From an optimization exercise on the open Yosys and OpenROAD flow, aimed at small area and a short achievable clock period; shortcuts taken in it are not production practice.
RTL that was checked went through simulation tests only; none was proved equivalent to the original.
Not every run is shown, and edits may drop behaviour that the tests do not exercise.
For runs 4 and 5, only the layout was checked, not whether the RTL still works.
Power is estimated from default activity; no workload was simulated.

Fig. 1: run 1, full-chip view from the flow's report step
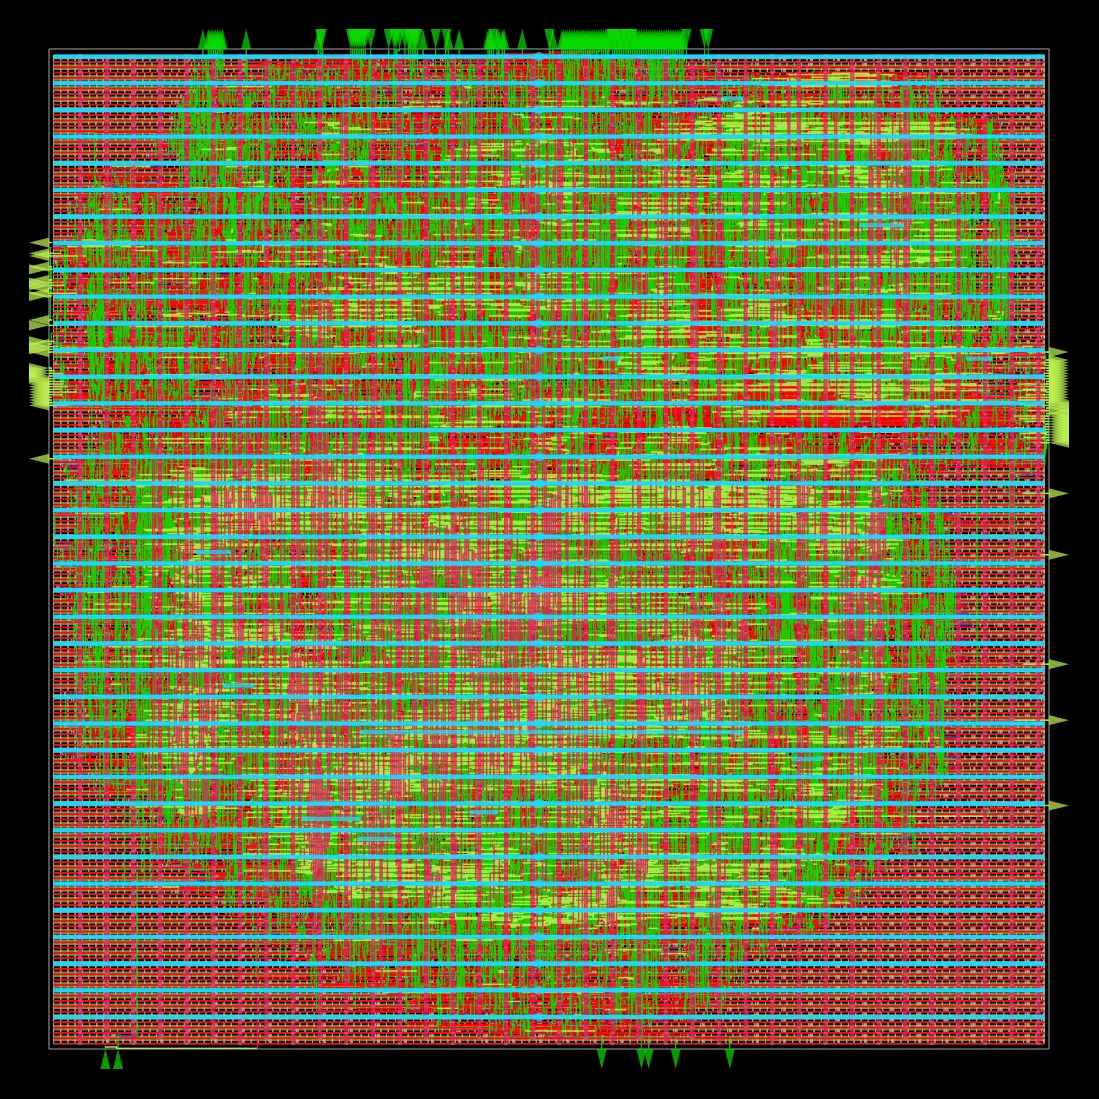
Fig. 2: run 1, nets reached from selected ports
Scale bar: 200 µm.
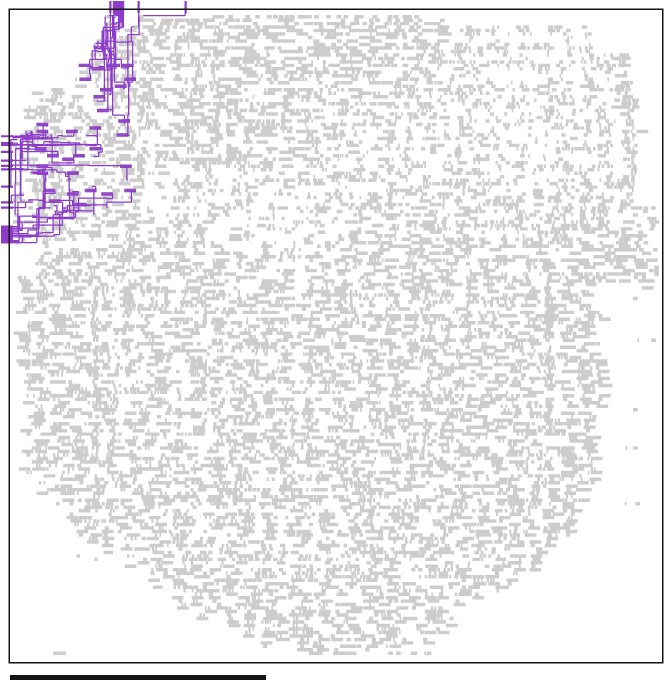
Fig. 3: run 1, sequential cells coloured by netlist name
Other sequential cells in the stronger grey, the rest of the logic in the fainter grey.
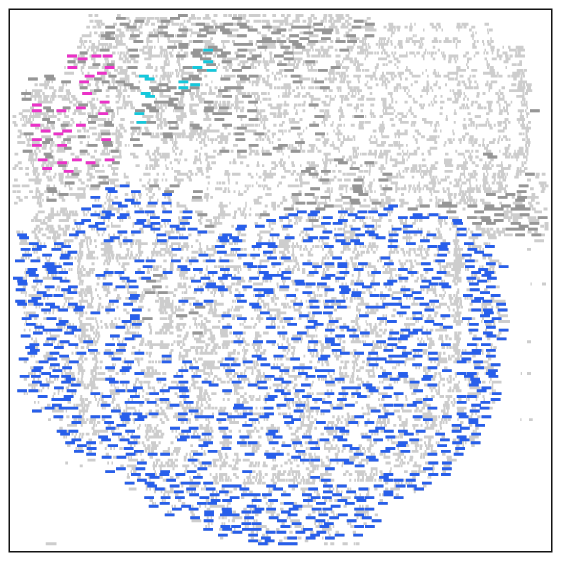
$ cat flow/constraint.sdc
create_clock -name core_clock -period 10.0 [get_ports {clk}]
set_input_delay 2.0000 -clock core_clock [delete_from_list [all_inputs] [get_ports {clk}]]
set_output_delay 2.0000 -clock core_clock [all_outputs]
set_load 0.01 [all_outputs]
$ cat flow/config.mk
export PLATFORM = sky130hd
export DESIGN_NAME = PipelineCPU
export DESIGN_NICKNAME = PipelineCPU
export VERILOG_FILES = /design/flow/design.v
export SDC_FILE = /design/flow/constraint.sdc
export NUM_CORES = 4
export LEC_CHECK = 0
export CAP_MARGIN = 20
export CORE_MARGIN = 2
export CORE_UTILIZATION = 30
export PLACE_DENSITY = 0.45
export SLEW_MARGIN = 20
$ cat flow/run.sh
#!/bin/bash
# synth_recipe.tcl (not shown) runs the flow's synth.tcl, then flattens the netlist and writes it again
# the make line also repeats each setting of config.mk as NAME=value (left out here)
make -C /OpenROAD-flow-scripts/flow DESIGN_CONFIG=/design/flow/config.mk WORK_HOME=/design/flow/orfs CLKGATE_MAP_FILE= SYNTH_SCRIPT=/design/flow/synth_recipe.tcl finish
$ cat flow/design.v
module ALU(
        input       [3:0]   Aluc,
        input       [31:0]  a, 
        input       [31:0]  b, 
        output  reg [31:0]  out
);
    always @(*) begin
        case (Aluc)
            4'd0: out = a + b;
            4'd1: out = a - b;
            4'd2: out = a & b;
            4'd3: out = a | b;
            4'd4: out = (a < b) ? 1: 0; 
            4'd5: begin  
                if (a < b &&((a[31] == 0 && b[31]==0) ||
                    (a[31] == 1 && b[31]==1))) out = 1;
                else if (a[31] == 0 && b[31]==1) out = 0;
                else if (a[31] == 1 && b[31]==0) out = 1;
                else out = 0;
            end
            4'd6: out = b << a;
            4'd7: out = a ^ b;
            4'd8: out = b >>> a;
            4'd9: out = b >> a;
            4'd10: out = {b,16'd0}; 
            4'd11: out = a - 32'd0;
            default: out = a + b;
        endcase
    end
endmodule
module BranchPredict(
    input  [3:0]  Aluc,
    input  [31:0] in_a,
    input  [31:0] in_b,
    output reg Zero,
    output reg Sign
);
    reg [31:0] out;
    always @(*) begin
        case (Aluc)
            4'd1: out = in_a - in_b;
            4'd11: out = in_a - 32'd0;
            default: out = 1'b1;
        endcase
        if (out == 0) Zero = 1;
        else Zero = 0;
        Sign = out[31];
    end
endmodule
module Conunit(
    input   wire  [5:0] Func,
    input   wire  [5:0] Op,
    input   wire  [4:0] rt, 
    input   wire        Zero, 
    input   wire        Sign,
    output  reg   [3:0] Aluc, 
    output  reg          AluSrcA, 
    output  reg          AluSrcB, 
    output  reg    [1:0] PcSrc, 
    output  reg          Wrback, 
    output  reg          RegDst, 
    output  reg          ExtSe, 
    output  reg          memWr, 
    output  reg          regWr 
);
    always @(*) begin
        case (Op)
            6'b000000: begin
                case(Func)
                    6'b100000: Aluc =4'd0;
                    6'b100001: Aluc =4'd0;
                    6'b100010: Aluc =4'd1;
                    6'b100011: Aluc =4'd1;
                    6'b100100: Aluc =4'd2;
                    6'b100110: Aluc =4'd7;
                    6'b100101: Aluc =4'd3;
                    6'b000000: Aluc =4'd6;
                    6'b000100: Aluc =4'd6;
                    6'b101010: Aluc =4'd5;
                    6'b101011: Aluc =4'd4;
                    6'b000110: Aluc =4'd9;
                    6'b000011,6'b000111: Aluc =4'd8;
                    6'b000010: Aluc =4'd9;
                    default: Aluc = 4'd0;
                endcase
            end
            6'b001000: Aluc = 4'd0;
            6'b001001: Aluc = 4'd0;
            6'b001100: Aluc = 4'd2;
            6'b001101: Aluc = 4'd3;
            6'b001010: Aluc = 4'd5;
            6'b001011: Aluc = 4'd4;
            6'b001110: Aluc = 4'd7; 
            6'b101011: Aluc = 4'd0;
            6'b100011: Aluc = 4'd0;
            6'b101000: Aluc = 4'd0;
            6'b100000: Aluc = 4'd0; 
            6'b000100: Aluc =4'd1;
            6'b000101: Aluc =4'd1;
            6'b000001: Aluc =4'd11;
            6'b000111: Aluc =4'd11;
            6'b000110: Aluc =4'd11;
            6'b000001: Aluc =4'd11; 
            6'b001111: Aluc = 4'd10;
            6'b111111: Aluc = 4'd0;
            default: Aluc = 4'd0;
        endcase
    end
    always @(*) begin
        case({Op,Func})
            {6'b000000,6'b000000},{6'b000000,6'b000011},{6'b000000,6'b000010}: AluSrcA = 1'b1;
            default: AluSrcA = 1'b0;
        endcase
    end
    always @(*) begin
        case(Op)
            6'b001000,6'b001001,6'b001010,6'b001011: AluSrcB = 1'b1;
            6'b001101,6'b001111,6'b001110: AluSrcB = 1'b1;
            6'b101011,6'b100011,6'b101000,6'b100000: AluSrcB = 1'b1;
            6'b111111: AluSrcB = 1'b1;
            default: AluSrcB = 1'b0;
        endcase
    end
    always @(*) begin
        case(Op)
            6'b000011,6'b000010: PcSrc = 2'b01;
            6'b000000: begin
                case (Func)
                    6'b001000: PcSrc = 2'b01; 
                    default: PcSrc = 2'b00;
                endcase
            end
            6'b000100: PcSrc = (Zero == 1) ? 2'b10 : 2'b00;
            6'b000101: PcSrc = (Zero == 0) ? 2'b10 : 2'b00;
            6'b000111: PcSrc = (Sign == 0 && Zero == 0) ? 2'b10 : 2'b00;
            6'b000001: begin 
                case (rt)
                    5'd1: PcSrc = (Sign == 0) ? 2'b10 : 2'b00; 
                    default: PcSrc = (Sign == 1) ? 2'b10 : 2'b00; 
                endcase
            end
            6'b000110: PcSrc = (Sign == 1 || Zero == 0) ? 2'b10 : 2'b00;
            6'b111111: PcSrc = 2'b11;
            default:PcSrc = 2'b00;
        endcase
    end
    always @(*) begin
        case(Op)
            6'b100011,6'b100000: Wrback = 1'b1;
            default: Wrback = 1'b0;
        endcase
    end
    always @(*) begin
        case(Op)
            6'b001001,6'b001010,6'b001011: RegDst = 1'b0;
            6'b111111: RegDst = 1'b0;
            6'b100011,6'b100000: RegDst = 1'b0;
            6'b001000,6'b001101,6'b001100,6'b001110,6'b001111: RegDst = 1'b0;
            default: RegDst = 1'b1;
        endcase
    end
    always @(*) begin
        case(Op)
            6'b001101,6'b001100,6'b001110: ExtSe = 1'b0;
            default: ExtSe = 1'b1;
        endcase
    end
    always @(*) begin
        case(Op)
            6'b101011,6'b101000: memWr = 1;
            default: memWr = 0;
        endcase
    end
    always @(*) begin
        case(Op)
            6'b101011,6'b101000,6'b000100,6'b000101,6'b000111,6'b000001,6'b000001,6'b000110: regWr = 0;
            6'b000010,6'b000011: regWr = 0;
            6'b000000: begin
                case (Func)
                    6'b001000: regWr = 0;
                    default: regWr = 1;
                endcase
            end
            default regWr = 1;
        endcase
    end
endmodule
module EX_MEM(
    input       clk,
    input       rst_n,
    input       memWr_EX,
    input       regWr_EX,
    input       Wrback_EX,
    input [31:0] AluResult_EX,
    input [31:0] WriteMemData_EX,
    input [4:0]  WriteReg_EX,
    output reg        memWr_MEM,           
    output reg        regWr_MEM,
    output reg        Wrback_MEM,
    output reg [31:0] AluResult_MEM,
    output reg [31:0] WriteMemData_MEM,
    output reg [4:0]  WriteReg_MEM  
);
    always @(posedge clk,negedge rst_n) begin
        if(~rst_n)begin
            memWr_MEM           <= 0;        
            regWr_MEM           <= 0;
            Wrback_MEM          <= 0;
            AluResult_MEM       <= 0;
            WriteMemData_MEM    <= 0;
            WriteReg_MEM        <= 0;
        end
        else begin
            memWr_MEM           <= memWr_EX;        
            regWr_MEM           <= regWr_EX;
            Wrback_MEM          <= Wrback_EX;
            AluResult_MEM       <= AluResult_EX;
            WriteMemData_MEM    <= WriteMemData_EX;
            WriteReg_MEM        <= WriteReg_EX;
        end
    end
endmodule
module Extend(
    input   ExtSe,
    input   [15:0] immd16,
    output  [31:0] Extout
);
    wire [31:0] signext;
    wire [31:0] zeroext;
    signExt signExt_instance(
    .im(immd16),
    .extend(signext)
);  
    ZeroExt Zeroext_instance(
    .im(immd16),
    .extend(zeroext)
); 
    assign Extout = (ExtSe) ? signext : zeroext;
endmodule
module Forward(
    input  [4:0] rs_EX,
    input  [4:0] rt_EX,
    input  [4:0] rs_ID,
    input  [4:0] rt_ID,
    input  [4:0] WriteReg_MEM,
    input  [4:0] WriteReg_WB,
    input  regWr_MEM,
    input  regWr_WB,
    output reg [1:0] ForwardAE,
    output reg [1:0] ForwardBE,
    output reg ForwardAD,
    output reg ForwardBD
);
    always @(*) begin
        if((rs_EX != 0) && (rs_EX == WriteReg_MEM) && (regWr_MEM ==1))
            ForwardAE = 2'b01;
        else if((rs_EX != 0) && (rs_EX == WriteReg_WB) && (regWr_WB ==1))
            ForwardAE = 2'b10;
        else ForwardAE = 2'b00;
        if ((rt_EX != 0) && (rt_EX == WriteReg_MEM) && (regWr_MEM ==1))
            ForwardBE = 2'b01;
        else if ((rt_EX != 0) && (rt_EX == WriteReg_WB) && (regWr_WB ==1))
            ForwardBE = 2'b10;
        else ForwardBE = 2'b00;
        if ((rs_ID != 0) && (rs_ID== WriteReg_MEM) && (regWr_MEM ==1))
            ForwardAD = 1'b1;
        else ForwardAD = 1'b0;
        if ((rt_ID != 0) && (rt_ID== WriteReg_MEM) && (regWr_MEM ==1))
            ForwardBD = 1'b1;
        else ForwardBD = 1'b0;
    end
endmodule
module HazardUnit(
    input  [4:0] rs_EX,
    input  [4:0] rt_EX,
    input  [4:0] rs_ID,
    input  [4:0] rt_ID,
    input  [4:0] WriteReg_MEM,
    input  [4:0] WriteReg_WB,
    input  regWr_MEM,
    input  regWr_WB,
    input  [4:0] WriteReg_EX,
    input  Branch_ID,
    input  regWr_EX,
    input  Wrback_EX,
    output [1:0] ForwardAE,
    output [1:0] ForwardBE,
    output ForwardAD,
    output ForwardBD,
    output Stall_IF,
    output Stall_ID,
    output Flush_EX
);
    Forward Forward_instance(
        .rs_EX(rs_EX),
        .rt_EX(rt_EX),
        .rs_ID(rs_ID),
        .rt_ID(rt_ID),
        .WriteReg_MEM(WriteReg_MEM),
        .WriteReg_WB(WriteReg_WB),
        .regWr_MEM(regWr_MEM),
        .regWr_WB(regWr_WB),
        .ForwardAE(ForwardAE),
        .ForwardBE(ForwardBE),
        .ForwardAD(ForwardAD),
        .ForwardBD(ForwardBD)
    );
    Stall Stall_instance(
        .rs_ID(rs_ID),
        .rt_ID(rt_ID),
        .rt_EX(rt_EX),
        .WriteReg_EX(WriteReg_EX),
        .WriteReg_MEM(WriteReg_MEM),
        .Branch_ID(Branch_ID),
        .regWr_EX(regWr_EX),
        .regWr_MEM(regWr_MEM),
        .Wrback_EX(Wrback_EX),
        .Stall_IF(Stall_IF),
        .Stall_ID(Stall_ID),
        .Flush_EX(Flush_EX)
    );
endmodule
module ID_EX(
    input clk,
    input rst_n,
    input Flush_ID,
    input [3:0] Aluc_ID,
    input       AluSrcA_ID,
    input       AluSrcB_ID,
    input       memWr_ID,
    input       Wrback_ID,
    input       RegDst_ID,
    input       regWr_ID,
    input [31:0] RD1_ID,
    input [31:0] RD2_ID,
    input [31:0] ImmSa_ID,
    input [31:0] Imm32_ID,
    input [4:0]  rs_ID,
    input [4:0]  rt_ID,
    input [4:0]  rd_ID,
    output reg [3:0] Aluc_EX,
    output reg       AluSrcA_EX,
    output reg       AluSrcB_EX,
    output reg       memWr_EX,
    output reg       regWr_EX,
    output reg       RegDst_EX,
    output reg       Wrback_EX,
    output reg [31:0] RD1_EX,
    output reg [31:0] RD2_EX,
    output reg [31:0] ImmSa_EX,
    output reg [31:0] Imm32_EX,
    output reg [4:0]  rs_EX,
    output reg [4:0]  rt_EX,
    output reg [4:0]  rd_EX
);
    always @(posedge clk,negedge rst_n) begin
        if(~rst_n)begin
            AluSrcA_EX      <= 0;
            AluSrcB_EX      <= 0;
            Aluc_EX         <= 0;
            memWr_EX        <= 0;
            regWr_EX        <= 0;
            RegDst_EX       <= 0;
            Wrback_EX       <= 0;
            RD1_EX          <= 0;
            RD2_EX          <= 0;
            ImmSa_EX        <= 0;
            Imm32_EX        <= 0;
            rs_EX           <= 0;
            rt_EX           <= 0;
            rd_EX           <= 0;
        end
        else begin
            RD1_EX          <= RD1_ID;
            RD2_EX          <= RD2_ID;
            ImmSa_EX        <= ImmSa_ID;
            Imm32_EX        <= Imm32_ID;
            rs_EX           <= rs_ID;
            rt_EX           <= rt_ID;
            rd_EX           <= rd_ID;
            if(Flush_ID) begin
                AluSrcA_EX      <= 0;
                AluSrcB_EX      <= 0;
                Aluc_EX         <= 0;
                memWr_EX        <= 0;
                regWr_EX        <= 0;
                RegDst_EX       <= 0;
                Wrback_EX       <= 0;
            end else begin
                AluSrcA_EX      <=    AluSrcA_ID;
                AluSrcB_EX      <=    AluSrcB_ID;
                Aluc_EX         <=    Aluc_ID;
                memWr_EX        <=    memWr_ID;
                regWr_EX        <=    regWr_ID;
                RegDst_EX       <=    RegDst_ID;
                Wrback_EX       <=    Wrback_ID;
            end
        end
    end
endmodule
module IF_ID(
    input clk,
    input rst_n,
    input Flush_IF,
    input Stall_ID, 
    input [31:0] PC_IF,
    input [31:0] Instruction_IF,
    output reg[31:0] PC_ID,
    output reg[31:0] Instruction_ID
);
    always @(posedge clk,negedge rst_n) begin
        if(~rst_n) begin
            Instruction_ID <= 32'd0;
            PC_ID <= 32'd0;
        end 
        else if(Flush_IF == 1'b1) begin
            Instruction_ID <= 32'hFC00_0000; 
        end
        else if(Stall_ID == 1'b0) begin
            Instruction_ID <= Instruction_IF;
            PC_ID <= PC_IF;
        end
    end
endmodule
module Jshift(
    input   [25:0] inst,
    input   [31:0] pc_add4,
    output  [31:0] sh
    ); 
    parameter z = 2'b00;
    assign sh = {pc_add4[31:28],inst[25:0],z};
endmodule
module Lshift(
    input   [31:0] in,
    output  [31:0] shift
);
    parameter  z = 2'b00;
    assign shift = {in[29:0], z};
endmodule
module MEM_WB(
    input           clk,
    input           rst_n,
    input           regWr_MEM,
    input           Wrback_MEM,
    input [31:0]    ReadMemData_MEM,
    input [31:0]    AluResult_MEM,
    input [4:0]     WriteReg_MEM,
    output reg      regWr_WB,
    output reg      Wrback_WB,
    output reg [31:0] ReadMemData_WB,
    output reg [31:0] AluResult_WB,
    output reg [4:0]  WriteReg_WB
);
    always @(posedge clk,negedge rst_n) begin
        if(~rst_n)begin
            regWr_WB            <=   0;
            Wrback_WB           <=   0;
            ReadMemData_WB      <=   0;
            AluResult_WB        <=   0;
            WriteReg_WB         <=   0;
        end
        else begin
            regWr_WB            <=   regWr_MEM;
            Wrback_WB           <=   Wrback_MEM;
            ReadMemData_WB      <=   ReadMemData_MEM;
            AluResult_WB        <=   AluResult_MEM;
            WriteReg_WB         <=   WriteReg_MEM;
        end
    end
endmodule
module PC(
    input               clk,
    input               rst_n,
    input               Stall_IF, 
    input       [31:0]  next_pc,
    output  reg [31:0]  pc
);
    always @(posedge clk, negedge rst_n) begin
        if(~rst_n)
            pc <= 32'd0;
        else if(Stall_IF != 1'b1)
            pc <= next_pc;
        else pc <= pc;
    end
endmodule
module PCAdd(
    input       [31:0]  pc,
    output      [31:0]  pc_add4
);
    assign pc_add4 = pc + 32'd4;
endmodule
module PC_branch(
    input   [31:0] immd_pc,
    input   [31:0] pc_add4,
    output  [31:0] pc_branch
);
    assign pc_branch = immd_pc + pc_add4;
endmodule
module RegFile(
    input clk,
    input rst_n,
    input regWr,
    input [4:0] RdReg1,
    input [4:0] RdReg2,
    input [4:0] WrReg,
    input [31:0] WriteData, 
    output [31:0] RD1,
    output [31:0] RD2
);
    reg [31:0] regfile [0:31];
    integer i;
    assign RD1 = (RdReg1 == 0) ? 0 : regfile[RdReg1];
    assign RD2 = (RdReg2 == 0) ? 0 : regfile[RdReg2];
    always @(posedge clk, negedge rst_n) begin
        if(~rst_n)
            for (i = 0; i<32; i=i+1) begin
                regfile[i] <= 32'd0;
            end
        else if(regWr == 1 && WrReg != 0)
            regfile[WrReg] <= WriteData;
    end
endmodule
module signExt(
    input   [15:0] im,
    output  [31:0] extend
);
    assign extend = {{16{im[15]}},im};
endmodule
module Stall(
    input  [4:0] rs_ID,
    input  [4:0] rt_ID,
    input  [4:0] rt_EX,
    input  [4:0] WriteReg_EX,
    input  [4:0] WriteReg_MEM,
    input  Branch_ID,
    input  regWr_EX,
    input  regWr_MEM,
    input  Wrback_EX,
    output reg Stall_IF,
    output reg Stall_ID,
    output reg Flush_EX
);
    wire lwstall;
    wire branchstall;
    assign lwstall = ((rs_ID == rt_EX) | (rt_ID == rt_EX)) & ( Wrback_EX == 1);
    assign branchstall = ((Branch_ID ==1) & (regWr_EX == 1) & ((WriteReg_EX == rs_ID) | (WriteReg_EX == rt_ID)))
                        || ((Branch_ID ==1) & (regWr_MEM == 1) & ((WriteReg_MEM == rs_ID) | (WriteReg_MEM == rt_ID)));
    always @(*) begin
        if((lwstall == 1'b1) | (branchstall == 1'b1))begin
            Stall_IF = 1'b1;
            Stall_ID = 1'b1;
            Flush_EX = 1'b1;
        end
        else begin
            Stall_IF = 1'b0;
            Stall_ID = 1'b0;
            Flush_EX = 1'b0;
        end
    end
endmodule
module ZeroExt(
    input   [15:0] im,
    output  [31:0]extend
);
    assign extend = {{16{1'b0}},im};
endmodule
module decoder(
    input [31:0] ins,
    output [5:0] op,
    output [5:0] func,
    output [4:0] sa,
    output [4:0] rs,
    output [4:0] rt,
    output [4:0] rd,
    output [15:0] immd16,
    output [25:0] immd26
    );
    assign op = ins[31:26];
    assign func = ins[5:0];
    assign sa = ins[10:6];
    assign rs = ins[25:21];
    assign rt = ins[20:16];
    assign rd = ins[15:11];
    assign immd16 = ins[15:0];
    assign immd26 = ins[25:0];
endmodule
module mux2(
    input   [4:0] rd, 
    input   [4:0] rt, 
    input         sel,
    output  reg [4:0] result
);
    always @(*) begin
        case (sel)
            1'b0: result = rt;
            1'b1: result = rd; 
            default: result = rd;
        endcase
    end
endmodule
module mux2Forward(
    input  [31:0] RD,
    input  [31:0] forward_ALU,
    input    selet,
    output reg [31:0] data_out
);
    always @(*) begin
        case(selet)
            1'b0: data_out = RD;
            1'b1: data_out = forward_ALU;
            default: data_out = RD;
        endcase
    end
endmodule
module mux2x32(
    input   wire [31:0] Qb, 
    input   wire [31:0] im, 
    input   wire        sel,
    output  reg [31:0]  result
);
    always @(*) begin
        case (sel)
            1'b0: result = Qb;
            1'b1: result = im;
            default: result = Qb;
        endcase
    end
endmodule
module mux3Forward(
    input  [31:0] RD,
    input  [31:0] forward_MEM,
    input  [31:0] forward_WB,
    input  [1:0]  selet,
    output reg [31:0] data_out
);
    always @(*) begin
        case(selet)
            2'b00: data_out = RD;
            2'b01: data_out = forward_MEM;
            2'b10:  data_out = forward_WB;
            default: data_out = RD;
        endcase
    end
endmodule
module mux4(
    input   [31:0] pc_add4,
    input   [31:0] NOOP,
    input   [31:0] branch,
    input   [31:0] pc_jump,
    input   [1:0]  sel,
    output  reg [31:0] result
);
    always @(*) begin
        case (sel)
            2'b00: result = pc_add4;
            2'b01: result = pc_jump;
            2'b10: result = branch;
            2'b11: result = NOOP;
            default: result = pc_add4;
        endcase
    end
endmodule
module noop_reg(
    input clk,
    input [31:0] noop_in,
    output reg [31:0] noop_out
);
    always @(posedge clk) begin
        noop_out <= noop_in;
    end
endmodule
module PipelineCPU(
    input wire clk,
    input wire rst_n,
    output wire [31:0] imem_addr,
    input  wire [31:0] imem_rdata,
    output wire [31:0] dmem_addr,
    output wire [31:0] dmem_wdata,
    output wire        dmem_we,
    input  wire [31:0] dmem_rdata,
    output wire        wb_en,
    output wire [4:0]  wb_reg,
    output wire [31:0] wb_data
);
    wire [31:0] pc;
    wire [31:0] next_pc;
    wire [31:0] pc_branch;
    wire [31:0] pc_jump;
    wire [1:0]  PcSrc;
    wire Stall_IF;
    wire Flush_IF;
    assign Flush_IF = (PcSrc == 2'b01 || PcSrc == 2'b10) ? 1'b1 : 1'b0; 
    wire [31:0] PC_IF;
    wire [31:0] Instruction_IF;
    wire [31:0] PC_ID;
    wire [31:0] Instruction_ID;
    wire Stall_ID;
    wire Flush_ID; 
    wire [3:0] Aluc_ID;
    wire AluSrcA_ID;
    wire AluSrcB_ID;
    wire memWr_ID;
    wire Wrback_ID;
    wire RegDst_ID;
    wire regWr_ID;
    wire [31:0] RD1_ID;
    wire [31:0] RD2_ID;
    wire [31:0] ImmSa_ID;
    wire  [31:0] Imm32_ID;
    wire Branch_ID;
    assign Branch_ID = (PcSrc == 2'b01 || PcSrc == 2'b10) ? 1'b1 : 1'b0; 
    wire ForwardAD;
    wire ForwardBD;
    wire [3:0] Aluc_EX;
    wire       AluSrcA_EX;
    wire       AluSrcB_EX;
    wire       memWr_EX;
    wire       regWr_EX;
    wire       RegDst_EX;
    wire       Wrback_EX;
    wire [31:0] RD1_EX;
    wire [31:0] RD2_EX;
    wire [31:0] ImmSa_EX;
    wire [31:0] Imm32_EX;
    wire [4:0]  rs_EX;
    wire [4:0]  rt_EX;
    wire [4:0]  rd_EX;
    wire [31:0] Alu_out_EX;
    wire [31:0] WriteMemData_EX;
    wire [4:0] WriteReg_EX;
    wire Flush_EX;
    assign Flush_ID = Flush_EX; 
    wire [1:0] ForwardAE;
    wire [1:0] ForwardBE;
    wire memWr_MEM;     
    wire regWr_MEM;
    wire Wrback_MEM;
    wire [31:0] Alu_out_MEM;
    wire [31:0] WriteMemData_MEM;
    wire  [4:0] WriteReg_MEM;
    wire  [31:0] data_mem_out_MEM;
    wire regWr_WB;
    wire Wrback_WB;
    wire  [31:0] data_mem_out_WB;
    wire [31:0] Alu_out_WB;
    wire [4:0] WriteReg_WB;
    wire [31:0] WriteData_WB;
    wire [5:0] op;
    wire [5:0] func;
    wire [4:0] sa;
    wire [4:0] rs_ID;
    wire [4:0] rt_ID;
    wire [4:0] rd_ID;
    wire [15:0] immd16;
    wire [25:0] immd26;
    wire  Zero; 
    wire  Sign;
    wire  ExtSe; 
    wire  [31:0] immd_pc;
    wire  [31:0] alu_in_a;
    wire  [31:0] alu_in_b;
    PC pc_instance(
        .clk(clk),
        .rst_n(rst_n),
        .Stall_IF(Stall_IF),
        .next_pc(next_pc),
        .pc(pc)
    );
    PCAdd pc_add4_instance(
        .pc(pc),
        .pc_add4(PC_IF)
    );
    assign imem_addr = pc;
    assign Instruction_IF = imem_rdata;
    wire [31:0] NOOP;
    noop_reg noop_reg_instance(
        .clk(clk),
        .noop_in(next_pc),
        .noop_out(NOOP)
    );
    mux4 mux4(
        .pc_add4(PC_IF),
        .NOOP(NOOP),
        .branch(pc_branch),
        .pc_jump(pc_jump),
        .sel(PcSrc),
        .result(next_pc)
    );
    wire [31:0] pc_jr;
    wire [31:0] pc_j_jal;
    assign pc_jump = (func == 6'b001000)? pc_jr : pc_j_jal; 
    IF_ID IF_ID_instance(
        .clk(clk),
        .rst_n(rst_n),
        .Flush_IF(Flush_IF),
        .Stall_ID(Stall_ID),
        .PC_IF(PC_IF),
        .Instruction_IF(Instruction_IF),
        .PC_ID(PC_ID),
        .Instruction_ID(Instruction_ID)
    );
    decoder decoder_instance(
        .ins(Instruction_ID),
        .op(op),
        .func(func),
        .sa(sa),
        .rs(rs_ID),
        .rt(rt_ID),
        .rd(rd_ID),
        .immd16(immd16),
        .immd26(immd26)
    );
    RegFile RegFile_instance(
        .clk(clk),
        .rst_n(rst_n),
        .regWr(regWr_WB),
        .RdReg1(rs_ID),
        .RdReg2(rt_ID),
        .WrReg(WriteReg_WB),
        .WriteData(WriteData_WB), 
        .RD1(RD1_ID),
        .RD2(RD2_ID)
    );
    assign pc_jr = RD1_ID; 
    mux2 mux2_instance(
        .rd(rd_EX), 
        .rt(rt_EX), 
        .sel(RegDst_EX),
        .result(WriteReg_EX)
    );
    Extend Extend_instance(
        .ExtSe(ExtSe),
        .immd16(immd16),
        .Extout(Imm32_ID)
    );
    Lshift Lshift_instance(
        .in(Imm32_ID),
        .shift(immd_pc)
    );
    PC_branch PC_branch_instance(
        .immd_pc(immd_pc),
        .pc_add4(PC_ID),
        .pc_branch(pc_branch)
    );
    Jshift Jshift_instance(
        .inst(immd26),
        .pc_add4(PC_ID),
        .sh(pc_j_jal)
    );
    Conunit Conunit_instance(
        .Func(func),
        .Op(op),
        .rt(rt_ID), 
        .Zero(Zero), 
        .Sign(Sign),
        .Aluc(Aluc_ID), 
        .AluSrcA(AluSrcA_ID), 
        .AluSrcB(AluSrcB_ID), 
        .PcSrc(PcSrc), 
        .Wrback(Wrback_ID), 
        .RegDst(RegDst_ID), 
        .ExtSe(ExtSe), 
        .memWr(memWr_ID), 
        .regWr(regWr_ID) 
    );
    wire [31:0] branch_in_a;
    wire [31:0] branch_in_b;
    mux2Forward mux2Forward_instance_1(
        .RD(RD1_ID),
        .forward_ALU(Alu_out_MEM),
        .selet(ForwardAD),
        .data_out(branch_in_a)
    );
    mux2Forward mux2Forward_instance_2(
        .RD(RD2_ID),
        .forward_ALU(Alu_out_MEM),
        .selet(ForwardBD),
        .data_out(branch_in_b)
    );
    BranchPredict BranchPredict_instance(
        .Aluc(Aluc_ID),
        .in_a(branch_in_a),
        .in_b(branch_in_b),
        .Zero(Zero),
        .Sign(Sign)
    );
    ID_EX ID_EX_instance(
        .clk(clk),
        .rst_n(rst_n),
        .Flush_ID(Flush_ID),
        .Aluc_ID(Aluc_ID),
        .AluSrcA_ID(AluSrcA_ID),
        .AluSrcB_ID(AluSrcB_ID),
        .memWr_ID(memWr_ID),
        .Wrback_ID(Wrback_ID),
        .RegDst_ID(RegDst_ID),
        .regWr_ID(regWr_ID),
        .RD1_ID(RD1_ID),
        .RD2_ID(RD2_ID),
        .ImmSa_ID(ImmSa_ID),
        .Imm32_ID(Imm32_ID),
        .rs_ID(rs_ID),
        .rt_ID(rt_ID),
        .rd_ID(rd_ID),
        .Aluc_EX(Aluc_EX),
        .AluSrcA_EX(AluSrcA_EX),
        .AluSrcB_EX(AluSrcB_EX),
        .memWr_EX(memWr_EX),
        .regWr_EX(regWr_EX),
        .RegDst_EX(RegDst_EX),
        .Wrback_EX(Wrback_EX),
        .RD1_EX(RD1_EX),
        .RD2_EX(RD2_EX),
        .ImmSa_EX(ImmSa_EX),
        .Imm32_EX(Imm32_EX),
        .rs_EX(rs_EX),
        .rt_EX(rt_EX),
        .rd_EX(rd_EX)
    );
    assign WriteMemData_EX = RD2_EX;
    ALU ALU_instance(
        .Aluc(Aluc_EX),
        .a(alu_in_a), 
        .b(alu_in_b), 
        .out(Alu_out_EX)
    );
    wire [31:0] forward_MEM;
    wire [31:0] forward_WB;
    assign forward_MEM = Alu_out_MEM;
    assign forward_WB  = WriteData_WB;
    wire [31:0] mux_in_a;
    wire [31:0] mux_in_b;
    mux3Forward mux3Forward_instance_1(
        .RD(RD1_EX),
        .forward_MEM(forward_MEM),
        .forward_WB(forward_WB),
        .selet(ForwardAE),
        .data_out(mux_in_a)
    );
    wire [15:0] SA;
    assign SA = {{11{1'b0}},sa};
    ZeroExt Zeroext_instance_1(
        .im(SA),
        .extend(ImmSa_ID)
    );
    mux2x32 mux2x32_instance_1(
        .Qb(mux_in_a),
        .im(ImmSa_EX),
        .sel(AluSrcA_EX),
        .result(alu_in_a)
    );
    mux3Forward mux3Forward_instance_2(
        .RD(RD2_EX),
        .forward_MEM(forward_MEM),
        .forward_WB(forward_WB),
        .selet(ForwardBE),
        .data_out(mux_in_b)
    );
    mux2x32 mux2x32_instance_2(
        .Qb(mux_in_b), 
        .im(Imm32_EX), 
        .sel(AluSrcB_EX),
        .result(alu_in_b)
    );
    EX_MEM EX_MEM_instance(
        .clk(clk),
        .rst_n(rst_n),
        .memWr_EX(memWr_EX),
        .regWr_EX(regWr_EX),
        .Wrback_EX(Wrback_EX),
        .AluResult_EX(Alu_out_EX),
        .WriteMemData_EX(WriteMemData_EX),
        .WriteReg_EX(WriteReg_EX),
        .memWr_MEM(memWr_MEM),           
        .regWr_MEM(regWr_MEM),
        .Wrback_MEM(Wrback_MEM),
        .AluResult_MEM(Alu_out_MEM),
        .WriteMemData_MEM(WriteMemData_MEM),
        .WriteReg_MEM(WriteReg_MEM)
    );
    assign dmem_addr = Alu_out_MEM;
    assign dmem_wdata = WriteMemData_MEM;
    assign dmem_we = memWr_MEM;
    assign data_mem_out_MEM = dmem_rdata;
    MEM_WB MEM_WB_instance(
        .clk(clk),
        .rst_n(rst_n),
        .regWr_MEM(regWr_MEM),
        .Wrback_MEM(Wrback_MEM),
        .ReadMemData_MEM(data_mem_out_MEM),
        .AluResult_MEM(Alu_out_MEM),
        .WriteReg_MEM(WriteReg_MEM),
        .regWr_WB(regWr_WB),
        .Wrback_WB(Wrback_WB),
        .ReadMemData_WB(data_mem_out_WB),
        .AluResult_WB(Alu_out_WB),
        .WriteReg_WB(WriteReg_WB)
    );
    mux2x32 mux2x32_instance_3(
        .Qb(Alu_out_WB),
        .im(data_mem_out_WB),
        .sel(Wrback_WB),
        .result(WriteData_WB)
    );
    assign wb_en = regWr_WB;
    assign wb_reg = WriteReg_WB;
    assign wb_data = WriteData_WB;
    HazardUnit HazardUnit_instance(
        .rs_EX(rs_EX),
        .rt_EX(rt_EX),
        .rs_ID(rs_ID),
        .rt_ID(rt_ID),
        .WriteReg_MEM(WriteReg_MEM),
        .WriteReg_WB(WriteReg_WB),
        .regWr_MEM(regWr_MEM),
        .regWr_WB(regWr_WB),
        .WriteReg_EX(WriteReg_EX),
        .Branch_ID(Branch_ID), 
        .regWr_EX(regWr_EX),
        .Wrback_EX(Wrback_EX),
        .ForwardAE(ForwardAE),
        .ForwardBE(ForwardBE),
        .ForwardAD(ForwardAD),
        .ForwardBD(ForwardBD),
        .Stall_IF(Stall_IF),
        .Stall_ID(Stall_ID),
        .Flush_EX(Flush_EX)
    );
endmodule
==> out/results.tsv, run 1 <==
stage	metric	value	unit
finish	fillers	26094	
synth	avgSynthCellArea	8.60	µm²
setup_path	crit_fanout	34	
synth	ys.flop_type	dfrtp_1	
drt	drtIter0Drc	13109	
clocking	post_cts_buffers	0	
die	core	254000	µm²
synth	yosys_warnings	18	
sta	finClkSkew	0.0407	ns
synth	synth_top_area_share	43.4	%
finish	final_cell_count_no_fill	12389	
power_and_ir_drop	worst_ir_drop_vdd	0.000203	V
clocking	worst_setup_hold_path_clk_slew	0.07	ns
power_and_ir_drop	total_leakage_power	0.0373	µW
global_routing	grtUsageTotal	35.6	%
clocking	root_buffer	clkbuf_16	
sta	finalHoldViolCount	0	
sta	min_period	9.35	ns
drt	first_pass_iters	12	
global_routing	grt_overflow_total	0	
clocking	insertion_delay	0.87	ns
flow_run	drv_cap	0	
sta	setup_tns	0	ns
setup_path	arrival	10.07	ns
synth	synth-seq-cells	1364	
sta	maxSlewHeadroom	18.1	%
synth	yosysMostFrequentCell	dfrtp_1	
setup_path	critPathKind	reg -> reg	
clocking	cts_sinks	1364	
synth	synthArstFlopShare	97.7	%
setup_path	worstSetupStartpointType	flop	
global_routing	grt_max_degree	172	
global_routing	grt_first_pass_wirelength	647000	µm
clocking	cts_htree_levels	4	
sta	timing.hold.ws	0.367	ns
drt	viasPerCell	6.51	
synth	ys_top_cells_by_count	1332 x dfrtp_1, 971 x a21oi_1, 924 x nor2_1	
clocking	cts_tree	done	
setup_path	cp-end-kind	flop	
sta	finalCritPeriodShare	93.5	%
global_routing	antenna_found_initial	34	
sta	tightest_slew	1.23	ns
sta	finalMaxSlewViolations	0	
synth	synthDistinctLibCells	98	
sta	finalSetupViolCount	0	
drt	drc	0	
synth	ys_seq_area_share	44.3	%
status	status	no timing/DRC/antenna violations	
global_routing	gr-usage-met2	49.8	%
setup_path	cp.required	10.72	ns
die	fp.dieArea	260000	µm²
sta	rsz0062_at_grt	no	
global_routing	use_met3	10.3	%
finish	syn2layout_area_growth	16.8	%
placed_design	dp.cells	12072	
sta	fmax	0.107	GHz
synth	syn-num-nets	9159	
Notes on Fig. 1 above:
DRT Wirelength: 477000 µm
cell area after layout: 89700 µm²
Die Wd: 510 µm
IO Pins: 201
num rows: 185

Notes on Fig. 2 above:
| colour | port | bits | direction | edge | end cells | wire |
|---|---|---|---|---|---|---|
| purple | `imem_addr` | 32 | output | 20 left, 12 top | 32 | 3100 µm |

Notes on Fig. 3 above:
| colour | name in the netlist | sequential cells |
|---|---|---|
| magenta | `pc_instance.pc` | 32 |
| blue | `RegFile_instance.regfile` | 992 |
| cyan | `ID_EX_instance.Imm32_EX` | 13 |
not coloured: 327
Core Util, Final: 35.3%
sequential share of cell area: 37.9%
FF/Latch Area: 34000 µm²

==> run 1: path summary, 6_finish.rpt <==
kind	from	slack, ns	end	cells after the start
worst max-delay path	IF_ID_instance.Instruction_ID[18]	0.65	IF_ID_instance.PC_ID[26]	30
worst min-delay path	EX_MEM_instance.Wrback_MEM	0.37	MEM_WB_instance.Wrback_WB	0
worst max register to register	IF_ID_instance.Instruction_ID[18]	0.65	IF_ID_instance.PC_ID[26]	30
worst min register to register	EX_MEM_instance.Wrback_MEM	0.37	MEM_WB_instance.Wrback_WB	0
max in group asynchronous	rst_n	6.70	MEM_WB_instance.ReadMemData_WB[10]	3
min in group asynchronous	rst_n	1.07	RegFile_instance.regfile[5][25]	1
==> run 1: registers in the layout (all words and copies together), names as in the netlist, 4 cells and up <==
signal and count:
RegFile_instance.regfile 992, EX_MEM_instance.AluResult_MEM 32, EX_MEM_instance.WriteMemData_MEM 32, ID_EX_instance.RD1_EX 32
ID_EX_instance.RD2_EX 32, IF_ID_instance.Instruction_ID 32, IF_ID_instance.PC_ID 32, MEM_WB_instance.AluResult_WB 32
MEM_WB_instance.ReadMemData_WB 32, noop_reg_instance.noop_out 32, pc_instance.pc 32, ID_EX_instance.Imm32_EX 13
EX_MEM_instance.WriteReg_MEM 5, ID_EX_instance.rs_EX 5, ID_EX_instance.rt_EX 5, MEM_WB_instance.WriteReg_WB 5
ID_EX_instance.Aluc_EX 4, ID_EX_instance.rd_EX 4
==> run 1: where the power goes <==
group | internal [µW] | switching, µW | total (µW)
logic | 5100 | 10700 | 15800
clock network | 3490 | 2700 | 6200
registers | 8030 | 3190 | 11200
==> run 1: layer usage <==
metal | routed length (µm) | share of wire [%]
met1 | 197000 | 41
met2 | 192000 | 40
met3 | 55200 | 12
met4 | 32000 | 6.7
met5 | 339 | 0.071
==> run 1: worst register-to-register path, delay by kind of cell (launching register included) <==
| family | cells | cell delay, ns |
|---|---|---|
| simple gates | 11 | 3.17 |
| compound gates | 10 | 2.63 |
| buf+inv | 4 | 1.19 |
| fa+ha+maj | 3 | 1.00 |
| flops | 1 | 0.66 |
| mux | 2 | 0.57 |
==> run 1: final cells by class <==
cell class              count  area [µm²]  share of cell area [%]
inverters                 195         737                   0.822
clock buffers             247        4760                    5.31
multi-input cells        6539       39900                    44.5
well taps                3366        4210                    4.70
clock inverters            55         638                   0.712
diodes                     14        35.0                  0.0391
repair buffers            609        5360                    5.98
flip-flops and latches   1364       34000                    37.9
==> run 1: placed cells by master, fill, tap and decap left out, types with 24 or more instances in the layout <==
| cell | instances |
|---|---|
| a222oi_1 | 63 |
| clkbuf_1 | 51 |
| clkdlybuf4s50_1 | 199 |
| and3_1 | 86 |
| a221oi_1 | 147 |
| o211ai_1 | 69 |
| buf_4 | 388 |
| a221o_1 | 25 |
| a21oi_1 | 969 |
| dfxtp_1 | 32 |
| clkinv_2 | 24 |
| a2111oi_0 | 34 |
| inv_1 | 187 |
| ha_1 | 169 |
| nor3_1 | 124 |
| a22oi_1 | 334 |
| nor2_1 | 879 |
| nor2b_1 | 53 |
| a31oi_1 | 52 |
| clkbuf_16 | 166 |
| clkbuf_8 | 30 |
| nand3_1 | 717 |
| a211oi_1 | 57 |
| a22o_1 | 168 |
| o41ai_1 | 35 |
| nand2b_1 | 42 |
| dfrtp_1 | 1325 |
| and2_1 | 40 |
| o21ai_0 | 626 |
| mux2_2 | 57 |
| nand4_1 | 221 |
| mux2i_4 | 32 |
| xnor2_1 | 76 |
| nor2_4 | 44 |
| nor4_1 | 95 |
| mux2i_1 | 92 |
| a21o_1 | 53 |
| xor2_1 | 57 |
| nand2_1 | 691 |
==> run 1: per-stage QoR <==
step / power (µW) / area (µm²)
finish: 33200 / 89700
floorplan: 18500 / 76700
global placement: 26300 / 84200
global route: 34500 / 89600
detailed placement: 26300 / 84200
CTS: 32500 / 89600
==> run 1: cells by family after synthesis <==
group / after synthesis / synth area share, %
and+or+nand+nor: 3148 / 19.2
AOI/OAI and AO/OA: 2893 / 24.2
DFF: 1364 / 44.3
buffers and inverters: 1016 / 5.12
muxes: 190 / 2.72
adders and majority gates: 174 / 2.88
xor gates and xnor gates: 134 / 1.55
## Run 2: files that changed since run 1, shown whole
removed: flow/run.sh
==> flow/design.v <==
module PipelineCPU(
    input wire clk,
    input wire rst_n,
    output wire [31:0] imem_addr,
    input  wire [31:0] imem_rdata,
    output wire [31:0] dmem_addr,
    output wire [31:0] dmem_wdata,
    output wire        dmem_we,
    input  wire [31:0] dmem_rdata,
    output wire        wb_en,
    output wire [4:0]  wb_reg,
    output wire [31:0] wb_data
);
    localparam [3:0] A_ADD = 4'd0, A_SUB = 4'd1, A_AND = 4'd2, A_OR = 4'd3,
                     A_LTU = 4'd4, A_LT = 4'd5, A_SLL = 4'd6, A_XOR = 4'd7,
                     A_SRL = 4'd9, A_LUI = 4'd10, A_PASS = 4'd11;
    reg  [31:0] pc;
    reg  [31:0] noop_pc;             
    reg  [31:0] pc_id;               
    reg  [31:0] ins_raw;             
    reg         bub_q;               
    wire [31:0] ins_id = bub_q ? 32'hFC00_0000 : ins_raw;
    reg         r_sum, r_and, r_or, r_xor, r_ltu, r_lt, r_sh, r_lui, r_pass;
    reg         memwr_ex, regwr_ex, regdst_ex, wrback_ex;
    reg         sub_ex, shr_ex;          
    reg  [4:0]  shamt_ex;                
    reg         am_ex, aw_ex, ar_ex;     
    reg         bi_ex, bm_ex, bw_ex, br_ex;  
    reg  [31:0] rd1_ex, rd2_ex;
    reg  [15:0] imm_ex;              
    reg         immx_ex;             
    reg  [4:0]  rt_ex;
    reg         memwr_mem, regwr_mem, wrback_mem;
    reg  [31:0] alu_mem, wdata_mem;
    reg  [4:0]  wreg_mem;
    reg         regwr_wb;
    reg  [4:0]  wreg_wb;
    reg  [31:0] wdata_wb;
    reg  [31:0] rf [1:31];
    reg  [31:1] rf_valid;
    integer     k;
    wire        rf_we = regwr_wb & (wreg_wb != 5'd0);
    genvar g;
    generate
        for (g = 1; g < 32; g = g + 1) begin : regs
            always @(posedge clk)
                if (rf_we && wreg_wb == g) rf[g] <= wdata_wb;
        end
    endgenerate
    always @(posedge clk or negedge rst_n)
        if (!rst_n) rf_valid <= 31'd0;
        else if (rf_we) rf_valid[wreg_wb] <= 1'b1;
    wire [5:0]  op   = ins_id[31:26];
    wire [4:0]  rs   = ins_id[25:21];
    wire [4:0]  rt   = ins_id[20:16];
    wire [5:0]  func = ins_id[5:0];
    wire [15:0] imm  = ins_id[15:0];
    reg  [31:1] sel1_q, sel2_q;
    wire [31:0] sel1 = {sel1_q, 1'b0};
    wire [31:0] sel2 = {sel2_q, 1'b0};
    reg [31:0] rd1, rd2;
    always @(*) begin
        rd1 = 32'd0;
        rd2 = 32'd0;
        for (k = 1; k < 32; k = k + 1) begin
            rd1 = rd1 | ({32{sel1[k]}} & rf[k]);
            rd2 = rd2 | ({32{sel2[k]}} & rf[k]);
        end
    end
    wire op_r    = (op == 6'b000000);
    wire op_beq  = (op == 6'b000100);
    wire op_bne  = (op == 6'b000101);
    wire op_bz   = (op == 6'b000001);    
    wire op_bgtz = (op == 6'b000111);
    wire op_blez = (op == 6'b000110);
    wire op_j    = (op == 6'b000010) | (op == 6'b000011);
    wire op_noop = (op == 6'b111111);
    wire f_jr    = (func == 6'b001000);
    reg [3:0] aluc;
    always @(*) begin
        case (op)
            6'b000000:
                case (func)
                    6'b100010, 6'b100011: aluc = A_SUB;
                    6'b100100: aluc = A_AND;
                    6'b100110: aluc = A_XOR;
                    6'b100101: aluc = A_OR;
                    6'b000000, 6'b000100: aluc = A_SLL;
                    6'b101010: aluc = A_LT;
                    6'b101011: aluc = A_LTU;
                    6'b000110, 6'b000011, 6'b000111, 6'b000010: aluc = A_SRL;
                    default: aluc = A_ADD;
                endcase
            6'b001100: aluc = A_AND;
            6'b001101: aluc = A_OR;
            6'b001010: aluc = A_LT;
            6'b001011: aluc = A_LTU;
            6'b001110: aluc = A_XOR;
            6'b000100, 6'b000101: aluc = A_SUB;
            6'b000001, 6'b000111, 6'b000110: aluc = A_PASS;
            6'b001111: aluc = A_LUI;
            default: aluc = A_ADD;
        endcase
    end
    wire srca = op_r & (func == 6'b000000 || func == 6'b000011 || func == 6'b000010);
    wire is_shift = op_r & (func == 6'b000000 || func == 6'b000100 || func == 6'b000110 ||
                            func == 6'b000011 || func == 6'b000111 || func == 6'b000010);
    reg srcb, regdst, exts, memwr, regwr;
    always @(*) begin
        case (op)
            6'b001000, 6'b001001, 6'b001010, 6'b001011, 6'b001101, 6'b001111,
            6'b001110, 6'b101011, 6'b100011, 6'b101000, 6'b100000, 6'b111111:
                srcb = 1'b1;
            default: srcb = 1'b0;
        endcase
        case (op)
            6'b001001, 6'b001010, 6'b001011, 6'b111111, 6'b100011, 6'b100000,
            6'b001000, 6'b001101, 6'b001100, 6'b001110, 6'b001111:
                regdst = 1'b0;
            default: regdst = 1'b1;
        endcase
        case (op)
            6'b001101, 6'b001100, 6'b001110: exts = 1'b0;
            default: exts = 1'b1;
        endcase
        memwr = (op == 6'b101011) | (op == 6'b101000);
        case (op)
            6'b101011, 6'b101000, 6'b000100, 6'b000101, 6'b000111, 6'b000001,
            6'b000110, 6'b000010, 6'b000011: regwr = 1'b0;
            6'b000000: regwr = ~f_jr;
            default: regwr = 1'b1;
        endcase
    end
    wire wrback = (op == 6'b100011) | (op == 6'b100000);
    wire fwd_ad = (rs != 5'd0) & (rs == wreg_mem) & regwr_mem;
    wire fwd_bd = (rt != 5'd0) & (rt == wreg_mem) & regwr_mem;
    wire e_rr = (rd1 == rd2);
    wire e_mr = (alu_mem == rd2);
    wire e_rm = (rd1 == alu_mem);
    wire eq   = fwd_ad ? (fwd_bd | e_mr) : (fwd_bd ? e_rm : e_rr);
    wire az   = fwd_ad ? (alu_mem == 32'd0) : (rd1 == 32'd0);
    wire sgn  = fwd_ad ? alu_mem[31] : rd1[31];
    reg taken;
    always @(*) begin
        taken = 1'b0;
        if (op_beq)  taken = eq;
        if (op_bne)  taken = ~eq;
        if (op_bgtz) taken = ~sgn & ~az;
        if (op_bz)   taken = (rt == 5'd1) ? ~sgn : sgn;
        if (op_blez) taken = sgn | ~az;
    end
    wire is_jump   = op_j | (op_r & f_jr);
    wire [4:0] wreg_ex = regdst_ex ? imm_ex[15:11] : rt_ex;
    wire lwstall = ((rs == rt_ex) | (rt == rt_ex)) & wrback_ex;
    wire bhaz = (regwr_ex & ((wreg_ex == rs) | (wreg_ex == rt))) |
                (regwr_mem & ((wreg_mem == rs) | (wreg_mem == rt)));
    wire stall_t = lwstall | bhaz;                  
    wire stall_n = lwstall | (is_jump & bhaz);      
    wire [31:0] pc4     = pc + 32'd4;
    wire [31:0] ext     = {{16{exts & imm[15]}}, imm};
    wire [31:0] pc_br   = pc_id + {ext[29:0], 2'b00};
    wire [31:0] pc_jump = f_jr ? rd1 : {pc_id[31:28], ins_id[25:0], 2'b00};
    wire [31:0] next_n  = is_jump ? pc_jump : op_noop ? noop_pc : pc4;
    wire [31:0] next_pc = taken ? pc_br : next_n;
    wire [31:0] pc_t    = stall_t ? pc : pc_br;
    wire [31:0] pc_n    = stall_n ? pc : next_n;
    always @(posedge clk) noop_pc <= next_pc;
    always @(posedge clk or negedge rst_n)
        if (!rst_n) pc <= 32'd0;
        else pc <= taken ? pc_t : pc_n;
    wire [4:0]  rs_n  = stall_n ? rs : imem_rdata[25:21];
    wire [4:0]  rt_n  = stall_n ? rt : imem_rdata[20:16];
    wire        sel_ok = ~is_jump;
    reg  [31:1] sel1_n, sel2_n;
    always @(*)
        for (k = 1; k < 32; k = k + 1) begin
            sel1_n[k] = sel_ok & (rs_n == k) & (rf_valid[k] | (rf_we & (wreg_wb == k)));
            sel2_n[k] = sel_ok & (rt_n == k) & (rf_valid[k] | (rf_we & (wreg_wb == k)));
        end
    always @(posedge clk or negedge rst_n)
        if (!rst_n) begin
            sel1_q <= 31'd0;
            sel2_q <= 31'd0;
        end else begin
            sel1_q <= sel1_n;
            sel2_q <= sel2_n;
        end
    always @(posedge clk or negedge rst_n)
        if (!rst_n) begin
            ins_raw <= 32'd0;
            bub_q   <= 1'b0;
        end else begin
            if (!stall_n) ins_raw <= imem_rdata;
            bub_q <= taken | is_jump | (stall_n & bub_q);
        end
    always @(posedge clk) if (!stall_n) pc_id <= pc4;
    always @(posedge clk) begin
        imm_ex <= imm; immx_ex <= exts & imm[15];
    end
    wire ctl_t = ~stall_t;
    wire ctl_n = ~stall_n;
    wire ctl_ok = taken ? ctl_t : ctl_n;
    wire srca_k = srca & ctl_n;              
    wire srcb_k = srcb & ctl_n;
    wire fam = (rs != 5'd0) & (rs == wreg_ex)  & regwr_ex;
    wire faw = (rs != 5'd0) & (rs == wreg_mem) & regwr_mem;
    wire fbm = (rt != 5'd0) & (rt == wreg_ex)  & regwr_ex;
    wire fbw = (rt != 5'd0) & (rt == wreg_mem) & regwr_mem;
    wire [3:0] aluc_k = ctl_ok ? aluc : 4'd0;
    always @(posedge clk or negedge rst_n)
        if (!rst_n) begin
            r_sum <= 1'b1; r_and <= 1'b0; r_or <= 1'b0; r_xor <= 1'b0; r_ltu <= 1'b0;
            r_lt <= 1'b0; r_sh <= 1'b0; r_lui <= 1'b0; r_pass <= 1'b0;
            ar_ex <= 1'b1; br_ex <= 1'b1;
            memwr_ex <= 1'b0; sub_ex <= 1'b0; shr_ex <= 1'b0;
            regwr_ex <= 1'b0; regdst_ex <= 1'b0; wrback_ex <= 1'b0;
            am_ex <= 1'b0; aw_ex <= 1'b0; bi_ex <= 1'b0; bm_ex <= 1'b0; bw_ex <= 1'b0;
            rd1_ex <= 32'd0; rd2_ex <= 32'd0; rt_ex <= 5'd0; shamt_ex <= 5'd0;
        end else begin
            rd1_ex <= bub_q ? 32'd0 : srca_k ? {27'd0, imm[10:6]} : rd1;
            rd2_ex <= bub_q ? 32'd0 : rd2;
            shamt_ex <= ~is_shift ? 5'd0 : srca_k ? imm[10:6] : rd1[4:0];
            rt_ex <= rt;
            am_ex <= ~srca_k & fam;
            aw_ex <= ~srca_k & ~fam & faw;
            ar_ex <= srca_k | (~fam & ~faw);
            bi_ex <= srcb_k;
            bm_ex <= ~srcb_k & fbm;
            bw_ex <= ~srcb_k & ~fbm & fbw;
            br_ex <= ~srcb_k & ~fbm & ~fbw;
            r_and  <= (aluc_k == A_AND);
            r_or   <= (aluc_k == A_OR);
            r_xor  <= (aluc_k == A_XOR);
            r_ltu  <= (aluc_k == A_LTU);
            r_lt   <= (aluc_k == A_LT);
            r_sh   <= (aluc_k == A_SLL) | (aluc_k == A_SRL);
            r_lui  <= (aluc_k == A_LUI);
            r_pass <= (aluc_k == A_PASS);
            r_sum  <= (aluc_k == A_ADD) | (aluc_k == A_SUB);
            sub_ex   <= (aluc_k == A_SUB) | (aluc_k == A_LT) | (aluc_k == A_LTU);
            shr_ex   <= (aluc_k == A_SRL);
            memwr_ex <= ctl_ok & memwr;
            regwr_ex <= ctl_ok & regwr;
            regdst_ex <= ctl_ok & regdst;
            wrback_ex <= ctl_ok & wrback;
        end
    wire [31:0] a = ({32{am_ex}} & alu_mem) | ({32{aw_ex}} & wdata_wb) |
                    ({32{ar_ex}} & rd1_ex);
    wire [31:0] b = ({32{bi_ex}} & {{16{immx_ex}}, imm_ex}) | ({32{bm_ex}} & alu_mem) |
                    ({32{bw_ex}} & wdata_wb) | ({32{br_ex}} & rd2_ex);
    wire        sub  = sub_ex;
    wire [32:0] sum  = {1'b0, a} + {1'b0, b ^ {32{sub}}} + {32'd0, sub};
    wire        ltu  = ~sum[32];
    wire        lt   = (a[31] ^ b[31]) ? a[31] : sum[31];
    wire        big  = |a[31:5];
    wire        shr_op = shr_ex;
    reg  [31:0] b_rev, sh_rev;
    wire [31:0] sh_in  = shr_op ? b_rev : b;
    wire [4:0]  sh_amt = am_ex ? alu_mem[4:0] : aw_ex ? wdata_wb[4:0] : shamt_ex;
    wire [31:0] sh_l   = sh_in << sh_amt;
    always @(*)
        for (k = 0; k < 32; k = k + 1) begin
            b_rev[k]  = b[31-k];
            sh_rev[k] = sh_l[31-k];
        end
    wire [31:0] sh_res = big ? 32'd0 : (shr_op ? sh_rev : sh_l);
    wire [31:0] alu_out = ({32{r_sum}} & sum[31:0]) | ({32{r_and}} & (a & b)) |
                          ({32{r_or}} & (a | b)) | ({32{r_xor}} & (a ^ b)) |
                          {31'd0, (r_ltu & ltu) | (r_lt & lt)} |
                          ({32{r_sh}} & sh_res) | ({32{r_lui}} & {b[15:0], 16'd0}) |
                          ({32{r_pass}} & a);
    always @(posedge clk or negedge rst_n)
        if (!rst_n) begin
            memwr_mem <= 1'b0; regwr_mem <= 1'b0; wrback_mem <= 1'b0;
            alu_mem <= 32'd0; wdata_mem <= 32'd0; wreg_mem <= 5'd0;
        end else begin
            memwr_mem <= memwr_ex; regwr_mem <= regwr_ex; wrback_mem <= wrback_ex;
            alu_mem <= alu_out; wdata_mem <= rd2_ex; wreg_mem <= wreg_ex;
        end
    always @(posedge clk or negedge rst_n)
        if (!rst_n) begin
            regwr_wb <= 1'b0; wreg_wb <= 5'd0; wdata_wb <= 32'd0;
        end else begin
            regwr_wb <= regwr_mem; wreg_wb <= wreg_mem;
            wdata_wb <= wrback_mem ? dmem_rdata : alu_mem;
        end
    assign imem_addr  = pc;
    assign dmem_addr  = alu_mem;
    assign dmem_wdata = wdata_mem;
    assign dmem_we    = memwr_mem;
    assign wb_en      = regwr_wb;
    assign wb_reg     = wreg_wb;
    assign wb_data    = wdata_wb;
endmodule
==> flow/flow/run.sh <==
#!/bin/bash
set -euo pipefail
bash standard.sh SETUP_SLACK_MARGIN=5.5 \
    "BUFFER_PORTS_ARGS=-buffer_cell sky130_fd_sc_hd__buf_1" finish > flow_make.log 2>&1
==> flow/standard.sh <==
#!/bin/bash
# synth_recipe.tcl (not shown) runs the flow's synth.tcl, then flattens the netlist and writes it again
# the make line also repeats each setting of config.mk as NAME=value (left out here)
make -C /OpenROAD-flow-scripts/flow DESIGN_CONFIG=/design/flow/config.mk WORK_HOME=/design/flow/orfs CLKGATE_MAP_FILE= SYNTH_SCRIPT=/design/flow/synth_recipe.tcl "${@:-finish}"
==> flow/config.mk <==
export PLATFORM = sky130hd
export DESIGN_NAME = PipelineCPU
export DESIGN_NICKNAME = PipelineCPU
export VERILOG_FILES = /design/flow/design.v
export SDC_FILE = /design/flow/constraint.sdc
export NUM_CORES = 4
export LEC_CHECK = 0
export CAP_MARGIN = 20
export CORE_MARGIN = 2
export CORE_UTILIZATION = 60
export CTS_CLUSTER_DIAMETER = 60
export CTS_CLUSTER_SIZE = 30
export PLACE_DENSITY = 0.72
export SLEW_MARGIN = 20
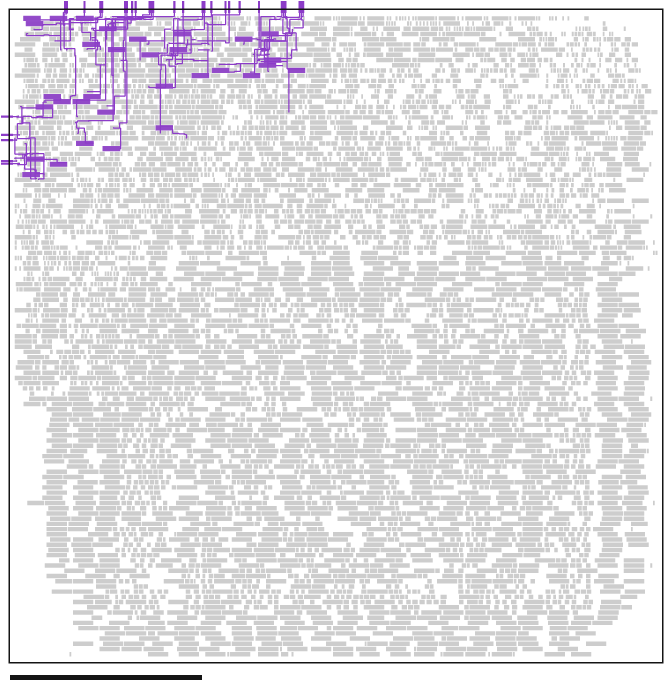
Fig. 4. Nets reached from selected ports (run 2).
Scale bar: 100 µm.
| colour | port | bits | direction | edge | end cells | wire |
|---|---|---|---|---|---|---|
| purple | `imem_addr` | 32 | output | 27 top, 5 left | 32 | 2100 µm |
I/O Buffers: 200

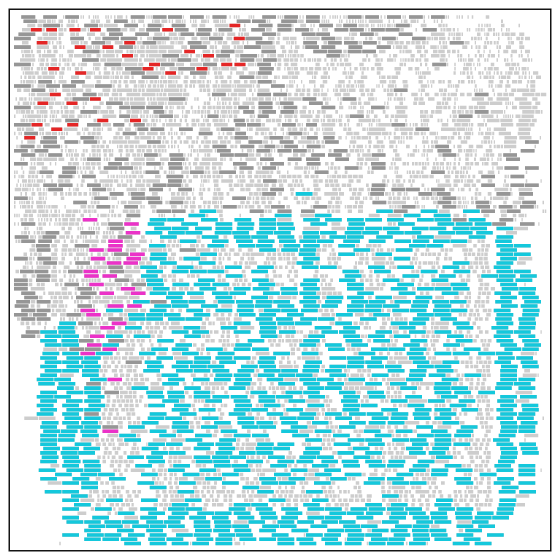
Fig. 5. Sequential cells coloured by netlist name (run 2).
Other sequential cells in the stronger grey, the rest of the logic in the fainter grey.
| colour | name in the netlist | sequential cells |
|---|---|---|
| magenta | `sel1_q` | 31 |
| cyan | `rf` | 992 |
| red | `noop_pc` | 32 |
not coloured: 382

==> out/results.tsv, run 2 <==
stage	metric	value	unit	change
clocking	insertion_delay	0.79	ns	-0.08 ns
synth	synth_top_area_share	45.3	%	+1.9 points
drt	viasPerCell	8.24		+27%
clocking	cts_tree	done		
setup_path	arrival	5.75	ns	-4.32 ns
power_and_ir_drop	power	19100	µW	-42%
clocking	cts_htree_levels	3		-1
sta	maxSlewHeadroom	22.3	%	+4.3 points
sta	finalCritPeriodShare	51.1	%	-42 points
clocking	worst_setup_hold_path_clk_slew	0.10	ns	+0.03 ns
synth	synth_xor_area_share	2.48	%	+0.93 points
synth	avgSynthCellArea	12.6	µm²	+46%
clocking	root_buffer	clkbuf_16		
synth	yosysMostFrequentCell	edfxtp_1		
global_routing	grt_first_pass_wirelength	413000	µm	-36%
synth	synthDistinctLibCells	81		-17%
global_routing	antenna_found_initial	10		-71%
synth	synthSimpleGateAreaFrac	9.04	%	-10 points
power_and_ir_drop	worst_ir_drop_vdd	0.000211	V	+3.8%
synth	synth_top_family_by_area	compound AO/OA/AOI/OAI gates		
synth	ys.flop_type	edfxtp_1		
setup_path	worstSetupStartpointType	flop		
sta	finalMaxSlewViolations	0		unchanged
drt	drc	0		unchanged
power_and_ir_drop	power_frac_comb	29.8	%	-18 points
sta	finalSetupViolCount	0		unchanged
finish	mostFrequentLayoutCells	1024 x edfxtp_1, 745 x a22oi_1, 334 x nand2_1		
setup_path	cp-end-kind	flop		
status	status	no timing/DRC/antenna violations		
global_routing	grt_overflow_total	0		unchanged
synth	synth_compound_area_share	18.0	%	-6.3 points
finish	final_common_cell	edfxtp_1		
synth	yosys_warnings	2		-16
synth	synthArstFlopShare	25.3	%	-72 points
sta	min_period	5.11	ns	-4.24 ns
finish	syn2layout_area_growth	14.3	%	
sta	fmax	0.196	GHz	+83%
sta	tightest_slew	1.16	ns	-0.0718 ns
synth	synthMuxAreaShare	4.95	%	+2.2 points
power_and_ir_drop	switchingPower	7310	µW	-56%
drt	drtIter0Drc	15864		+21%
finish	max_flop_register	rf		
synth	ys_top_cells_by_count	1024 x edfxtp_1, 747 x a22oi_1, 361 x dfrtp_1		
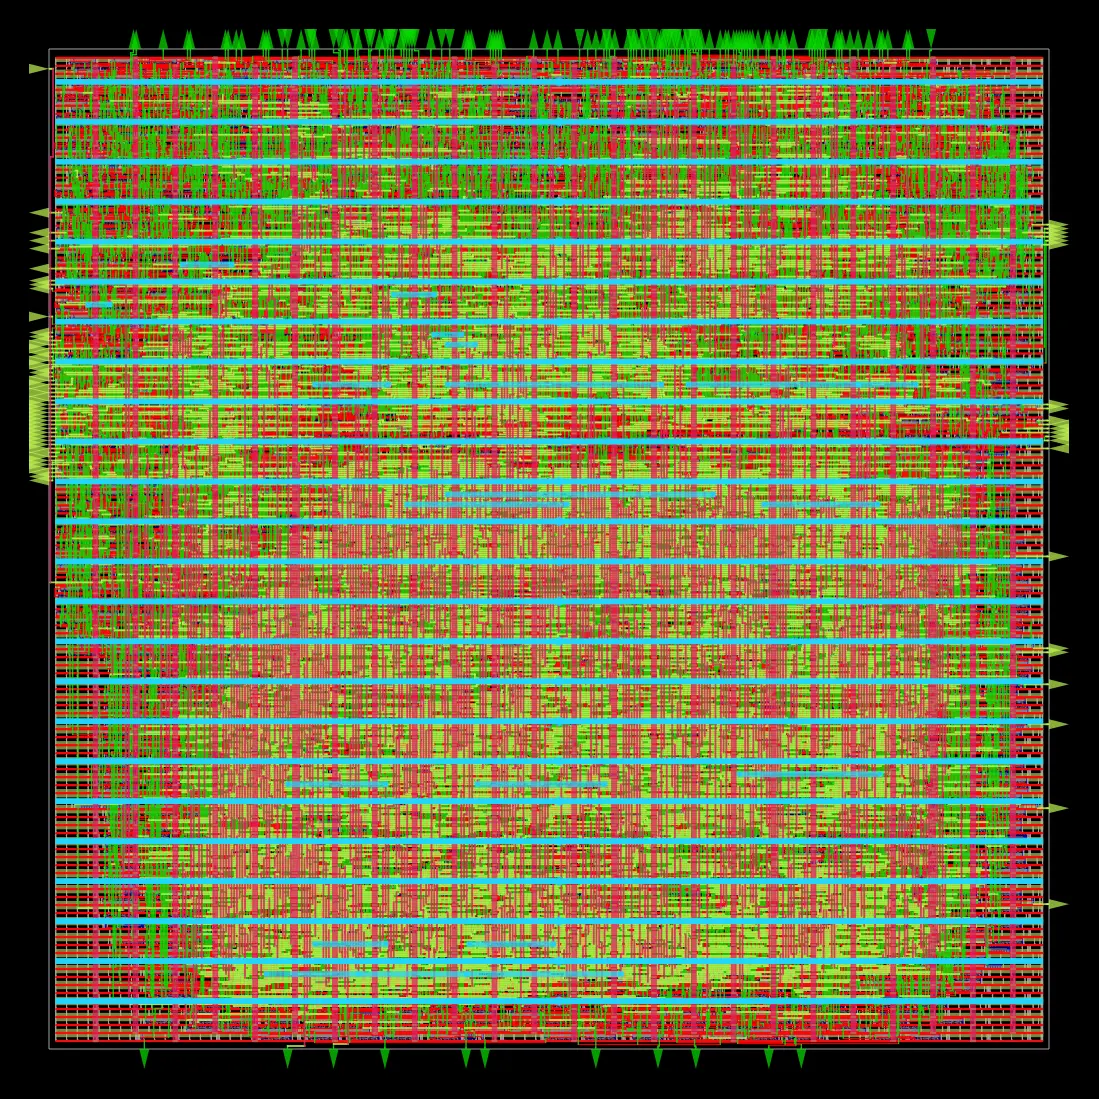
Fig. 6. Full-chip view from the flow's report step (run 2).
Die Wd: 340 µm
Core Util, Final: 69.0%
num rows: 123
die area: 116000 µm²
DRT Wirelength: 308000 µm

-- run 2: cell count changes in the layout (fill, tap and decap cells not counted), moves of 223 or more --
cell      delta
a21oi_1    -857
a22oi_1    +411
buf_4      -223
dfrtp_1   -1036
edfxtp_1  +1024
nand2_1    -357
nand3_1    -558
nor2_1     -721
o21ai_0    -434
-- run 2: worst paths after layout --
| kind | from | end | slack, ns | depth (start not counted) |
|---|---|---|---|---|
| worst min-delay path | rd2_ex[18] | wdata_mem[18] | 0.39 | 0 |
| max in group asynchronous | rst_n | bub_q | 6.56 | 3 |
| worst min register to register | rd2_ex[18] | wdata_mem[18] | 0.39 | 0 |
| min in group asynchronous | rst_n | wdata_mem[23] | 1.31 | 1 |
| worst max-delay path | sel1_q[1] | pc[12] | 4.89 | 19 |
| worst max register to register | sel1_q[1] | pc[12] | 4.89 | 19 |
-- run 2: timing repair --
item                                    4_1_cts  5_1_grt
pin swaps                                    30       34
endpoints found under the hold margin         0        0
gates cloned                                 15        5
gates resized for setup                     156      193
endpoints found under the setup margin      237      193
setup buffers                                38       41
-- run 2: metal layers --
metal | GRT usage (%) | vias to the layer above | part of all wire (%)
li1 | - | 22069 | -
met1 | 65.5 | 28208 | 32
met2 | 66.1 | 7134 | 37
met3 | 27.4 | 2229 | 20
met4 | 33.5 | 37 | 10
met5 | 1.47 | - | 0.23
-- run 2: per-stage QoR --
stage	cells	worst slack, ns	instance area [µm²]	utilization [%]	hold slack (ns)
global route	7226	4.83	77500	69.0	0.398
finish	7242	4.89	77500	69.0	0.388
floorplan	5406	5.51	67900	-	0.331
global placement	6924	3.85	70800	63.0	0.365
detailed placement	6924	3.81	70800	63.0	0.370
CTS	7178	5.05	76200	67.8	0.388
-- run 2: layout make-up --
cell class / count / area (µm²) / share of cell area (%)
diodes: 17 / 42.5 / 0.0549
multi-input cells: 3492 / 26400 / 34.0
inverters: 125 / 473 / 0.610
repair buffers: 470 / 3770 / 4.87
clock inverters: 92 / 1350 / 1.74
well taps: 1500 / 1880 / 2.42
clock buffers: 109 / 2690 / 3.46
flip-flops and latches: 1437 / 41000 / 52.8
-- run 2: kinds of logic after synthesis --
| kind of cell | after synthesis |
|---|---|
| fa+ha+maj | 143 |
| xor+xnor | 192 |
| compound gates | 1641 |
| flops | 1437 |
| simple gates | 1229 |
| buf+inv | 480 |
| mux | 284 |
-- run 2: power by group through the flow --
| stage | sequential (µW) | combinational (µW) | clock [µW] |
|---|---|---|---|
| floorplan | 8520 | 2760 | 0 |
| global placement | 8570 | 4890 | 0 |
| detailed placement | 8580 | 4970 | 0 |
| CTS | 8450 | 5130 | 4860 |
| global route | 8540 | 5930 | 5090 |
| finish | 8530 | 5710 | 4910 |
==> run 2 -> run 3 <==
==> flow/run.sh (new file) <==
#!/bin/bash
# synth_recipe.tcl (not shown) runs the flow's synth.tcl, then flattens the netlist and writes it again
# the make line also repeats each setting of config.mk as NAME=value (left out here)
make -C /OpenROAD-flow-scripts/flow DESIGN_CONFIG=/design/flow/config.mk WORK_HOME=/design/flow/orfs CLKGATE_MAP_FILE= SYNTH_SCRIPT=/design/flow/synth_recipe.tcl finish
--- a/flow/config.mk
+++ b/flow/config.mk
@@ -7,8 +7,9 @@
 export LEC_CHECK = 0
 export CAP_MARGIN = 20
 export CORE_MARGIN = 2
-export CORE_UTILIZATION = 60
+export CORE_UTILIZATION = 50
 export CTS_CLUSTER_DIAMETER = 60
 export CTS_CLUSTER_SIZE = 30
-export PLACE_DENSITY = 0.72
+export PLACE_DENSITY = 0.65
+export SETUP_SLACK_MARGIN = 5
 export SLEW_MARGIN = 20
removed: flow/flow/run.sh
removed: flow/standard.sh
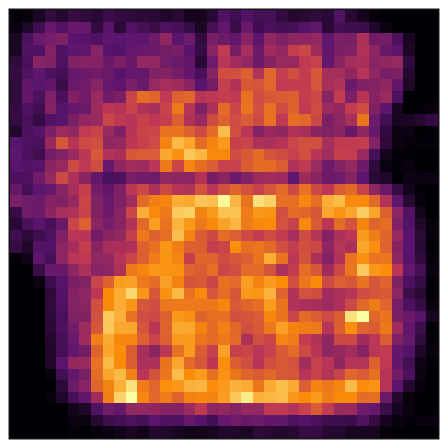
Fig. 7. Signal metal coverage by tile (run 3).
The die is cut into 37 by 37 equal tiles; black is low, pale yellow is high, scaled to the fullest tile. Values are wire area over tile area, all layers added.
densest ninth of the die: middle
mean over tiles: 0.43
fullest tile: 1.1

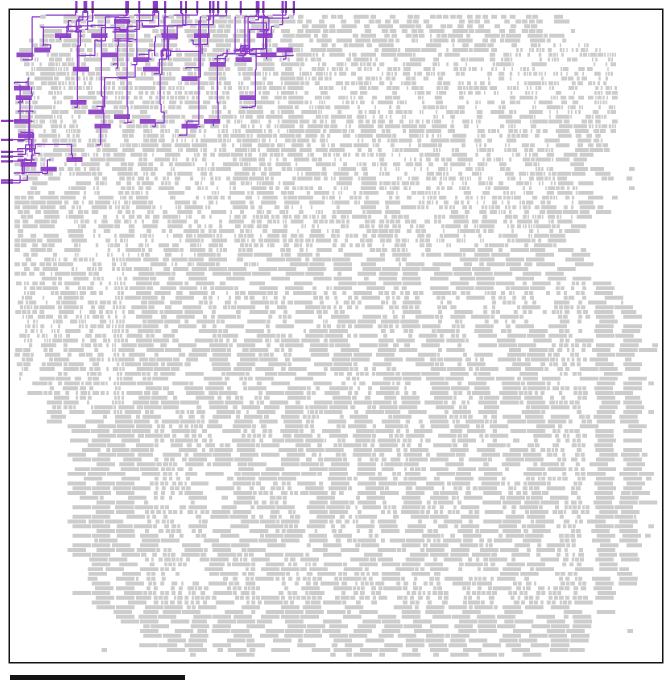
Fig. 8. Nets reached from selected ports (run 3).
Scale bar: 100 µm.

==> out/results.tsv, run 3 <==
stage	metric	value	unit	change
finish	finalInstanceArea	78200	µm²	+0.90%
synth	ys_top_cells_by_count	1024 x edfxtp_1, 747 x a22oi_1, 361 x dfrtp_1		
sta	finalSetupViolCount	0		unchanged
synth	ys.flop_type	edfxtp_1		
sta	min_period	5.30	ns	+0.194 ns
clocking	cts_htree_levels	3		unchanged
power_and_ir_drop	worst_ir_drop_vdd	0.000197	V	-6.6%
setup_path	worstSetupStartpointType	flop		
placed_design	dpl_cell_area	72400	µm²	+2.3%
finish	syn2layout_area_growth	15.3	%	
synth	synth_top_area_share	45.3	%	unchanged
die	fp.dieArea	139000	µm²	+20%
finish	mostFrequentLayoutCells	1024 x edfxtp_1, 746 x a22oi_1, 339 x nand2_1		
drt	drc	0		unchanged
global_routing	grt_first_pass_wirelength	424000	µm	+2.7%
drt	viasPerCell	7.76		-5.8%
global_routing	antenna_found_initial	9		-1
synth	yosys_warnings	2		unchanged
status	status	no timing/DRC/antenna violations		
setup_path	arrival	5.95	ns	+0.20 ns
clocking	insertion_delay	0.80	ns	about the same
global_routing	grt_overflow_total	0		unchanged
die	die_w	372	µm	+9.4%
clocking	worst_setup_hold_path_clk_slew	0.08	ns	-0.02 ns
placed_design	io_buffers	200		unchanged
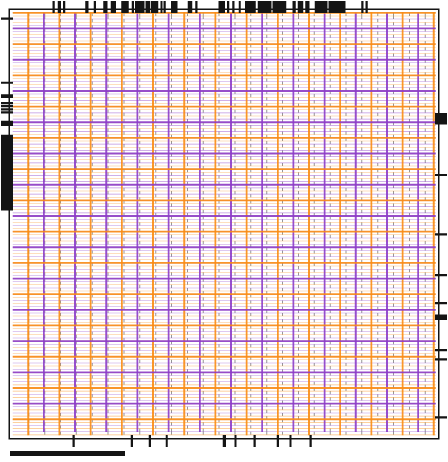
Fig. 9. Supply network (run 3).
Scale bar: 100 µm. Pins as bars on the die edge. Tap cells in grey.
| colour | net |
|---|---|
| purple | VDD |
| orange | VSS |
met5 straps: 27
tap cells: 1781
met1 rails: 136
met4 straps: 27
signal pins: 201

-- run 3: logic make-up after synthesis --
| kind of cell | Yosys count | synth area share [%] |
|---|---|---|
| xor+xnor | 192 | 2.48 |
| fa+ha+maj | 143 | 2.66 |
| flops | 1437 | 60.2 |
| compound gates | 1641 | 18.0 |
| simple gates | 1229 | 9.04 |
| mux | 284 | 4.95 |
| buf+inv | 480 | 2.72 |
-- run 3: through the flow --
step / util, % / power [µW] / cells / worst slack [ns] / hold WS (ns)
6_report: 57.9 / 19300 / 7504 / 4.70 / 0.395
3_3_place_gp: 53.6 / 13900 / 7208 / 3.56 / 0.368
2_1_floorplan: - / 11300 / 5406 / 5.19 / 0.331
3_5_place_dp: 53.6 / 13900 / 7208 / 3.50 / 0.372
5_1_grt: 57.9 / 19800 / 7495 / 4.77 / 0.405
4_1_cts: 57.3 / 18800 / 7470 / 4.92 / 0.394
-- run 3: worst paths after layout --
kind | start | end | slack, ns | cells after the start
min in group asynchronous | rst_n | rd1_ex[19] | 1.27 | 1
worst max-delay path | sel1_q[19] | pc[9] | 4.70 | 16
max in group asynchronous | rst_n | wreg_wb[0] | 7.24 | 2
worst min-delay path | rd2_ex[26] | wdata_mem[26] | 0.40 | 0
worst max register to register | sel1_q[19] | pc[9] | 4.70 | 16
worst min register to register | rd2_ex[26] | wdata_mem[26] | 0.40 | 0
-- run 3: layout make-up --
| type | instances | area, µm² | share of cell area (%) |
|---|---|---|---|
| sequential | 1437 | 41000 | 52.4 |
| multi-input combinational | 3491 | 26000 | 33.2 |
| timing repair buffer | 453 | 4540 | 5.80 |
| clock buffer | 116 | 2820 | 3.60 |
| tap | 1781 | 2230 | 2.85 |
| clock inverter | 92 | 1230 | 1.58 |
| inverter | 125 | 473 | 0.605 |
| antenna | 9 | 22.5 | 0.0288 |
-- run 3: routing by layer --
layer	track usage, %	vias to the layer above	routed length (µm)
met5	0.140	-	141
met4	26.7	16	26300
met3	21.2	1687	58500
met2	58.3	6320	120000
met1	58.4	28200	110000
li1	-	22044	-
-- run 3: worst register-to-register path: stages, from the launching register on --
cell and delay (ns):
dfrtp_2 0.39, buf_4 0.39, a22oi_1 0.45, nand4_1 0.17, or4_4 0.67, a222oi_1 0.55, nand4_1 0.19, a211oi_2 0.28
nand4_1 0.31, nor4_4 0.37, or3_4 0.20, a41oi_4 0.14, buf_12 0.19, a21oi_4 0.19, buf_12 0.18, clkbuf_16 0.19
mux2_4 0.30
-- run 3: timing repair --
action,4_1_cts,5_1_grt
hold endpoints to repair,0,0
gates cloned,7,5
resized for setup,103,111
buffers inserted,47,19
endpoints found under the setup margin,135,115
hold buffers,0,0
pin swaps,13,30
-- run 3: power by group --
| group | switching (µW) | total [µW] | internal (µW) |
|---|---|---|---|
| sequential | 798 | 8460 | 7660 |
| combinational | 3780 | 5900 | 2120 |
| clock | 2590 | 4910 | 2330 |
==> run 3 -> run 4 <==
--- a/flow/design.v
+++ b/flow/design.v
@@ -17,15 +17,12 @@
     reg  [31:0] pc;
     reg  [31:0] noop_pc;             
     reg  [31:0] pc_id;               
-    reg  [31:0] ins_raw;             
-    reg         bub_q;               
-    wire [31:0] ins_id = bub_q ? 32'hFC00_0000 : ins_raw;
-    reg         r_sum, r_and, r_or, r_xor, r_ltu, r_lt, r_sh, r_lui, r_pass;
+    reg  [31:0] ins_id;
+    reg  [3:0]  aluc_ex;
     reg         memwr_ex, regwr_ex, regdst_ex, wrback_ex;
     reg         sub_ex, shr_ex;          
-    reg  [4:0]  shamt_ex;                
-    reg         am_ex, aw_ex, ar_ex;     
-    reg         bi_ex, bm_ex, bw_ex, br_ex;  
+    reg         am_ex, aw_ex;            
+    reg         bi_ex, bm_ex, bw_ex;     
     reg  [31:0] rd1_ex, rd2_ex;
     reg  [15:0] imm_ex;              
     reg         immx_ex;             
@@ -103,8 +100,6 @@
         endcase
     end
     wire srca = op_r & (func == 6'b000000 || func == 6'b000011 || func == 6'b000010);
-    wire is_shift = op_r & (func == 6'b000000 || func == 6'b000100 || func == 6'b000110 ||
-                            func == 6'b000011 || func == 6'b000111 || func == 6'b000010);
     reg srcb, regdst, exts, memwr, regwr;
     always @(*) begin
         case (op)
@@ -134,12 +129,11 @@
     wire wrback = (op == 6'b100011) | (op == 6'b100000);
     wire fwd_ad = (rs != 5'd0) & (rs == wreg_mem) & regwr_mem;
     wire fwd_bd = (rt != 5'd0) & (rt == wreg_mem) & regwr_mem;
-    wire e_rr = (rd1 == rd2);
-    wire e_mr = (alu_mem == rd2);
-    wire e_rm = (rd1 == alu_mem);
-    wire eq   = fwd_ad ? (fwd_bd | e_mr) : (fwd_bd ? e_rm : e_rr);
-    wire az   = fwd_ad ? (alu_mem == 32'd0) : (rd1 == 32'd0);
-    wire sgn  = fwd_ad ? alu_mem[31] : rd1[31];
+    wire [31:0] ba = fwd_ad ? alu_mem : rd1;
+    wire [31:0] bb = fwd_bd ? alu_mem : rd2;
+    wire eq   = (ba == bb);
+    wire az   = (ba == 32'd0);
+    wire sgn  = ba[31];
     reg taken;
     always @(*) begin
         taken = 1'b0;
@@ -168,6 +162,7 @@
     always @(posedge clk or negedge rst_n)
         if (!rst_n) pc <= 32'd0;
         else pc <= taken ? pc_t : pc_n;
+    wire [31:0] ins_n = is_jump ? 32'hFC00_0000 : stall_n ? ins_id : imem_rdata;
     wire [4:0]  rs_n  = stall_n ? rs : imem_rdata[25:21];
     wire [4:0]  rt_n  = stall_n ? rt : imem_rdata[20:16];
     wire        sel_ok = ~is_jump;
@@ -182,17 +177,12 @@
             sel1_q <= 31'd0;
             sel2_q <= 31'd0;
         end else begin
-            sel1_q <= sel1_n;
-            sel2_q <= sel2_n;
-        end
-    always @(posedge clk or negedge rst_n)
-        if (!rst_n) begin
-            ins_raw <= 32'd0;
-            bub_q   <= 1'b0;
-        end else begin
-            if (!stall_n) ins_raw <= imem_rdata;
-            bub_q <= taken | is_jump | (stall_n & bub_q);
-        end
+            sel1_q <= taken ? 31'd0 : sel1_n;
+            sel2_q <= taken ? 31'd0 : sel2_n;
+        end
+    always @(posedge clk or negedge rst_n)
+        if (!rst_n) ins_id <= 32'd0;
+        else ins_id <= taken ? 32'hFC00_0000 : ins_n;
     always @(posedge clk) if (!stall_n) pc_id <= pc4;
     always @(posedge clk) begin
         imm_ex <= imm; immx_ex <= exts & imm[15];
@@ -209,34 +199,19 @@
     wire [3:0] aluc_k = ctl_ok ? aluc : 4'd0;
     always @(posedge clk or negedge rst_n)
         if (!rst_n) begin
-            r_sum <= 1'b1; r_and <= 1'b0; r_or <= 1'b0; r_xor <= 1'b0; r_ltu <= 1'b0;
-            r_lt <= 1'b0; r_sh <= 1'b0; r_lui <= 1'b0; r_pass <= 1'b0;
-            ar_ex <= 1'b1; br_ex <= 1'b1;
-            memwr_ex <= 1'b0; sub_ex <= 1'b0; shr_ex <= 1'b0;
+            aluc_ex <= 4'd0; memwr_ex <= 1'b0; sub_ex <= 1'b0; shr_ex <= 1'b0;
             regwr_ex <= 1'b0; regdst_ex <= 1'b0; wrback_ex <= 1'b0;
             am_ex <= 1'b0; aw_ex <= 1'b0; bi_ex <= 1'b0; bm_ex <= 1'b0; bw_ex <= 1'b0;
-            rd1_ex <= 32'd0; rd2_ex <= 32'd0; rt_ex <= 5'd0; shamt_ex <= 5'd0;
-        end else begin
-            rd1_ex <= bub_q ? 32'd0 : srca_k ? {27'd0, imm[10:6]} : rd1;
-            rd2_ex <= bub_q ? 32'd0 : rd2;
-            shamt_ex <= ~is_shift ? 5'd0 : srca_k ? imm[10:6] : rd1[4:0];
-            rt_ex <= rt;
+            rd1_ex <= 32'd0; rd2_ex <= 32'd0; rt_ex <= 5'd0;
+        end else begin
+            rd1_ex <= srca_k ? {27'd0, imm[10:6]} : rd1;
+            rd2_ex <= rd2; rt_ex <= rt;
             am_ex <= ~srca_k & fam;
             aw_ex <= ~srca_k & ~fam & faw;
-            ar_ex <= srca_k | (~fam & ~faw);
             bi_ex <= srcb_k;
             bm_ex <= ~srcb_k & fbm;
             bw_ex <= ~srcb_k & ~fbm & fbw;
-            br_ex <= ~srcb_k & ~fbm & ~fbw;
-            r_and  <= (aluc_k == A_AND);
-            r_or   <= (aluc_k == A_OR);
-            r_xor  <= (aluc_k == A_XOR);
-            r_ltu  <= (aluc_k == A_LTU);
-            r_lt   <= (aluc_k == A_LT);
-            r_sh   <= (aluc_k == A_SLL) | (aluc_k == A_SRL);
-            r_lui  <= (aluc_k == A_LUI);
-            r_pass <= (aluc_k == A_PASS);
-            r_sum  <= (aluc_k == A_ADD) | (aluc_k == A_SUB);
+            aluc_ex  <= aluc_k;
             sub_ex   <= (aluc_k == A_SUB) | (aluc_k == A_LT) | (aluc_k == A_LTU);
             shr_ex   <= (aluc_k == A_SRL);
             memwr_ex <= ctl_ok & memwr;
@@ -244,6 +219,8 @@
             regdst_ex <= ctl_ok & regdst;
             wrback_ex <= ctl_ok & wrback;
         end
+    wire ar_ex = ~(am_ex | aw_ex);
+    wire br_ex = ~(bi_ex | bm_ex | bw_ex);
     wire [31:0] a = ({32{am_ex}} & alu_mem) | ({32{aw_ex}} & wdata_wb) |
                     ({32{ar_ex}} & rd1_ex);
     wire [31:0] b = ({32{bi_ex}} & {{16{immx_ex}}, imm_ex}) | ({32{bm_ex}} & alu_mem) |
@@ -256,19 +233,28 @@
     wire        shr_op = shr_ex;
     reg  [31:0] b_rev, sh_rev;
     wire [31:0] sh_in  = shr_op ? b_rev : b;
-    wire [4:0]  sh_amt = am_ex ? alu_mem[4:0] : aw_ex ? wdata_wb[4:0] : shamt_ex;
-    wire [31:0] sh_l   = sh_in << sh_amt;
+    wire [31:0] sh_l   = sh_in << a[4:0];
     always @(*)
         for (k = 0; k < 32; k = k + 1) begin
             b_rev[k]  = b[31-k];
             sh_rev[k] = sh_l[31-k];
         end
     wire [31:0] sh_res = big ? 32'd0 : (shr_op ? sh_rev : sh_l);
-    wire [31:0] alu_out = ({32{r_sum}} & sum[31:0]) | ({32{r_and}} & (a & b)) |
-                          ({32{r_or}} & (a | b)) | ({32{r_xor}} & (a ^ b)) |
-                          {31'd0, (r_ltu & ltu) | (r_lt & lt)} |
-                          ({32{r_sh}} & sh_res) | ({32{r_lui}} & {b[15:0], 16'd0}) |
-                          ({32{r_pass}} & a);
+    reg [31:0] alu_out;
+    always @(*) begin
+        case (aluc_ex)
+            A_AND:  alu_out = a & b;
+            A_OR:   alu_out = a | b;
+            A_LTU:  alu_out = {31'd0, ltu};
+            A_LT:   alu_out = {31'd0, lt};
+            A_SLL:  alu_out = sh_res;
+            A_XOR:  alu_out = a ^ b;
+            A_SRL:  alu_out = sh_res;
+            A_LUI:  alu_out = {b[15:0], 16'd0};
+            A_PASS: alu_out = a;
+            default: alu_out = sum[31:0];
+        endcase
+    end
     always @(posedge clk or negedge rst_n)
         if (!rst_n) begin
             memwr_mem <= 1'b0; regwr_mem <= 1'b0; wrback_mem <= 1'b0;
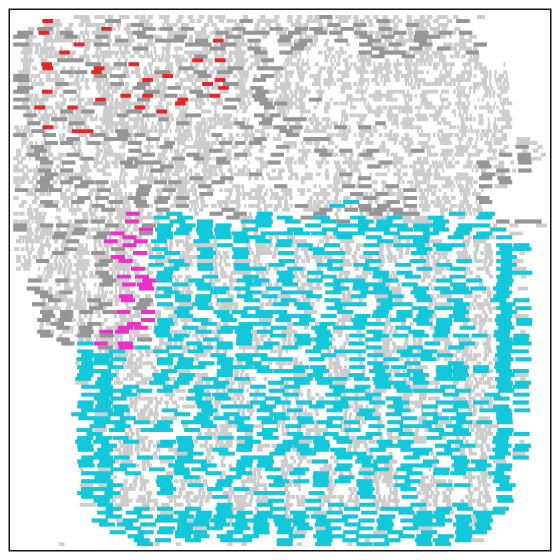
Fig. 10. Sequential cells coloured by netlist name (run 4).
Other sequential cells in the stronger grey, the rest of the logic in the fainter grey.
| colour | name in the netlist | sequential cells |
|---|---|---|
| red | `noop_pc` | 32 |
| cyan | `rf` | 992 |
| magenta | `sel1_q` | 31 |
not coloured: 369
P_seq: 8650 µW
sequential share of cell area: 52.1%

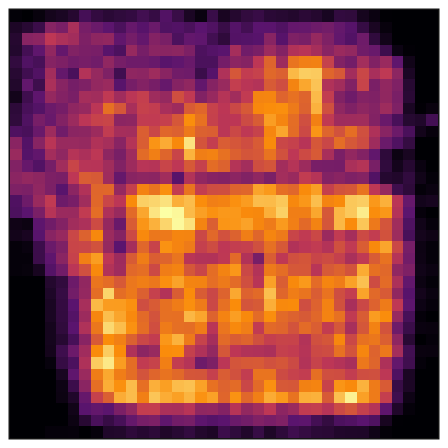
Fig. 11. Signal metal coverage by tile (run 4).
The die is cut into 37 by 37 equal tiles; black is low, pale yellow is high, scaled to the fullest tile. Values are wire area over tile area, all layers added.
GRT Total Usage: 43.6%
DRT Wirelength: 316000 µm

==> out/results.tsv, run 4 <==
stage	metric	value	unit	change
status	status	no timing/DRC/antenna violations		
clocking	worst_setup_hold_path_clk_slew	0.08	ns	about the same
setup_path	crit_start	sel1_q[13]		
clocking	insertion_delay	0.80	ns	about the same
setup_path	worstReg2RegEnd	pc[6]		
finish	mostFrequentLayoutCells	1024 x edfxtp_1, 738 x a22oi_1, 279 x dfrtp_1		
placed_design	dp.cells	7201		-0.097%
power_and_ir_drop	power	20600	µW	+6.9%
setup_path	arrival	5.71	ns	-0.24 ns
die	fp.dieArea	139000	µm²	+0.58%
global_routing	grt_first_pass_wirelength	427000	µm	+0.79%
finish	max_flop_register	rf		
synth	synth_xor_area_share	2.41	%	-0.066 points
min_path	worstHoldEndpoint	wrback_mem		
global_routing	grt_overflow_total	0		unchanged
synth	synthMuxAreaShare	3.59	%	-1.4 points
finish	syn2layout_area_growth	14.2	%	
min_path	worstHoldStart	wrback_ex		
synth	ys_top_cells_by_count	1024 x edfxtp_1, 739 x a22oi_1, 351 x dfrtp_1		
die	die_w	373	µm	+0.29%
synth	synth_top_area_share	45.1	%	-0.26 points
synth	yosys.area_share.adder	2.64	%	-0.015 points
clocking	cts_htree_levels	3		unchanged
drt	wl_per_cell	42.2	µm	
global_routing	antenna_found_initial	11		+2
synth	synth_compound_area_share	19.5	%	+1.5 points
finish	fin_util	57.5	%	-0.37 points
setup_path	rr_startpoint	sel1_q[13]		
synth	yosys_warnings	2		unchanged
min_path	hold_depth	0		unchanged
synth	synth_top_family_by_area	compound AO/OA/AOI/OAI gates		
setup_path	cp-end-kind	flop		
setup_path	r2r_setup_slack	4.91	ns	+0.21 ns
drt	viasPerCell	7.88		+1.5%
sta	timing.hold.ws	0.398	ns	+0.00286 ns
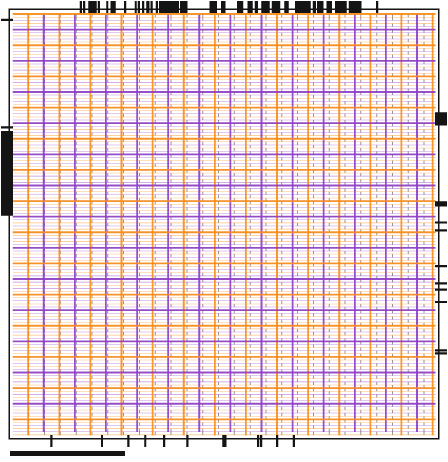
Fig. 12. Supply network (run 4).
Scale bar: 100 µm. Pins as bars on the die edge. Tap cells in grey.
| colour | net |
|---|---|
| orange | VSS |
| purple | VDD |
met1 rails: 136
rows: 135
met5 straps: 27
signal pins: 201

-- run 4: how the worst max path moves through the flow --
stage            endpoint  slack (ns)  depth (start not counted)
6_report            pc[6]        4.91                         16
5_1_grt         ins_id[9]        4.92                         18
4_1_cts            pc[15]        5.00                         13
3_5_place_dp   sel2_q[16]        3.41                         15
3_3_place_gp   sel1_q[14]        3.61                         15
2_1_floorplan      pc[31]        5.64                         15
-- run 4: what timing repair did --
item,CTS,global route
setup endpoints to repair,180,180
hold buffers,0,0
cloned,3,1
gates resized for setup,105,99
pin swaps,6,18
buffers inserted,19,30
-- run 4: worst max-delay path: stages (launching register included) --
cell	delay, ns
dfrtp_4	0.59
buf_4	0.18
buf_12	0.14
a22o_1	0.22
a221oi_2	0.19
nand3_1	0.14
or4_4	0.66
o22ai_2	0.20
nor2_1	0.06
o21ai_1	0.14
nand4_1	0.19
or4_1	0.44
or4_4	0.61
mux2_4	0.46
o31ai_4	0.29
buf_6	0.24
o221ai_1	0.13
-- run 4: kinds of logic (layout without fill, tap and decap cells) --
logic type,Yosys count,count (layout)
AOI/OAI and AO/OA,1783,1783
DFF,1424,1424
and+or+nand+nor,1192,1193
buffers and inverters,566,764
muxes,198,198
xor gates and xnor gates,188,188
adders and majority gates,143,143
other,0,8
-- run 4: layout make-up --
cell class	instances	area (µm²)
Tap cell	1781	2230
Clock buffer	123	2990
Inverter	122	462
Multi-Input combinational cell	3505	26100
Antenna cell	8	20.0
Clock inverter	97	1330
Sequential cell	1424	40600
Timing Repair Buffer	421	4150
Timing Repair inverter	1	7.51
Fill cell	10998	57500
-- run 4: report_power, final --
group | leakage [µW] | internal, µW | total, µW | switching [µW]
clock | 0.00207 | 2560 | 5170 | 2620
sequential | 0.0141 | 7710 | 8650 | 938
combinational | 0.0116 | 2400 | 6790 | 4390
-- run 4: per-layer routing --
metal | up-vias | track usage [%] | part of all wire [%]
met2 | 6534 | 57.4 | 38
met4 | 10 | 27.1 | 8.2
met5 | - | 0.103 | 0.029
met1 | 28441 | 58.3 | 35
met3 | 1668 | 19.5 | 19
li1 | 22288 | - | -
-- run 4: metrics by stage --
step | worst slack [ns] | cell area (µm²)
2_1_floorplan | 5.64 | 68200
3_3_place_gp | 3.61 | 72300
3_5_place_dp | 3.41 | 72300
4_1_cts | 5.00 | 77300
5_1_grt | 4.92 | 77900
6_report | 4.91 | 77900
## Run 5: files that changed since run 4, shown whole
==> flow/design.v <==
module PipelineCPU(
    input wire clk,
    input wire rst_n,
    output wire [31:0] imem_addr,
    input  wire [31:0] imem_rdata,
    output wire [31:0] dmem_addr,
    output wire [31:0] dmem_wdata,
    output wire        dmem_we,
    input  wire [31:0] dmem_rdata,
    output wire        wb_en,
    output wire [4:0]  wb_reg,
    output wire [31:0] wb_data
);
    localparam [3:0] A_ADD = 4'd0, A_SUB = 4'd1, A_AND = 4'd2, A_OR = 4'd3,
                     A_LTU = 4'd4, A_LT = 4'd5, A_SLL = 4'd6, A_XOR = 4'd7,
                     A_SRL = 4'd9, A_LUI = 4'd10, A_PASS = 4'd11;
    reg  [31:0] pc;
    reg  [31:0] noop_pc;             
    reg  [31:0] pc_id;               
    reg  [31:0] ins_id;
    reg  [3:0]  aluc_ex;
    reg         srca_ex, srcb_ex, memwr_ex, regwr_ex, regdst_ex, wrback_ex;
    reg  [31:0] rd1_ex, rd2_ex;
    reg  [15:0] imm_ex;              
    reg         immx_ex;             
    reg  [4:0]  rs_ex, rt_ex;
    reg         memwr_mem, regwr_mem, wrback_mem;
    reg  [31:0] alu_mem, wdata_mem;
    reg  [4:0]  wreg_mem;
    reg         regwr_wb;
    reg  [4:0]  wreg_wb;
    reg  [31:0] wdata_wb;
    reg  [31:0] rf [1:31];
    reg  [31:1] rf_valid;
    wire        rf_we = regwr_wb & (wreg_wb != 5'd0);
    genvar g;
    generate
        for (g = 1; g < 32; g = g + 1) begin : regs
            always @(posedge clk)
                if (rf_we && wreg_wb == g) rf[g] <= wdata_wb;
        end
    endgenerate
    always @(posedge clk or negedge rst_n)
        if (!rst_n) rf_valid <= 31'd0;
        else if (rf_we) rf_valid[wreg_wb] <= 1'b1;
    wire [5:0]  op   = ins_id[31:26];
    wire [4:0]  rs   = ins_id[25:21];
    wire [4:0]  rt   = ins_id[20:16];
    wire [5:0]  func = ins_id[5:0];
    wire [15:0] imm  = ins_id[15:0];
    wire [31:0] sel1, sel2;
    wire [31:0] rf_v = {rf_valid, 1'b0};
    generate
        for (g = 0; g < 32; g = g + 1) begin : dec
            assign sel1[g] = (rs == g) & rf_v[g];
            assign sel2[g] = (rt == g) & rf_v[g];
        end
    endgenerate
    reg [31:0] rd1, rd2;
    integer k;
    always @(*) begin
        rd1 = 32'd0;
        rd2 = 32'd0;
        for (k = 1; k < 32; k = k + 1) begin
            rd1 = rd1 | ({32{sel1[k]}} & rf[k]);
            rd2 = rd2 | ({32{sel2[k]}} & rf[k]);
        end
    end
    wire op_r    = (op == 6'b000000);
    wire op_beq  = (op == 6'b000100);
    wire op_bne  = (op == 6'b000101);
    wire op_bz   = (op == 6'b000001);    
    wire op_bgtz = (op == 6'b000111);
    wire op_blez = (op == 6'b000110);
    wire op_j    = (op == 6'b000010) | (op == 6'b000011);
    wire op_noop = (op == 6'b111111);
    wire f_jr    = (func == 6'b001000);
    reg [3:0] aluc;
    always @(*) begin
        case (op)
            6'b000000:
                case (func)
                    6'b100010, 6'b100011: aluc = A_SUB;
                    6'b100100: aluc = A_AND;
                    6'b100110: aluc = A_XOR;
                    6'b100101: aluc = A_OR;
                    6'b000000, 6'b000100: aluc = A_SLL;
                    6'b101010: aluc = A_LT;
                    6'b101011: aluc = A_LTU;
                    6'b000110, 6'b000011, 6'b000111, 6'b000010: aluc = A_SRL;
                    default: aluc = A_ADD;
                endcase
            6'b001100: aluc = A_AND;
            6'b001101: aluc = A_OR;
            6'b001010: aluc = A_LT;
            6'b001011: aluc = A_LTU;
            6'b001110: aluc = A_XOR;
            6'b000100, 6'b000101: aluc = A_SUB;
            6'b000001, 6'b000111, 6'b000110: aluc = A_PASS;
            6'b001111: aluc = A_LUI;
            default: aluc = A_ADD;
        endcase
    end
    wire srca = op_r & (func == 6'b000000 || func == 6'b000011 || func == 6'b000010);
    reg srcb, regdst, exts, memwr, regwr;
    always @(*) begin
        case (op)
            6'b001000, 6'b001001, 6'b001010, 6'b001011, 6'b001101, 6'b001111,
            6'b001110, 6'b101011, 6'b100011, 6'b101000, 6'b100000, 6'b111111:
                srcb = 1'b1;
            default: srcb = 1'b0;
        endcase
        case (op)
            6'b001001, 6'b001010, 6'b001011, 6'b111111, 6'b100011, 6'b100000,
            6'b001000, 6'b001101, 6'b001100, 6'b001110, 6'b001111:
                regdst = 1'b0;
            default: regdst = 1'b1;
        endcase
        case (op)
            6'b001101, 6'b001100, 6'b001110: exts = 1'b0;
            default: exts = 1'b1;
        endcase
        memwr = (op == 6'b101011) | (op == 6'b101000);
        case (op)
            6'b101011, 6'b101000, 6'b000100, 6'b000101, 6'b000111, 6'b000001,
            6'b000110, 6'b000010, 6'b000011: regwr = 1'b0;
            6'b000000: regwr = ~f_jr;
            default: regwr = 1'b1;
        endcase
    end
    wire wrback = (op == 6'b100011) | (op == 6'b100000);
    wire fwd_ad = (rs != 5'd0) & (rs == wreg_mem) & regwr_mem;
    wire fwd_bd = (rt != 5'd0) & (rt == wreg_mem) & regwr_mem;
    wire [31:0] ba = fwd_ad ? alu_mem : rd1;
    wire [31:0] bb = fwd_bd ? alu_mem : rd2;
    wire eq   = (ba == bb);
    wire az   = (ba == 32'd0);
    wire sgn  = ba[31];
    reg taken;
    always @(*) begin
        taken = 1'b0;
        if (op_beq)  taken = eq;
        if (op_bne)  taken = ~eq;
        if (op_bgtz) taken = ~sgn & ~az;
        if (op_bz)   taken = (rt == 5'd1) ? ~sgn : sgn;
        if (op_blez) taken = sgn | ~az;
    end
    wire is_jump   = op_j | (op_r & f_jr);
    wire branch_id = is_jump | taken;      
    wire [4:0] wreg_ex = regdst_ex ? imm_ex[15:11] : rt_ex;
    wire lwstall = ((rs == rt_ex) | (rt == rt_ex)) & wrback_ex;
    wire bhaz = (regwr_ex & ((wreg_ex == rs) | (wreg_ex == rt))) |
                (regwr_mem & ((wreg_mem == rs) | (wreg_mem == rt)));
    wire stall = lwstall | (branch_id & bhaz);
    wire [31:0] pc4     = pc + 32'd4;
    wire [31:0] ext     = {{16{exts & imm[15]}}, imm};
    wire [31:0] pc_br   = pc_id + {ext[29:0], 2'b00};
    wire [31:0] pc_jump = f_jr ? rd1 : {pc_id[31:28], ins_id[25:0], 2'b00};
    wire [31:0] next_pc = is_jump ? pc_jump :
                          taken   ? pc_br :
                          op_noop ? noop_pc : pc4;
    always @(posedge clk) noop_pc <= next_pc;
    always @(posedge clk or negedge rst_n)
        if (!rst_n) pc <= 32'd0;
        else if (!stall) pc <= next_pc;
    always @(posedge clk or negedge rst_n)
        if (!rst_n) begin
            ins_id <= 32'd0;
            pc_id  <= 32'd0;
        end else if (branch_id) begin
            ins_id <= 32'hFC00_0000;
        end else if (!stall) begin
            ins_id <= imem_rdata;
            pc_id  <= pc4;
        end
    always @(posedge clk or negedge rst_n)
        if (!rst_n) begin
            aluc_ex <= 4'd0; srca_ex <= 1'b0; srcb_ex <= 1'b0; memwr_ex <= 1'b0;
            regwr_ex <= 1'b0; regdst_ex <= 1'b0; wrback_ex <= 1'b0;
            rd1_ex <= 32'd0; rd2_ex <= 32'd0; imm_ex <= 16'd0; immx_ex <= 1'b0;
            rs_ex <= 5'd0; rt_ex <= 5'd0;
        end else begin
            rd1_ex <= rd1; rd2_ex <= rd2; imm_ex <= imm; immx_ex <= exts & imm[15];
            rs_ex <= rs; rt_ex <= rt;
            if (stall) begin
                aluc_ex <= 4'd0; srca_ex <= 1'b0; srcb_ex <= 1'b0; memwr_ex <= 1'b0;
                regwr_ex <= 1'b0; regdst_ex <= 1'b0; wrback_ex <= 1'b0;
            end else begin
                aluc_ex <= aluc; srca_ex <= srca; srcb_ex <= srcb; memwr_ex <= memwr;
                regwr_ex <= regwr; regdst_ex <= regdst; wrback_ex <= wrback;
            end
        end
    wire fa_mem = (rs_ex != 5'd0) & (rs_ex == wreg_mem) & regwr_mem;
    wire fa_wb  = (rs_ex != 5'd0) & (rs_ex == wreg_wb)  & regwr_wb;
    wire fb_mem = (rt_ex != 5'd0) & (rt_ex == wreg_mem) & regwr_mem;
    wire fb_wb  = (rt_ex != 5'd0) & (rt_ex == wreg_wb)  & regwr_wb;
    wire [31:0] fwa = fa_mem ? alu_mem : fa_wb ? wdata_wb : rd1_ex;
    wire [31:0] fwb = fb_mem ? alu_mem : fb_wb ? wdata_wb : rd2_ex;
    wire [31:0] a = srca_ex ? {27'd0, imm_ex[10:6]} : fwa;
    wire [31:0] b = srcb_ex ? {{16{immx_ex}}, imm_ex} : fwb;
    wire        sub  = (aluc_ex == A_SUB) | (aluc_ex == A_LT) | (aluc_ex == A_LTU);
    wire [32:0] sum  = {1'b0, a} + {1'b0, b ^ {32{sub}}} + {32'd0, sub};
    wire        ltu  = ~sum[32];
    wire        lt   = (a[31] ^ b[31]) ? a[31] : sum[31];
    wire        big  = |a[31:5];
    wire [31:0] shl  = big ? 32'd0 : (b << a[4:0]);
    wire [31:0] shr  = big ? 32'd0 : (b >> a[4:0]);
    reg [31:0] alu_out;
    always @(*) begin
        case (aluc_ex)
            A_AND:  alu_out = a & b;
            A_OR:   alu_out = a | b;
            A_LTU:  alu_out = {31'd0, ltu};
            A_LT:   alu_out = {31'd0, lt};
            A_SLL:  alu_out = shl;
            A_XOR:  alu_out = a ^ b;
            A_SRL:  alu_out = shr;
            A_LUI:  alu_out = {b[15:0], 16'd0};
            A_PASS: alu_out = a;
            default: alu_out = sum[31:0];
        endcase
    end
    always @(posedge clk or negedge rst_n)
        if (!rst_n) begin
            memwr_mem <= 1'b0; regwr_mem <= 1'b0; wrback_mem <= 1'b0;
            alu_mem <= 32'd0; wdata_mem <= 32'd0; wreg_mem <= 5'd0;
        end else begin
            memwr_mem <= memwr_ex; regwr_mem <= regwr_ex; wrback_mem <= wrback_ex;
            alu_mem <= alu_out; wdata_mem <= rd2_ex; wreg_mem <= wreg_ex;
        end
    always @(posedge clk or negedge rst_n)
        if (!rst_n) begin
            regwr_wb <= 1'b0; wreg_wb <= 5'd0; wdata_wb <= 32'd0;
        end else begin
            regwr_wb <= regwr_mem; wreg_wb <= wreg_mem;
            wdata_wb <= wrback_mem ? dmem_rdata : alu_mem;
        end
    assign imem_addr  = pc;
    assign dmem_addr  = alu_mem;
    assign dmem_wdata = wdata_mem;
    assign dmem_we    = memwr_mem;
    assign wb_en      = regwr_wb;
    assign wb_reg     = wreg_wb;
    assign wb_data    = wdata_wb;
endmodule
==> flow/config.mk <==
export PLATFORM = sky130hd
export DESIGN_NAME = PipelineCPU
export DESIGN_NICKNAME = PipelineCPU
export VERILOG_FILES = /design/flow/design.v
export SDC_FILE = /design/flow/constraint.sdc
export NUM_CORES = 4
export LEC_CHECK = 0
export CAP_MARGIN = 20
export CORE_MARGIN = 2
export CORE_UTILIZATION = 30
export PLACE_DENSITY = 0.45
export SLEW_MARGIN = 20
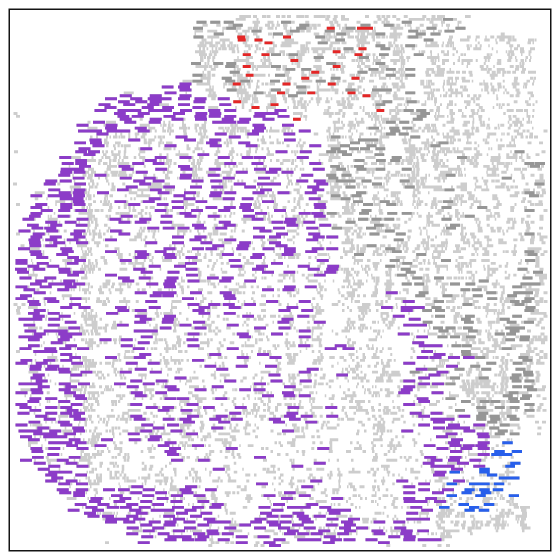
Fig. 13. Sequential cells coloured by netlist name (run 5).
Other sequential cells in the stronger grey, the rest of the logic in the fainter grey.
| colour | name in the netlist | sequential cells | where |
|---|---|---|---|
| purple | `rf` | 992 | spread over the die |
| blue | `rf_valid` | 31 | bottom right |
| red | `noop_pc` | 32 | top middle |
not coloured: 307
sequential share of cell area: 44.6%
P_seq: 8640 µW

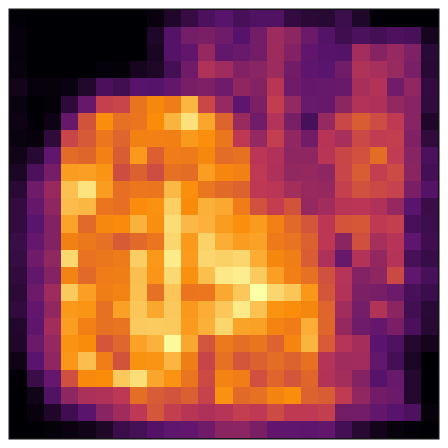
Fig. 14. Signal metal coverage by tile (run 5).
The die is cut into 25 by 25 equal tiles; black is low, pale yellow is high, scaled to the fullest tile. Values are wire area over tile area, all layers added.
nearly empty tiles: 8.5%
emptiest ninth of the die: top left
densest ninth of the die: middle
tiles over half the peak: 45%
mean over tiles: 0.38

==> out/results.tsv, run 5 <==
stage	metric	value	unit	change
status	status	no timing/DRC/antenna violations		
placed_design	dp.cells	10456		+45%
drt	viasPerCell	6.95		-12%
finish	syn2layout_area_growth	18.3	%	
clocking	insertion_delay	0.93	ns	+0.13 ns
setup_path	cp-end-kind	flop		
synth	synth_top_area_share	40.4	%	-4.6 points
clocking	cts_htree_levels	4		+1
power_and_ir_drop	p_clk_share	24.0	%	-1.1 points
global_routing	grt_overflow_total	0		unchanged
finish	max_flop_register	rf		
finish	fillers	24364		+120%
finish	mostFrequentLayoutCells	992 x edfxtp_1, 901 x nand2_1, 456 x nand3_1		
setup_path	cp_slowest_cell	dfrtp_1		
setup_path	slowest_delay	1.05	ns	+0.39 ns
min_path	worstHoldEndpoint	wdata_mem[14]		
power_and_ir_drop	internal-power	13700	µW	+8.2%
power_and_ir_drop	swShare	46.7	%	+8.2 points
sta	timing.hold.ws	0.381	ns	-0.0174 ns
clocking	ctsHoldBuffers	0		unchanged
global_routing	grtUsageTotal	41.1	%	-2.5 points
min_path	worstHoldStart	rd2_ex[14]		
clocking	worst_setup_hold_path_clk_slew	0.06	ns	-0.02 ns
synth	yosys_warnings	2		unchanged
setup_path	crit_chain	nor3b_2, buf_4, nand2_1, buf_4, o22ai_1, or4_1, or4_1, nor4_4, nand4_1, nor4_1, nand3_1, a211oi_4, buf_4, o21a_1, nand3_1, o2bb2ai_4, nand2_1, o221a_2		
setup_path	crit_top_cell	buf_4		
drt	wl_per_cell	49.4	µm	+17%
die	fp.dieArea	250000	µm²	+79%
clocking	cts_resized	0		-100%
setup_path	crit_buf_inv	3		unchanged
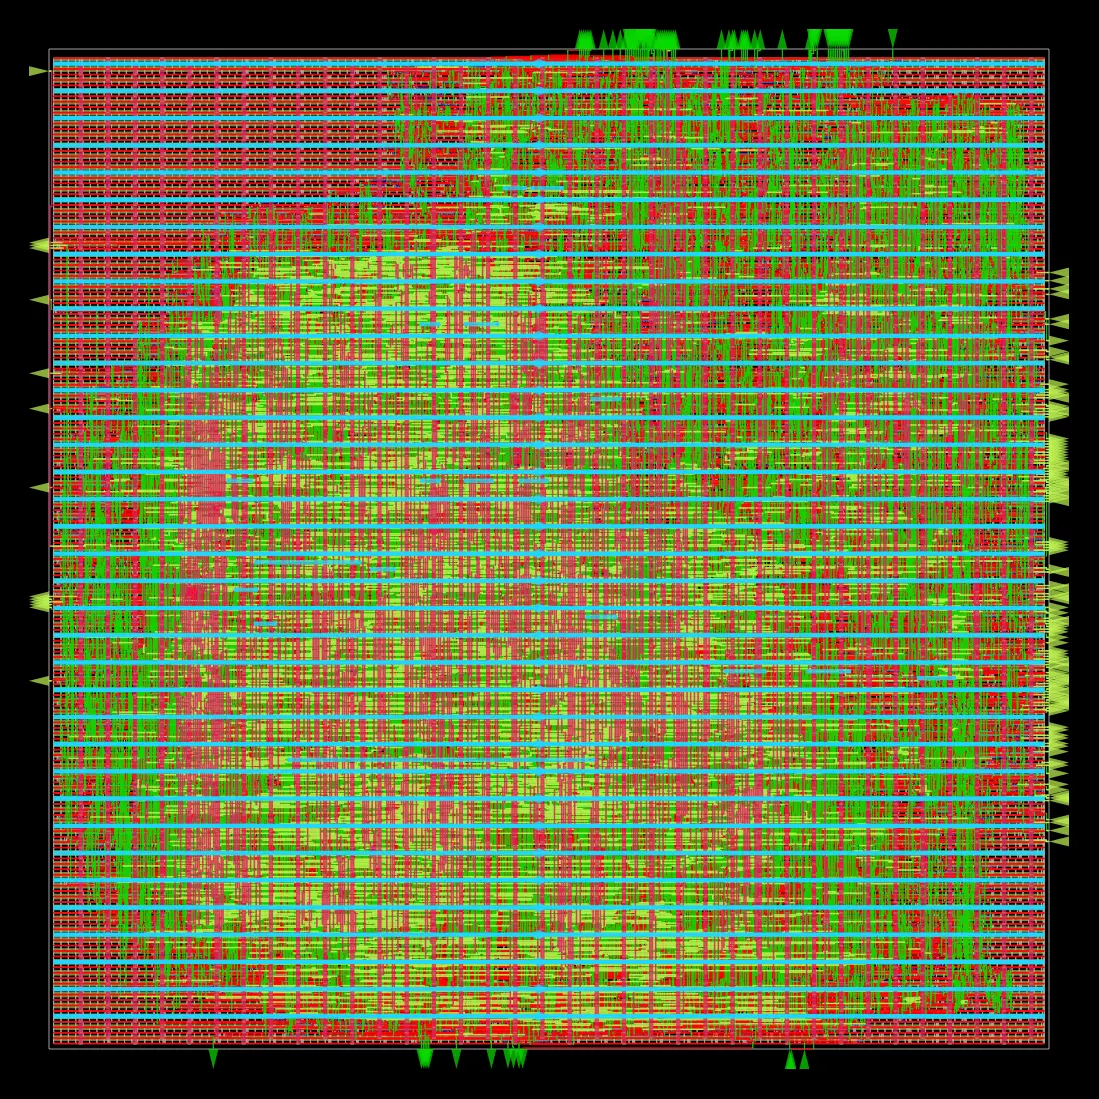
Fig. 15. Full-chip view from the flow's report step (run 5).
Die Ht: 500 µm
Die Wd: 500 µm
num rows: 181
DRT Wirelength: 533000 µm
cell area after layout: 87200 µm²

==> run 5: routing by layer <==
layer	global-route usage, %	vias up	wire length [µm]
met3	16.7	1937	73700
met2	57.4	7037	214000
met1	52.3	37924	203000
met4	26.4	36	41300
met5	0.0579	-	411
li1	-	28055	-
==> run 5: cells by family (layout without fill, tap and decap cells) <==
family	after synthesis	count (layout)	share of synthesized area, %
flip-flops	1362	1362	52.8
AO/OA/AOI/OAI	1589	1589	14.9
other	0	31	0
adder cells (fa/ha/maj)	144	144	2.47
XOR/XNOR	198	198	2.35
multiplexers	341	341	4.81
AND/OR/NAND/NOR	2796	2796	18.8
buffers and inverters	743	1125	3.95
==> run 5: stage by stage <==
stage / utilization, % / area (µm²) / total power, µW / setup WS (ns)
floorplan: - / 73700 / 13000 / 3.74
global placement: 33.4 / 81500 / 19000 / 1.69
detailed placement: 33.5 / 81600 / 19000 / 1.61
CTS: 35.7 / 87000 / 25100 / 1.54
global route: 35.8 / 87100 / 26000 / 1.24
finish: 35.8 / 87200 / 25700 / 1.20
==> run 5: worst register-to-register path, cell delays in order (launching register included) <==
cell and delay, ns:
dfrtp_1 1.05, nor3b_2 0.10, buf_4 0.29, nand2_1 0.95
buf_4 0.38, o22ai_1 0.11, or4_1 0.48, or4_1 0.58
nor4_4 0.79, nand4_1 0.19, nor4_1 0.28, nand3_1 0.22
a211oi_4 0.48, buf_4 0.58, o21a_1 0.37, nand3_1 0.17
o2bb2ai_4 0.67, nand2_1 0.57, o221a_2 0.40
==> run 5: final cells by class <==
| type | instances | area (µm²) | area share [%] |
|---|---|---|---|
| flip-flops and latches | 1362 | 38900 | 44.6 |
| multi-input cells | 5068 | 32600 | 37.4 |
| repair buffers | 648 | 5540 | 6.36 |
| clock buffers | 208 | 4420 | 5.07 |
| well taps | 3202 | 4010 | 4.59 |
| clock inverters | 87 | 950 | 1.09 |
| inverters | 182 | 683 | 0.783 |
| diodes | 31 | 77.6 | 0.0890 |
==> run 5: how the worst max path moves through the flow <==
stage / cells after the start / slack, ns / endpoint / from
after floorplan: 26 / 3.74 / alu_mem[28] / rs_ex[1]
after global placement: 18 / 1.69 / pc[4] / ins_id[24]
after detailed placement: 17 / 1.61 / pc[4] / ins_id[24]
after CTS: 17 / 1.54 / pc[4] / ins_id[24]
after global routing: 19 / 1.24 / memwr_ex / ins_id[23]
final: 18 / 1.20 / pc[4] / ins_id[24]
==> run 5: power groups by stage <==
| stage | combinational (µW) | sequential, µW | clock, µW |
|---|---|---|---|
| 2_1_floorplan | 4770 | 8210 | 0 |
| 3_3_place_gp | 10400 | 8650 | 0 |
| 3_5_place_dp | 10300 | 8640 | 0 |
| 4_1_cts | 10400 | 8530 | 6190 |
| 5_1_grt | 11000 | 8600 | 6380 |
| 6_report | 10900 | 8640 | 6170 |

==> notes/layouts.md <==
Pictures saved along the way, in no particular order.

Supply network.
panel A
Scale bar: 200 µm. Pins as bars on the die edge. Tap cells in grey.
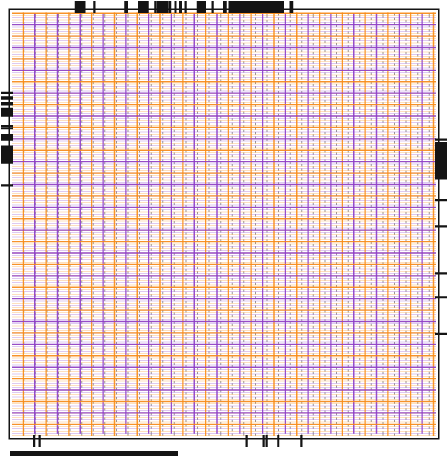
panel B
Scale bar: 100 µm. Pins as bars on the die edge. Tap cells in grey.
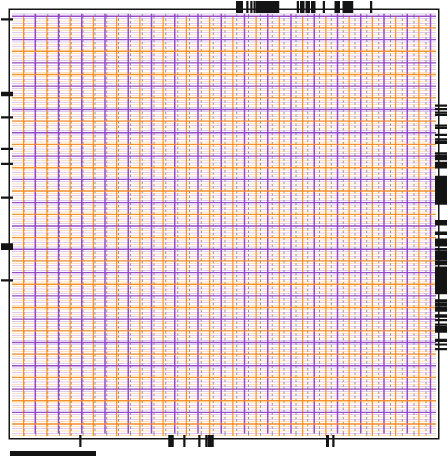
panel C
Scale bar: 100 µm. Pins as bars on the die edge. Tap cells in grey.
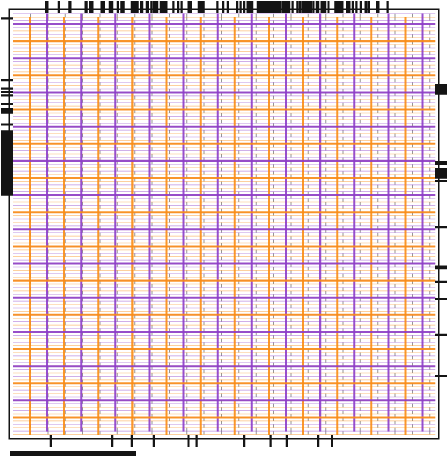
- smallest die: panel C
| from | picture |
|---|---|
| run 1 | panel A |
| run 5 | panel B |
| run 2 | panel C |

port drivers added, routing unchanged:
In the flow no input, the clock included, has a driving cell. The finished layouts below were timed again as built, in two steps. Step 1 sets driving cells, clkbuf_16 on the clock port and buf_2 on the other inputs (assumed; they add their load-dependent delay and slew). Step 2, shift: input delay + t, output delay - t, t = (earliest + latest rising clock arrival at the registers) / 2. This alone moves slack from input paths to output paths. a / b / c = no drivers / after step 1 / after step 2; a / b = the first two.
| run | t (ns) | slack for setup (ns) | pins driven straight from the clock port |
|---|---|---|---|
| run 1 | 0.957 | 0.646 / 0.646 / 0.646 | 1 |
| run 2 | 0.845 | 4.889 / 4.889 / 4.889 | 1 |
| run 3 | 0.843 | 4.695 / 4.695 / 4.695 | 1 |
| run 4 | 0.848 | 4.906 / 4.906 / 4.906 | 1 |
| run 5 | 0.979 | 1.202 / 1.202 / 1.202 | 1 |
After both steps every run listed still meets setup and hold.
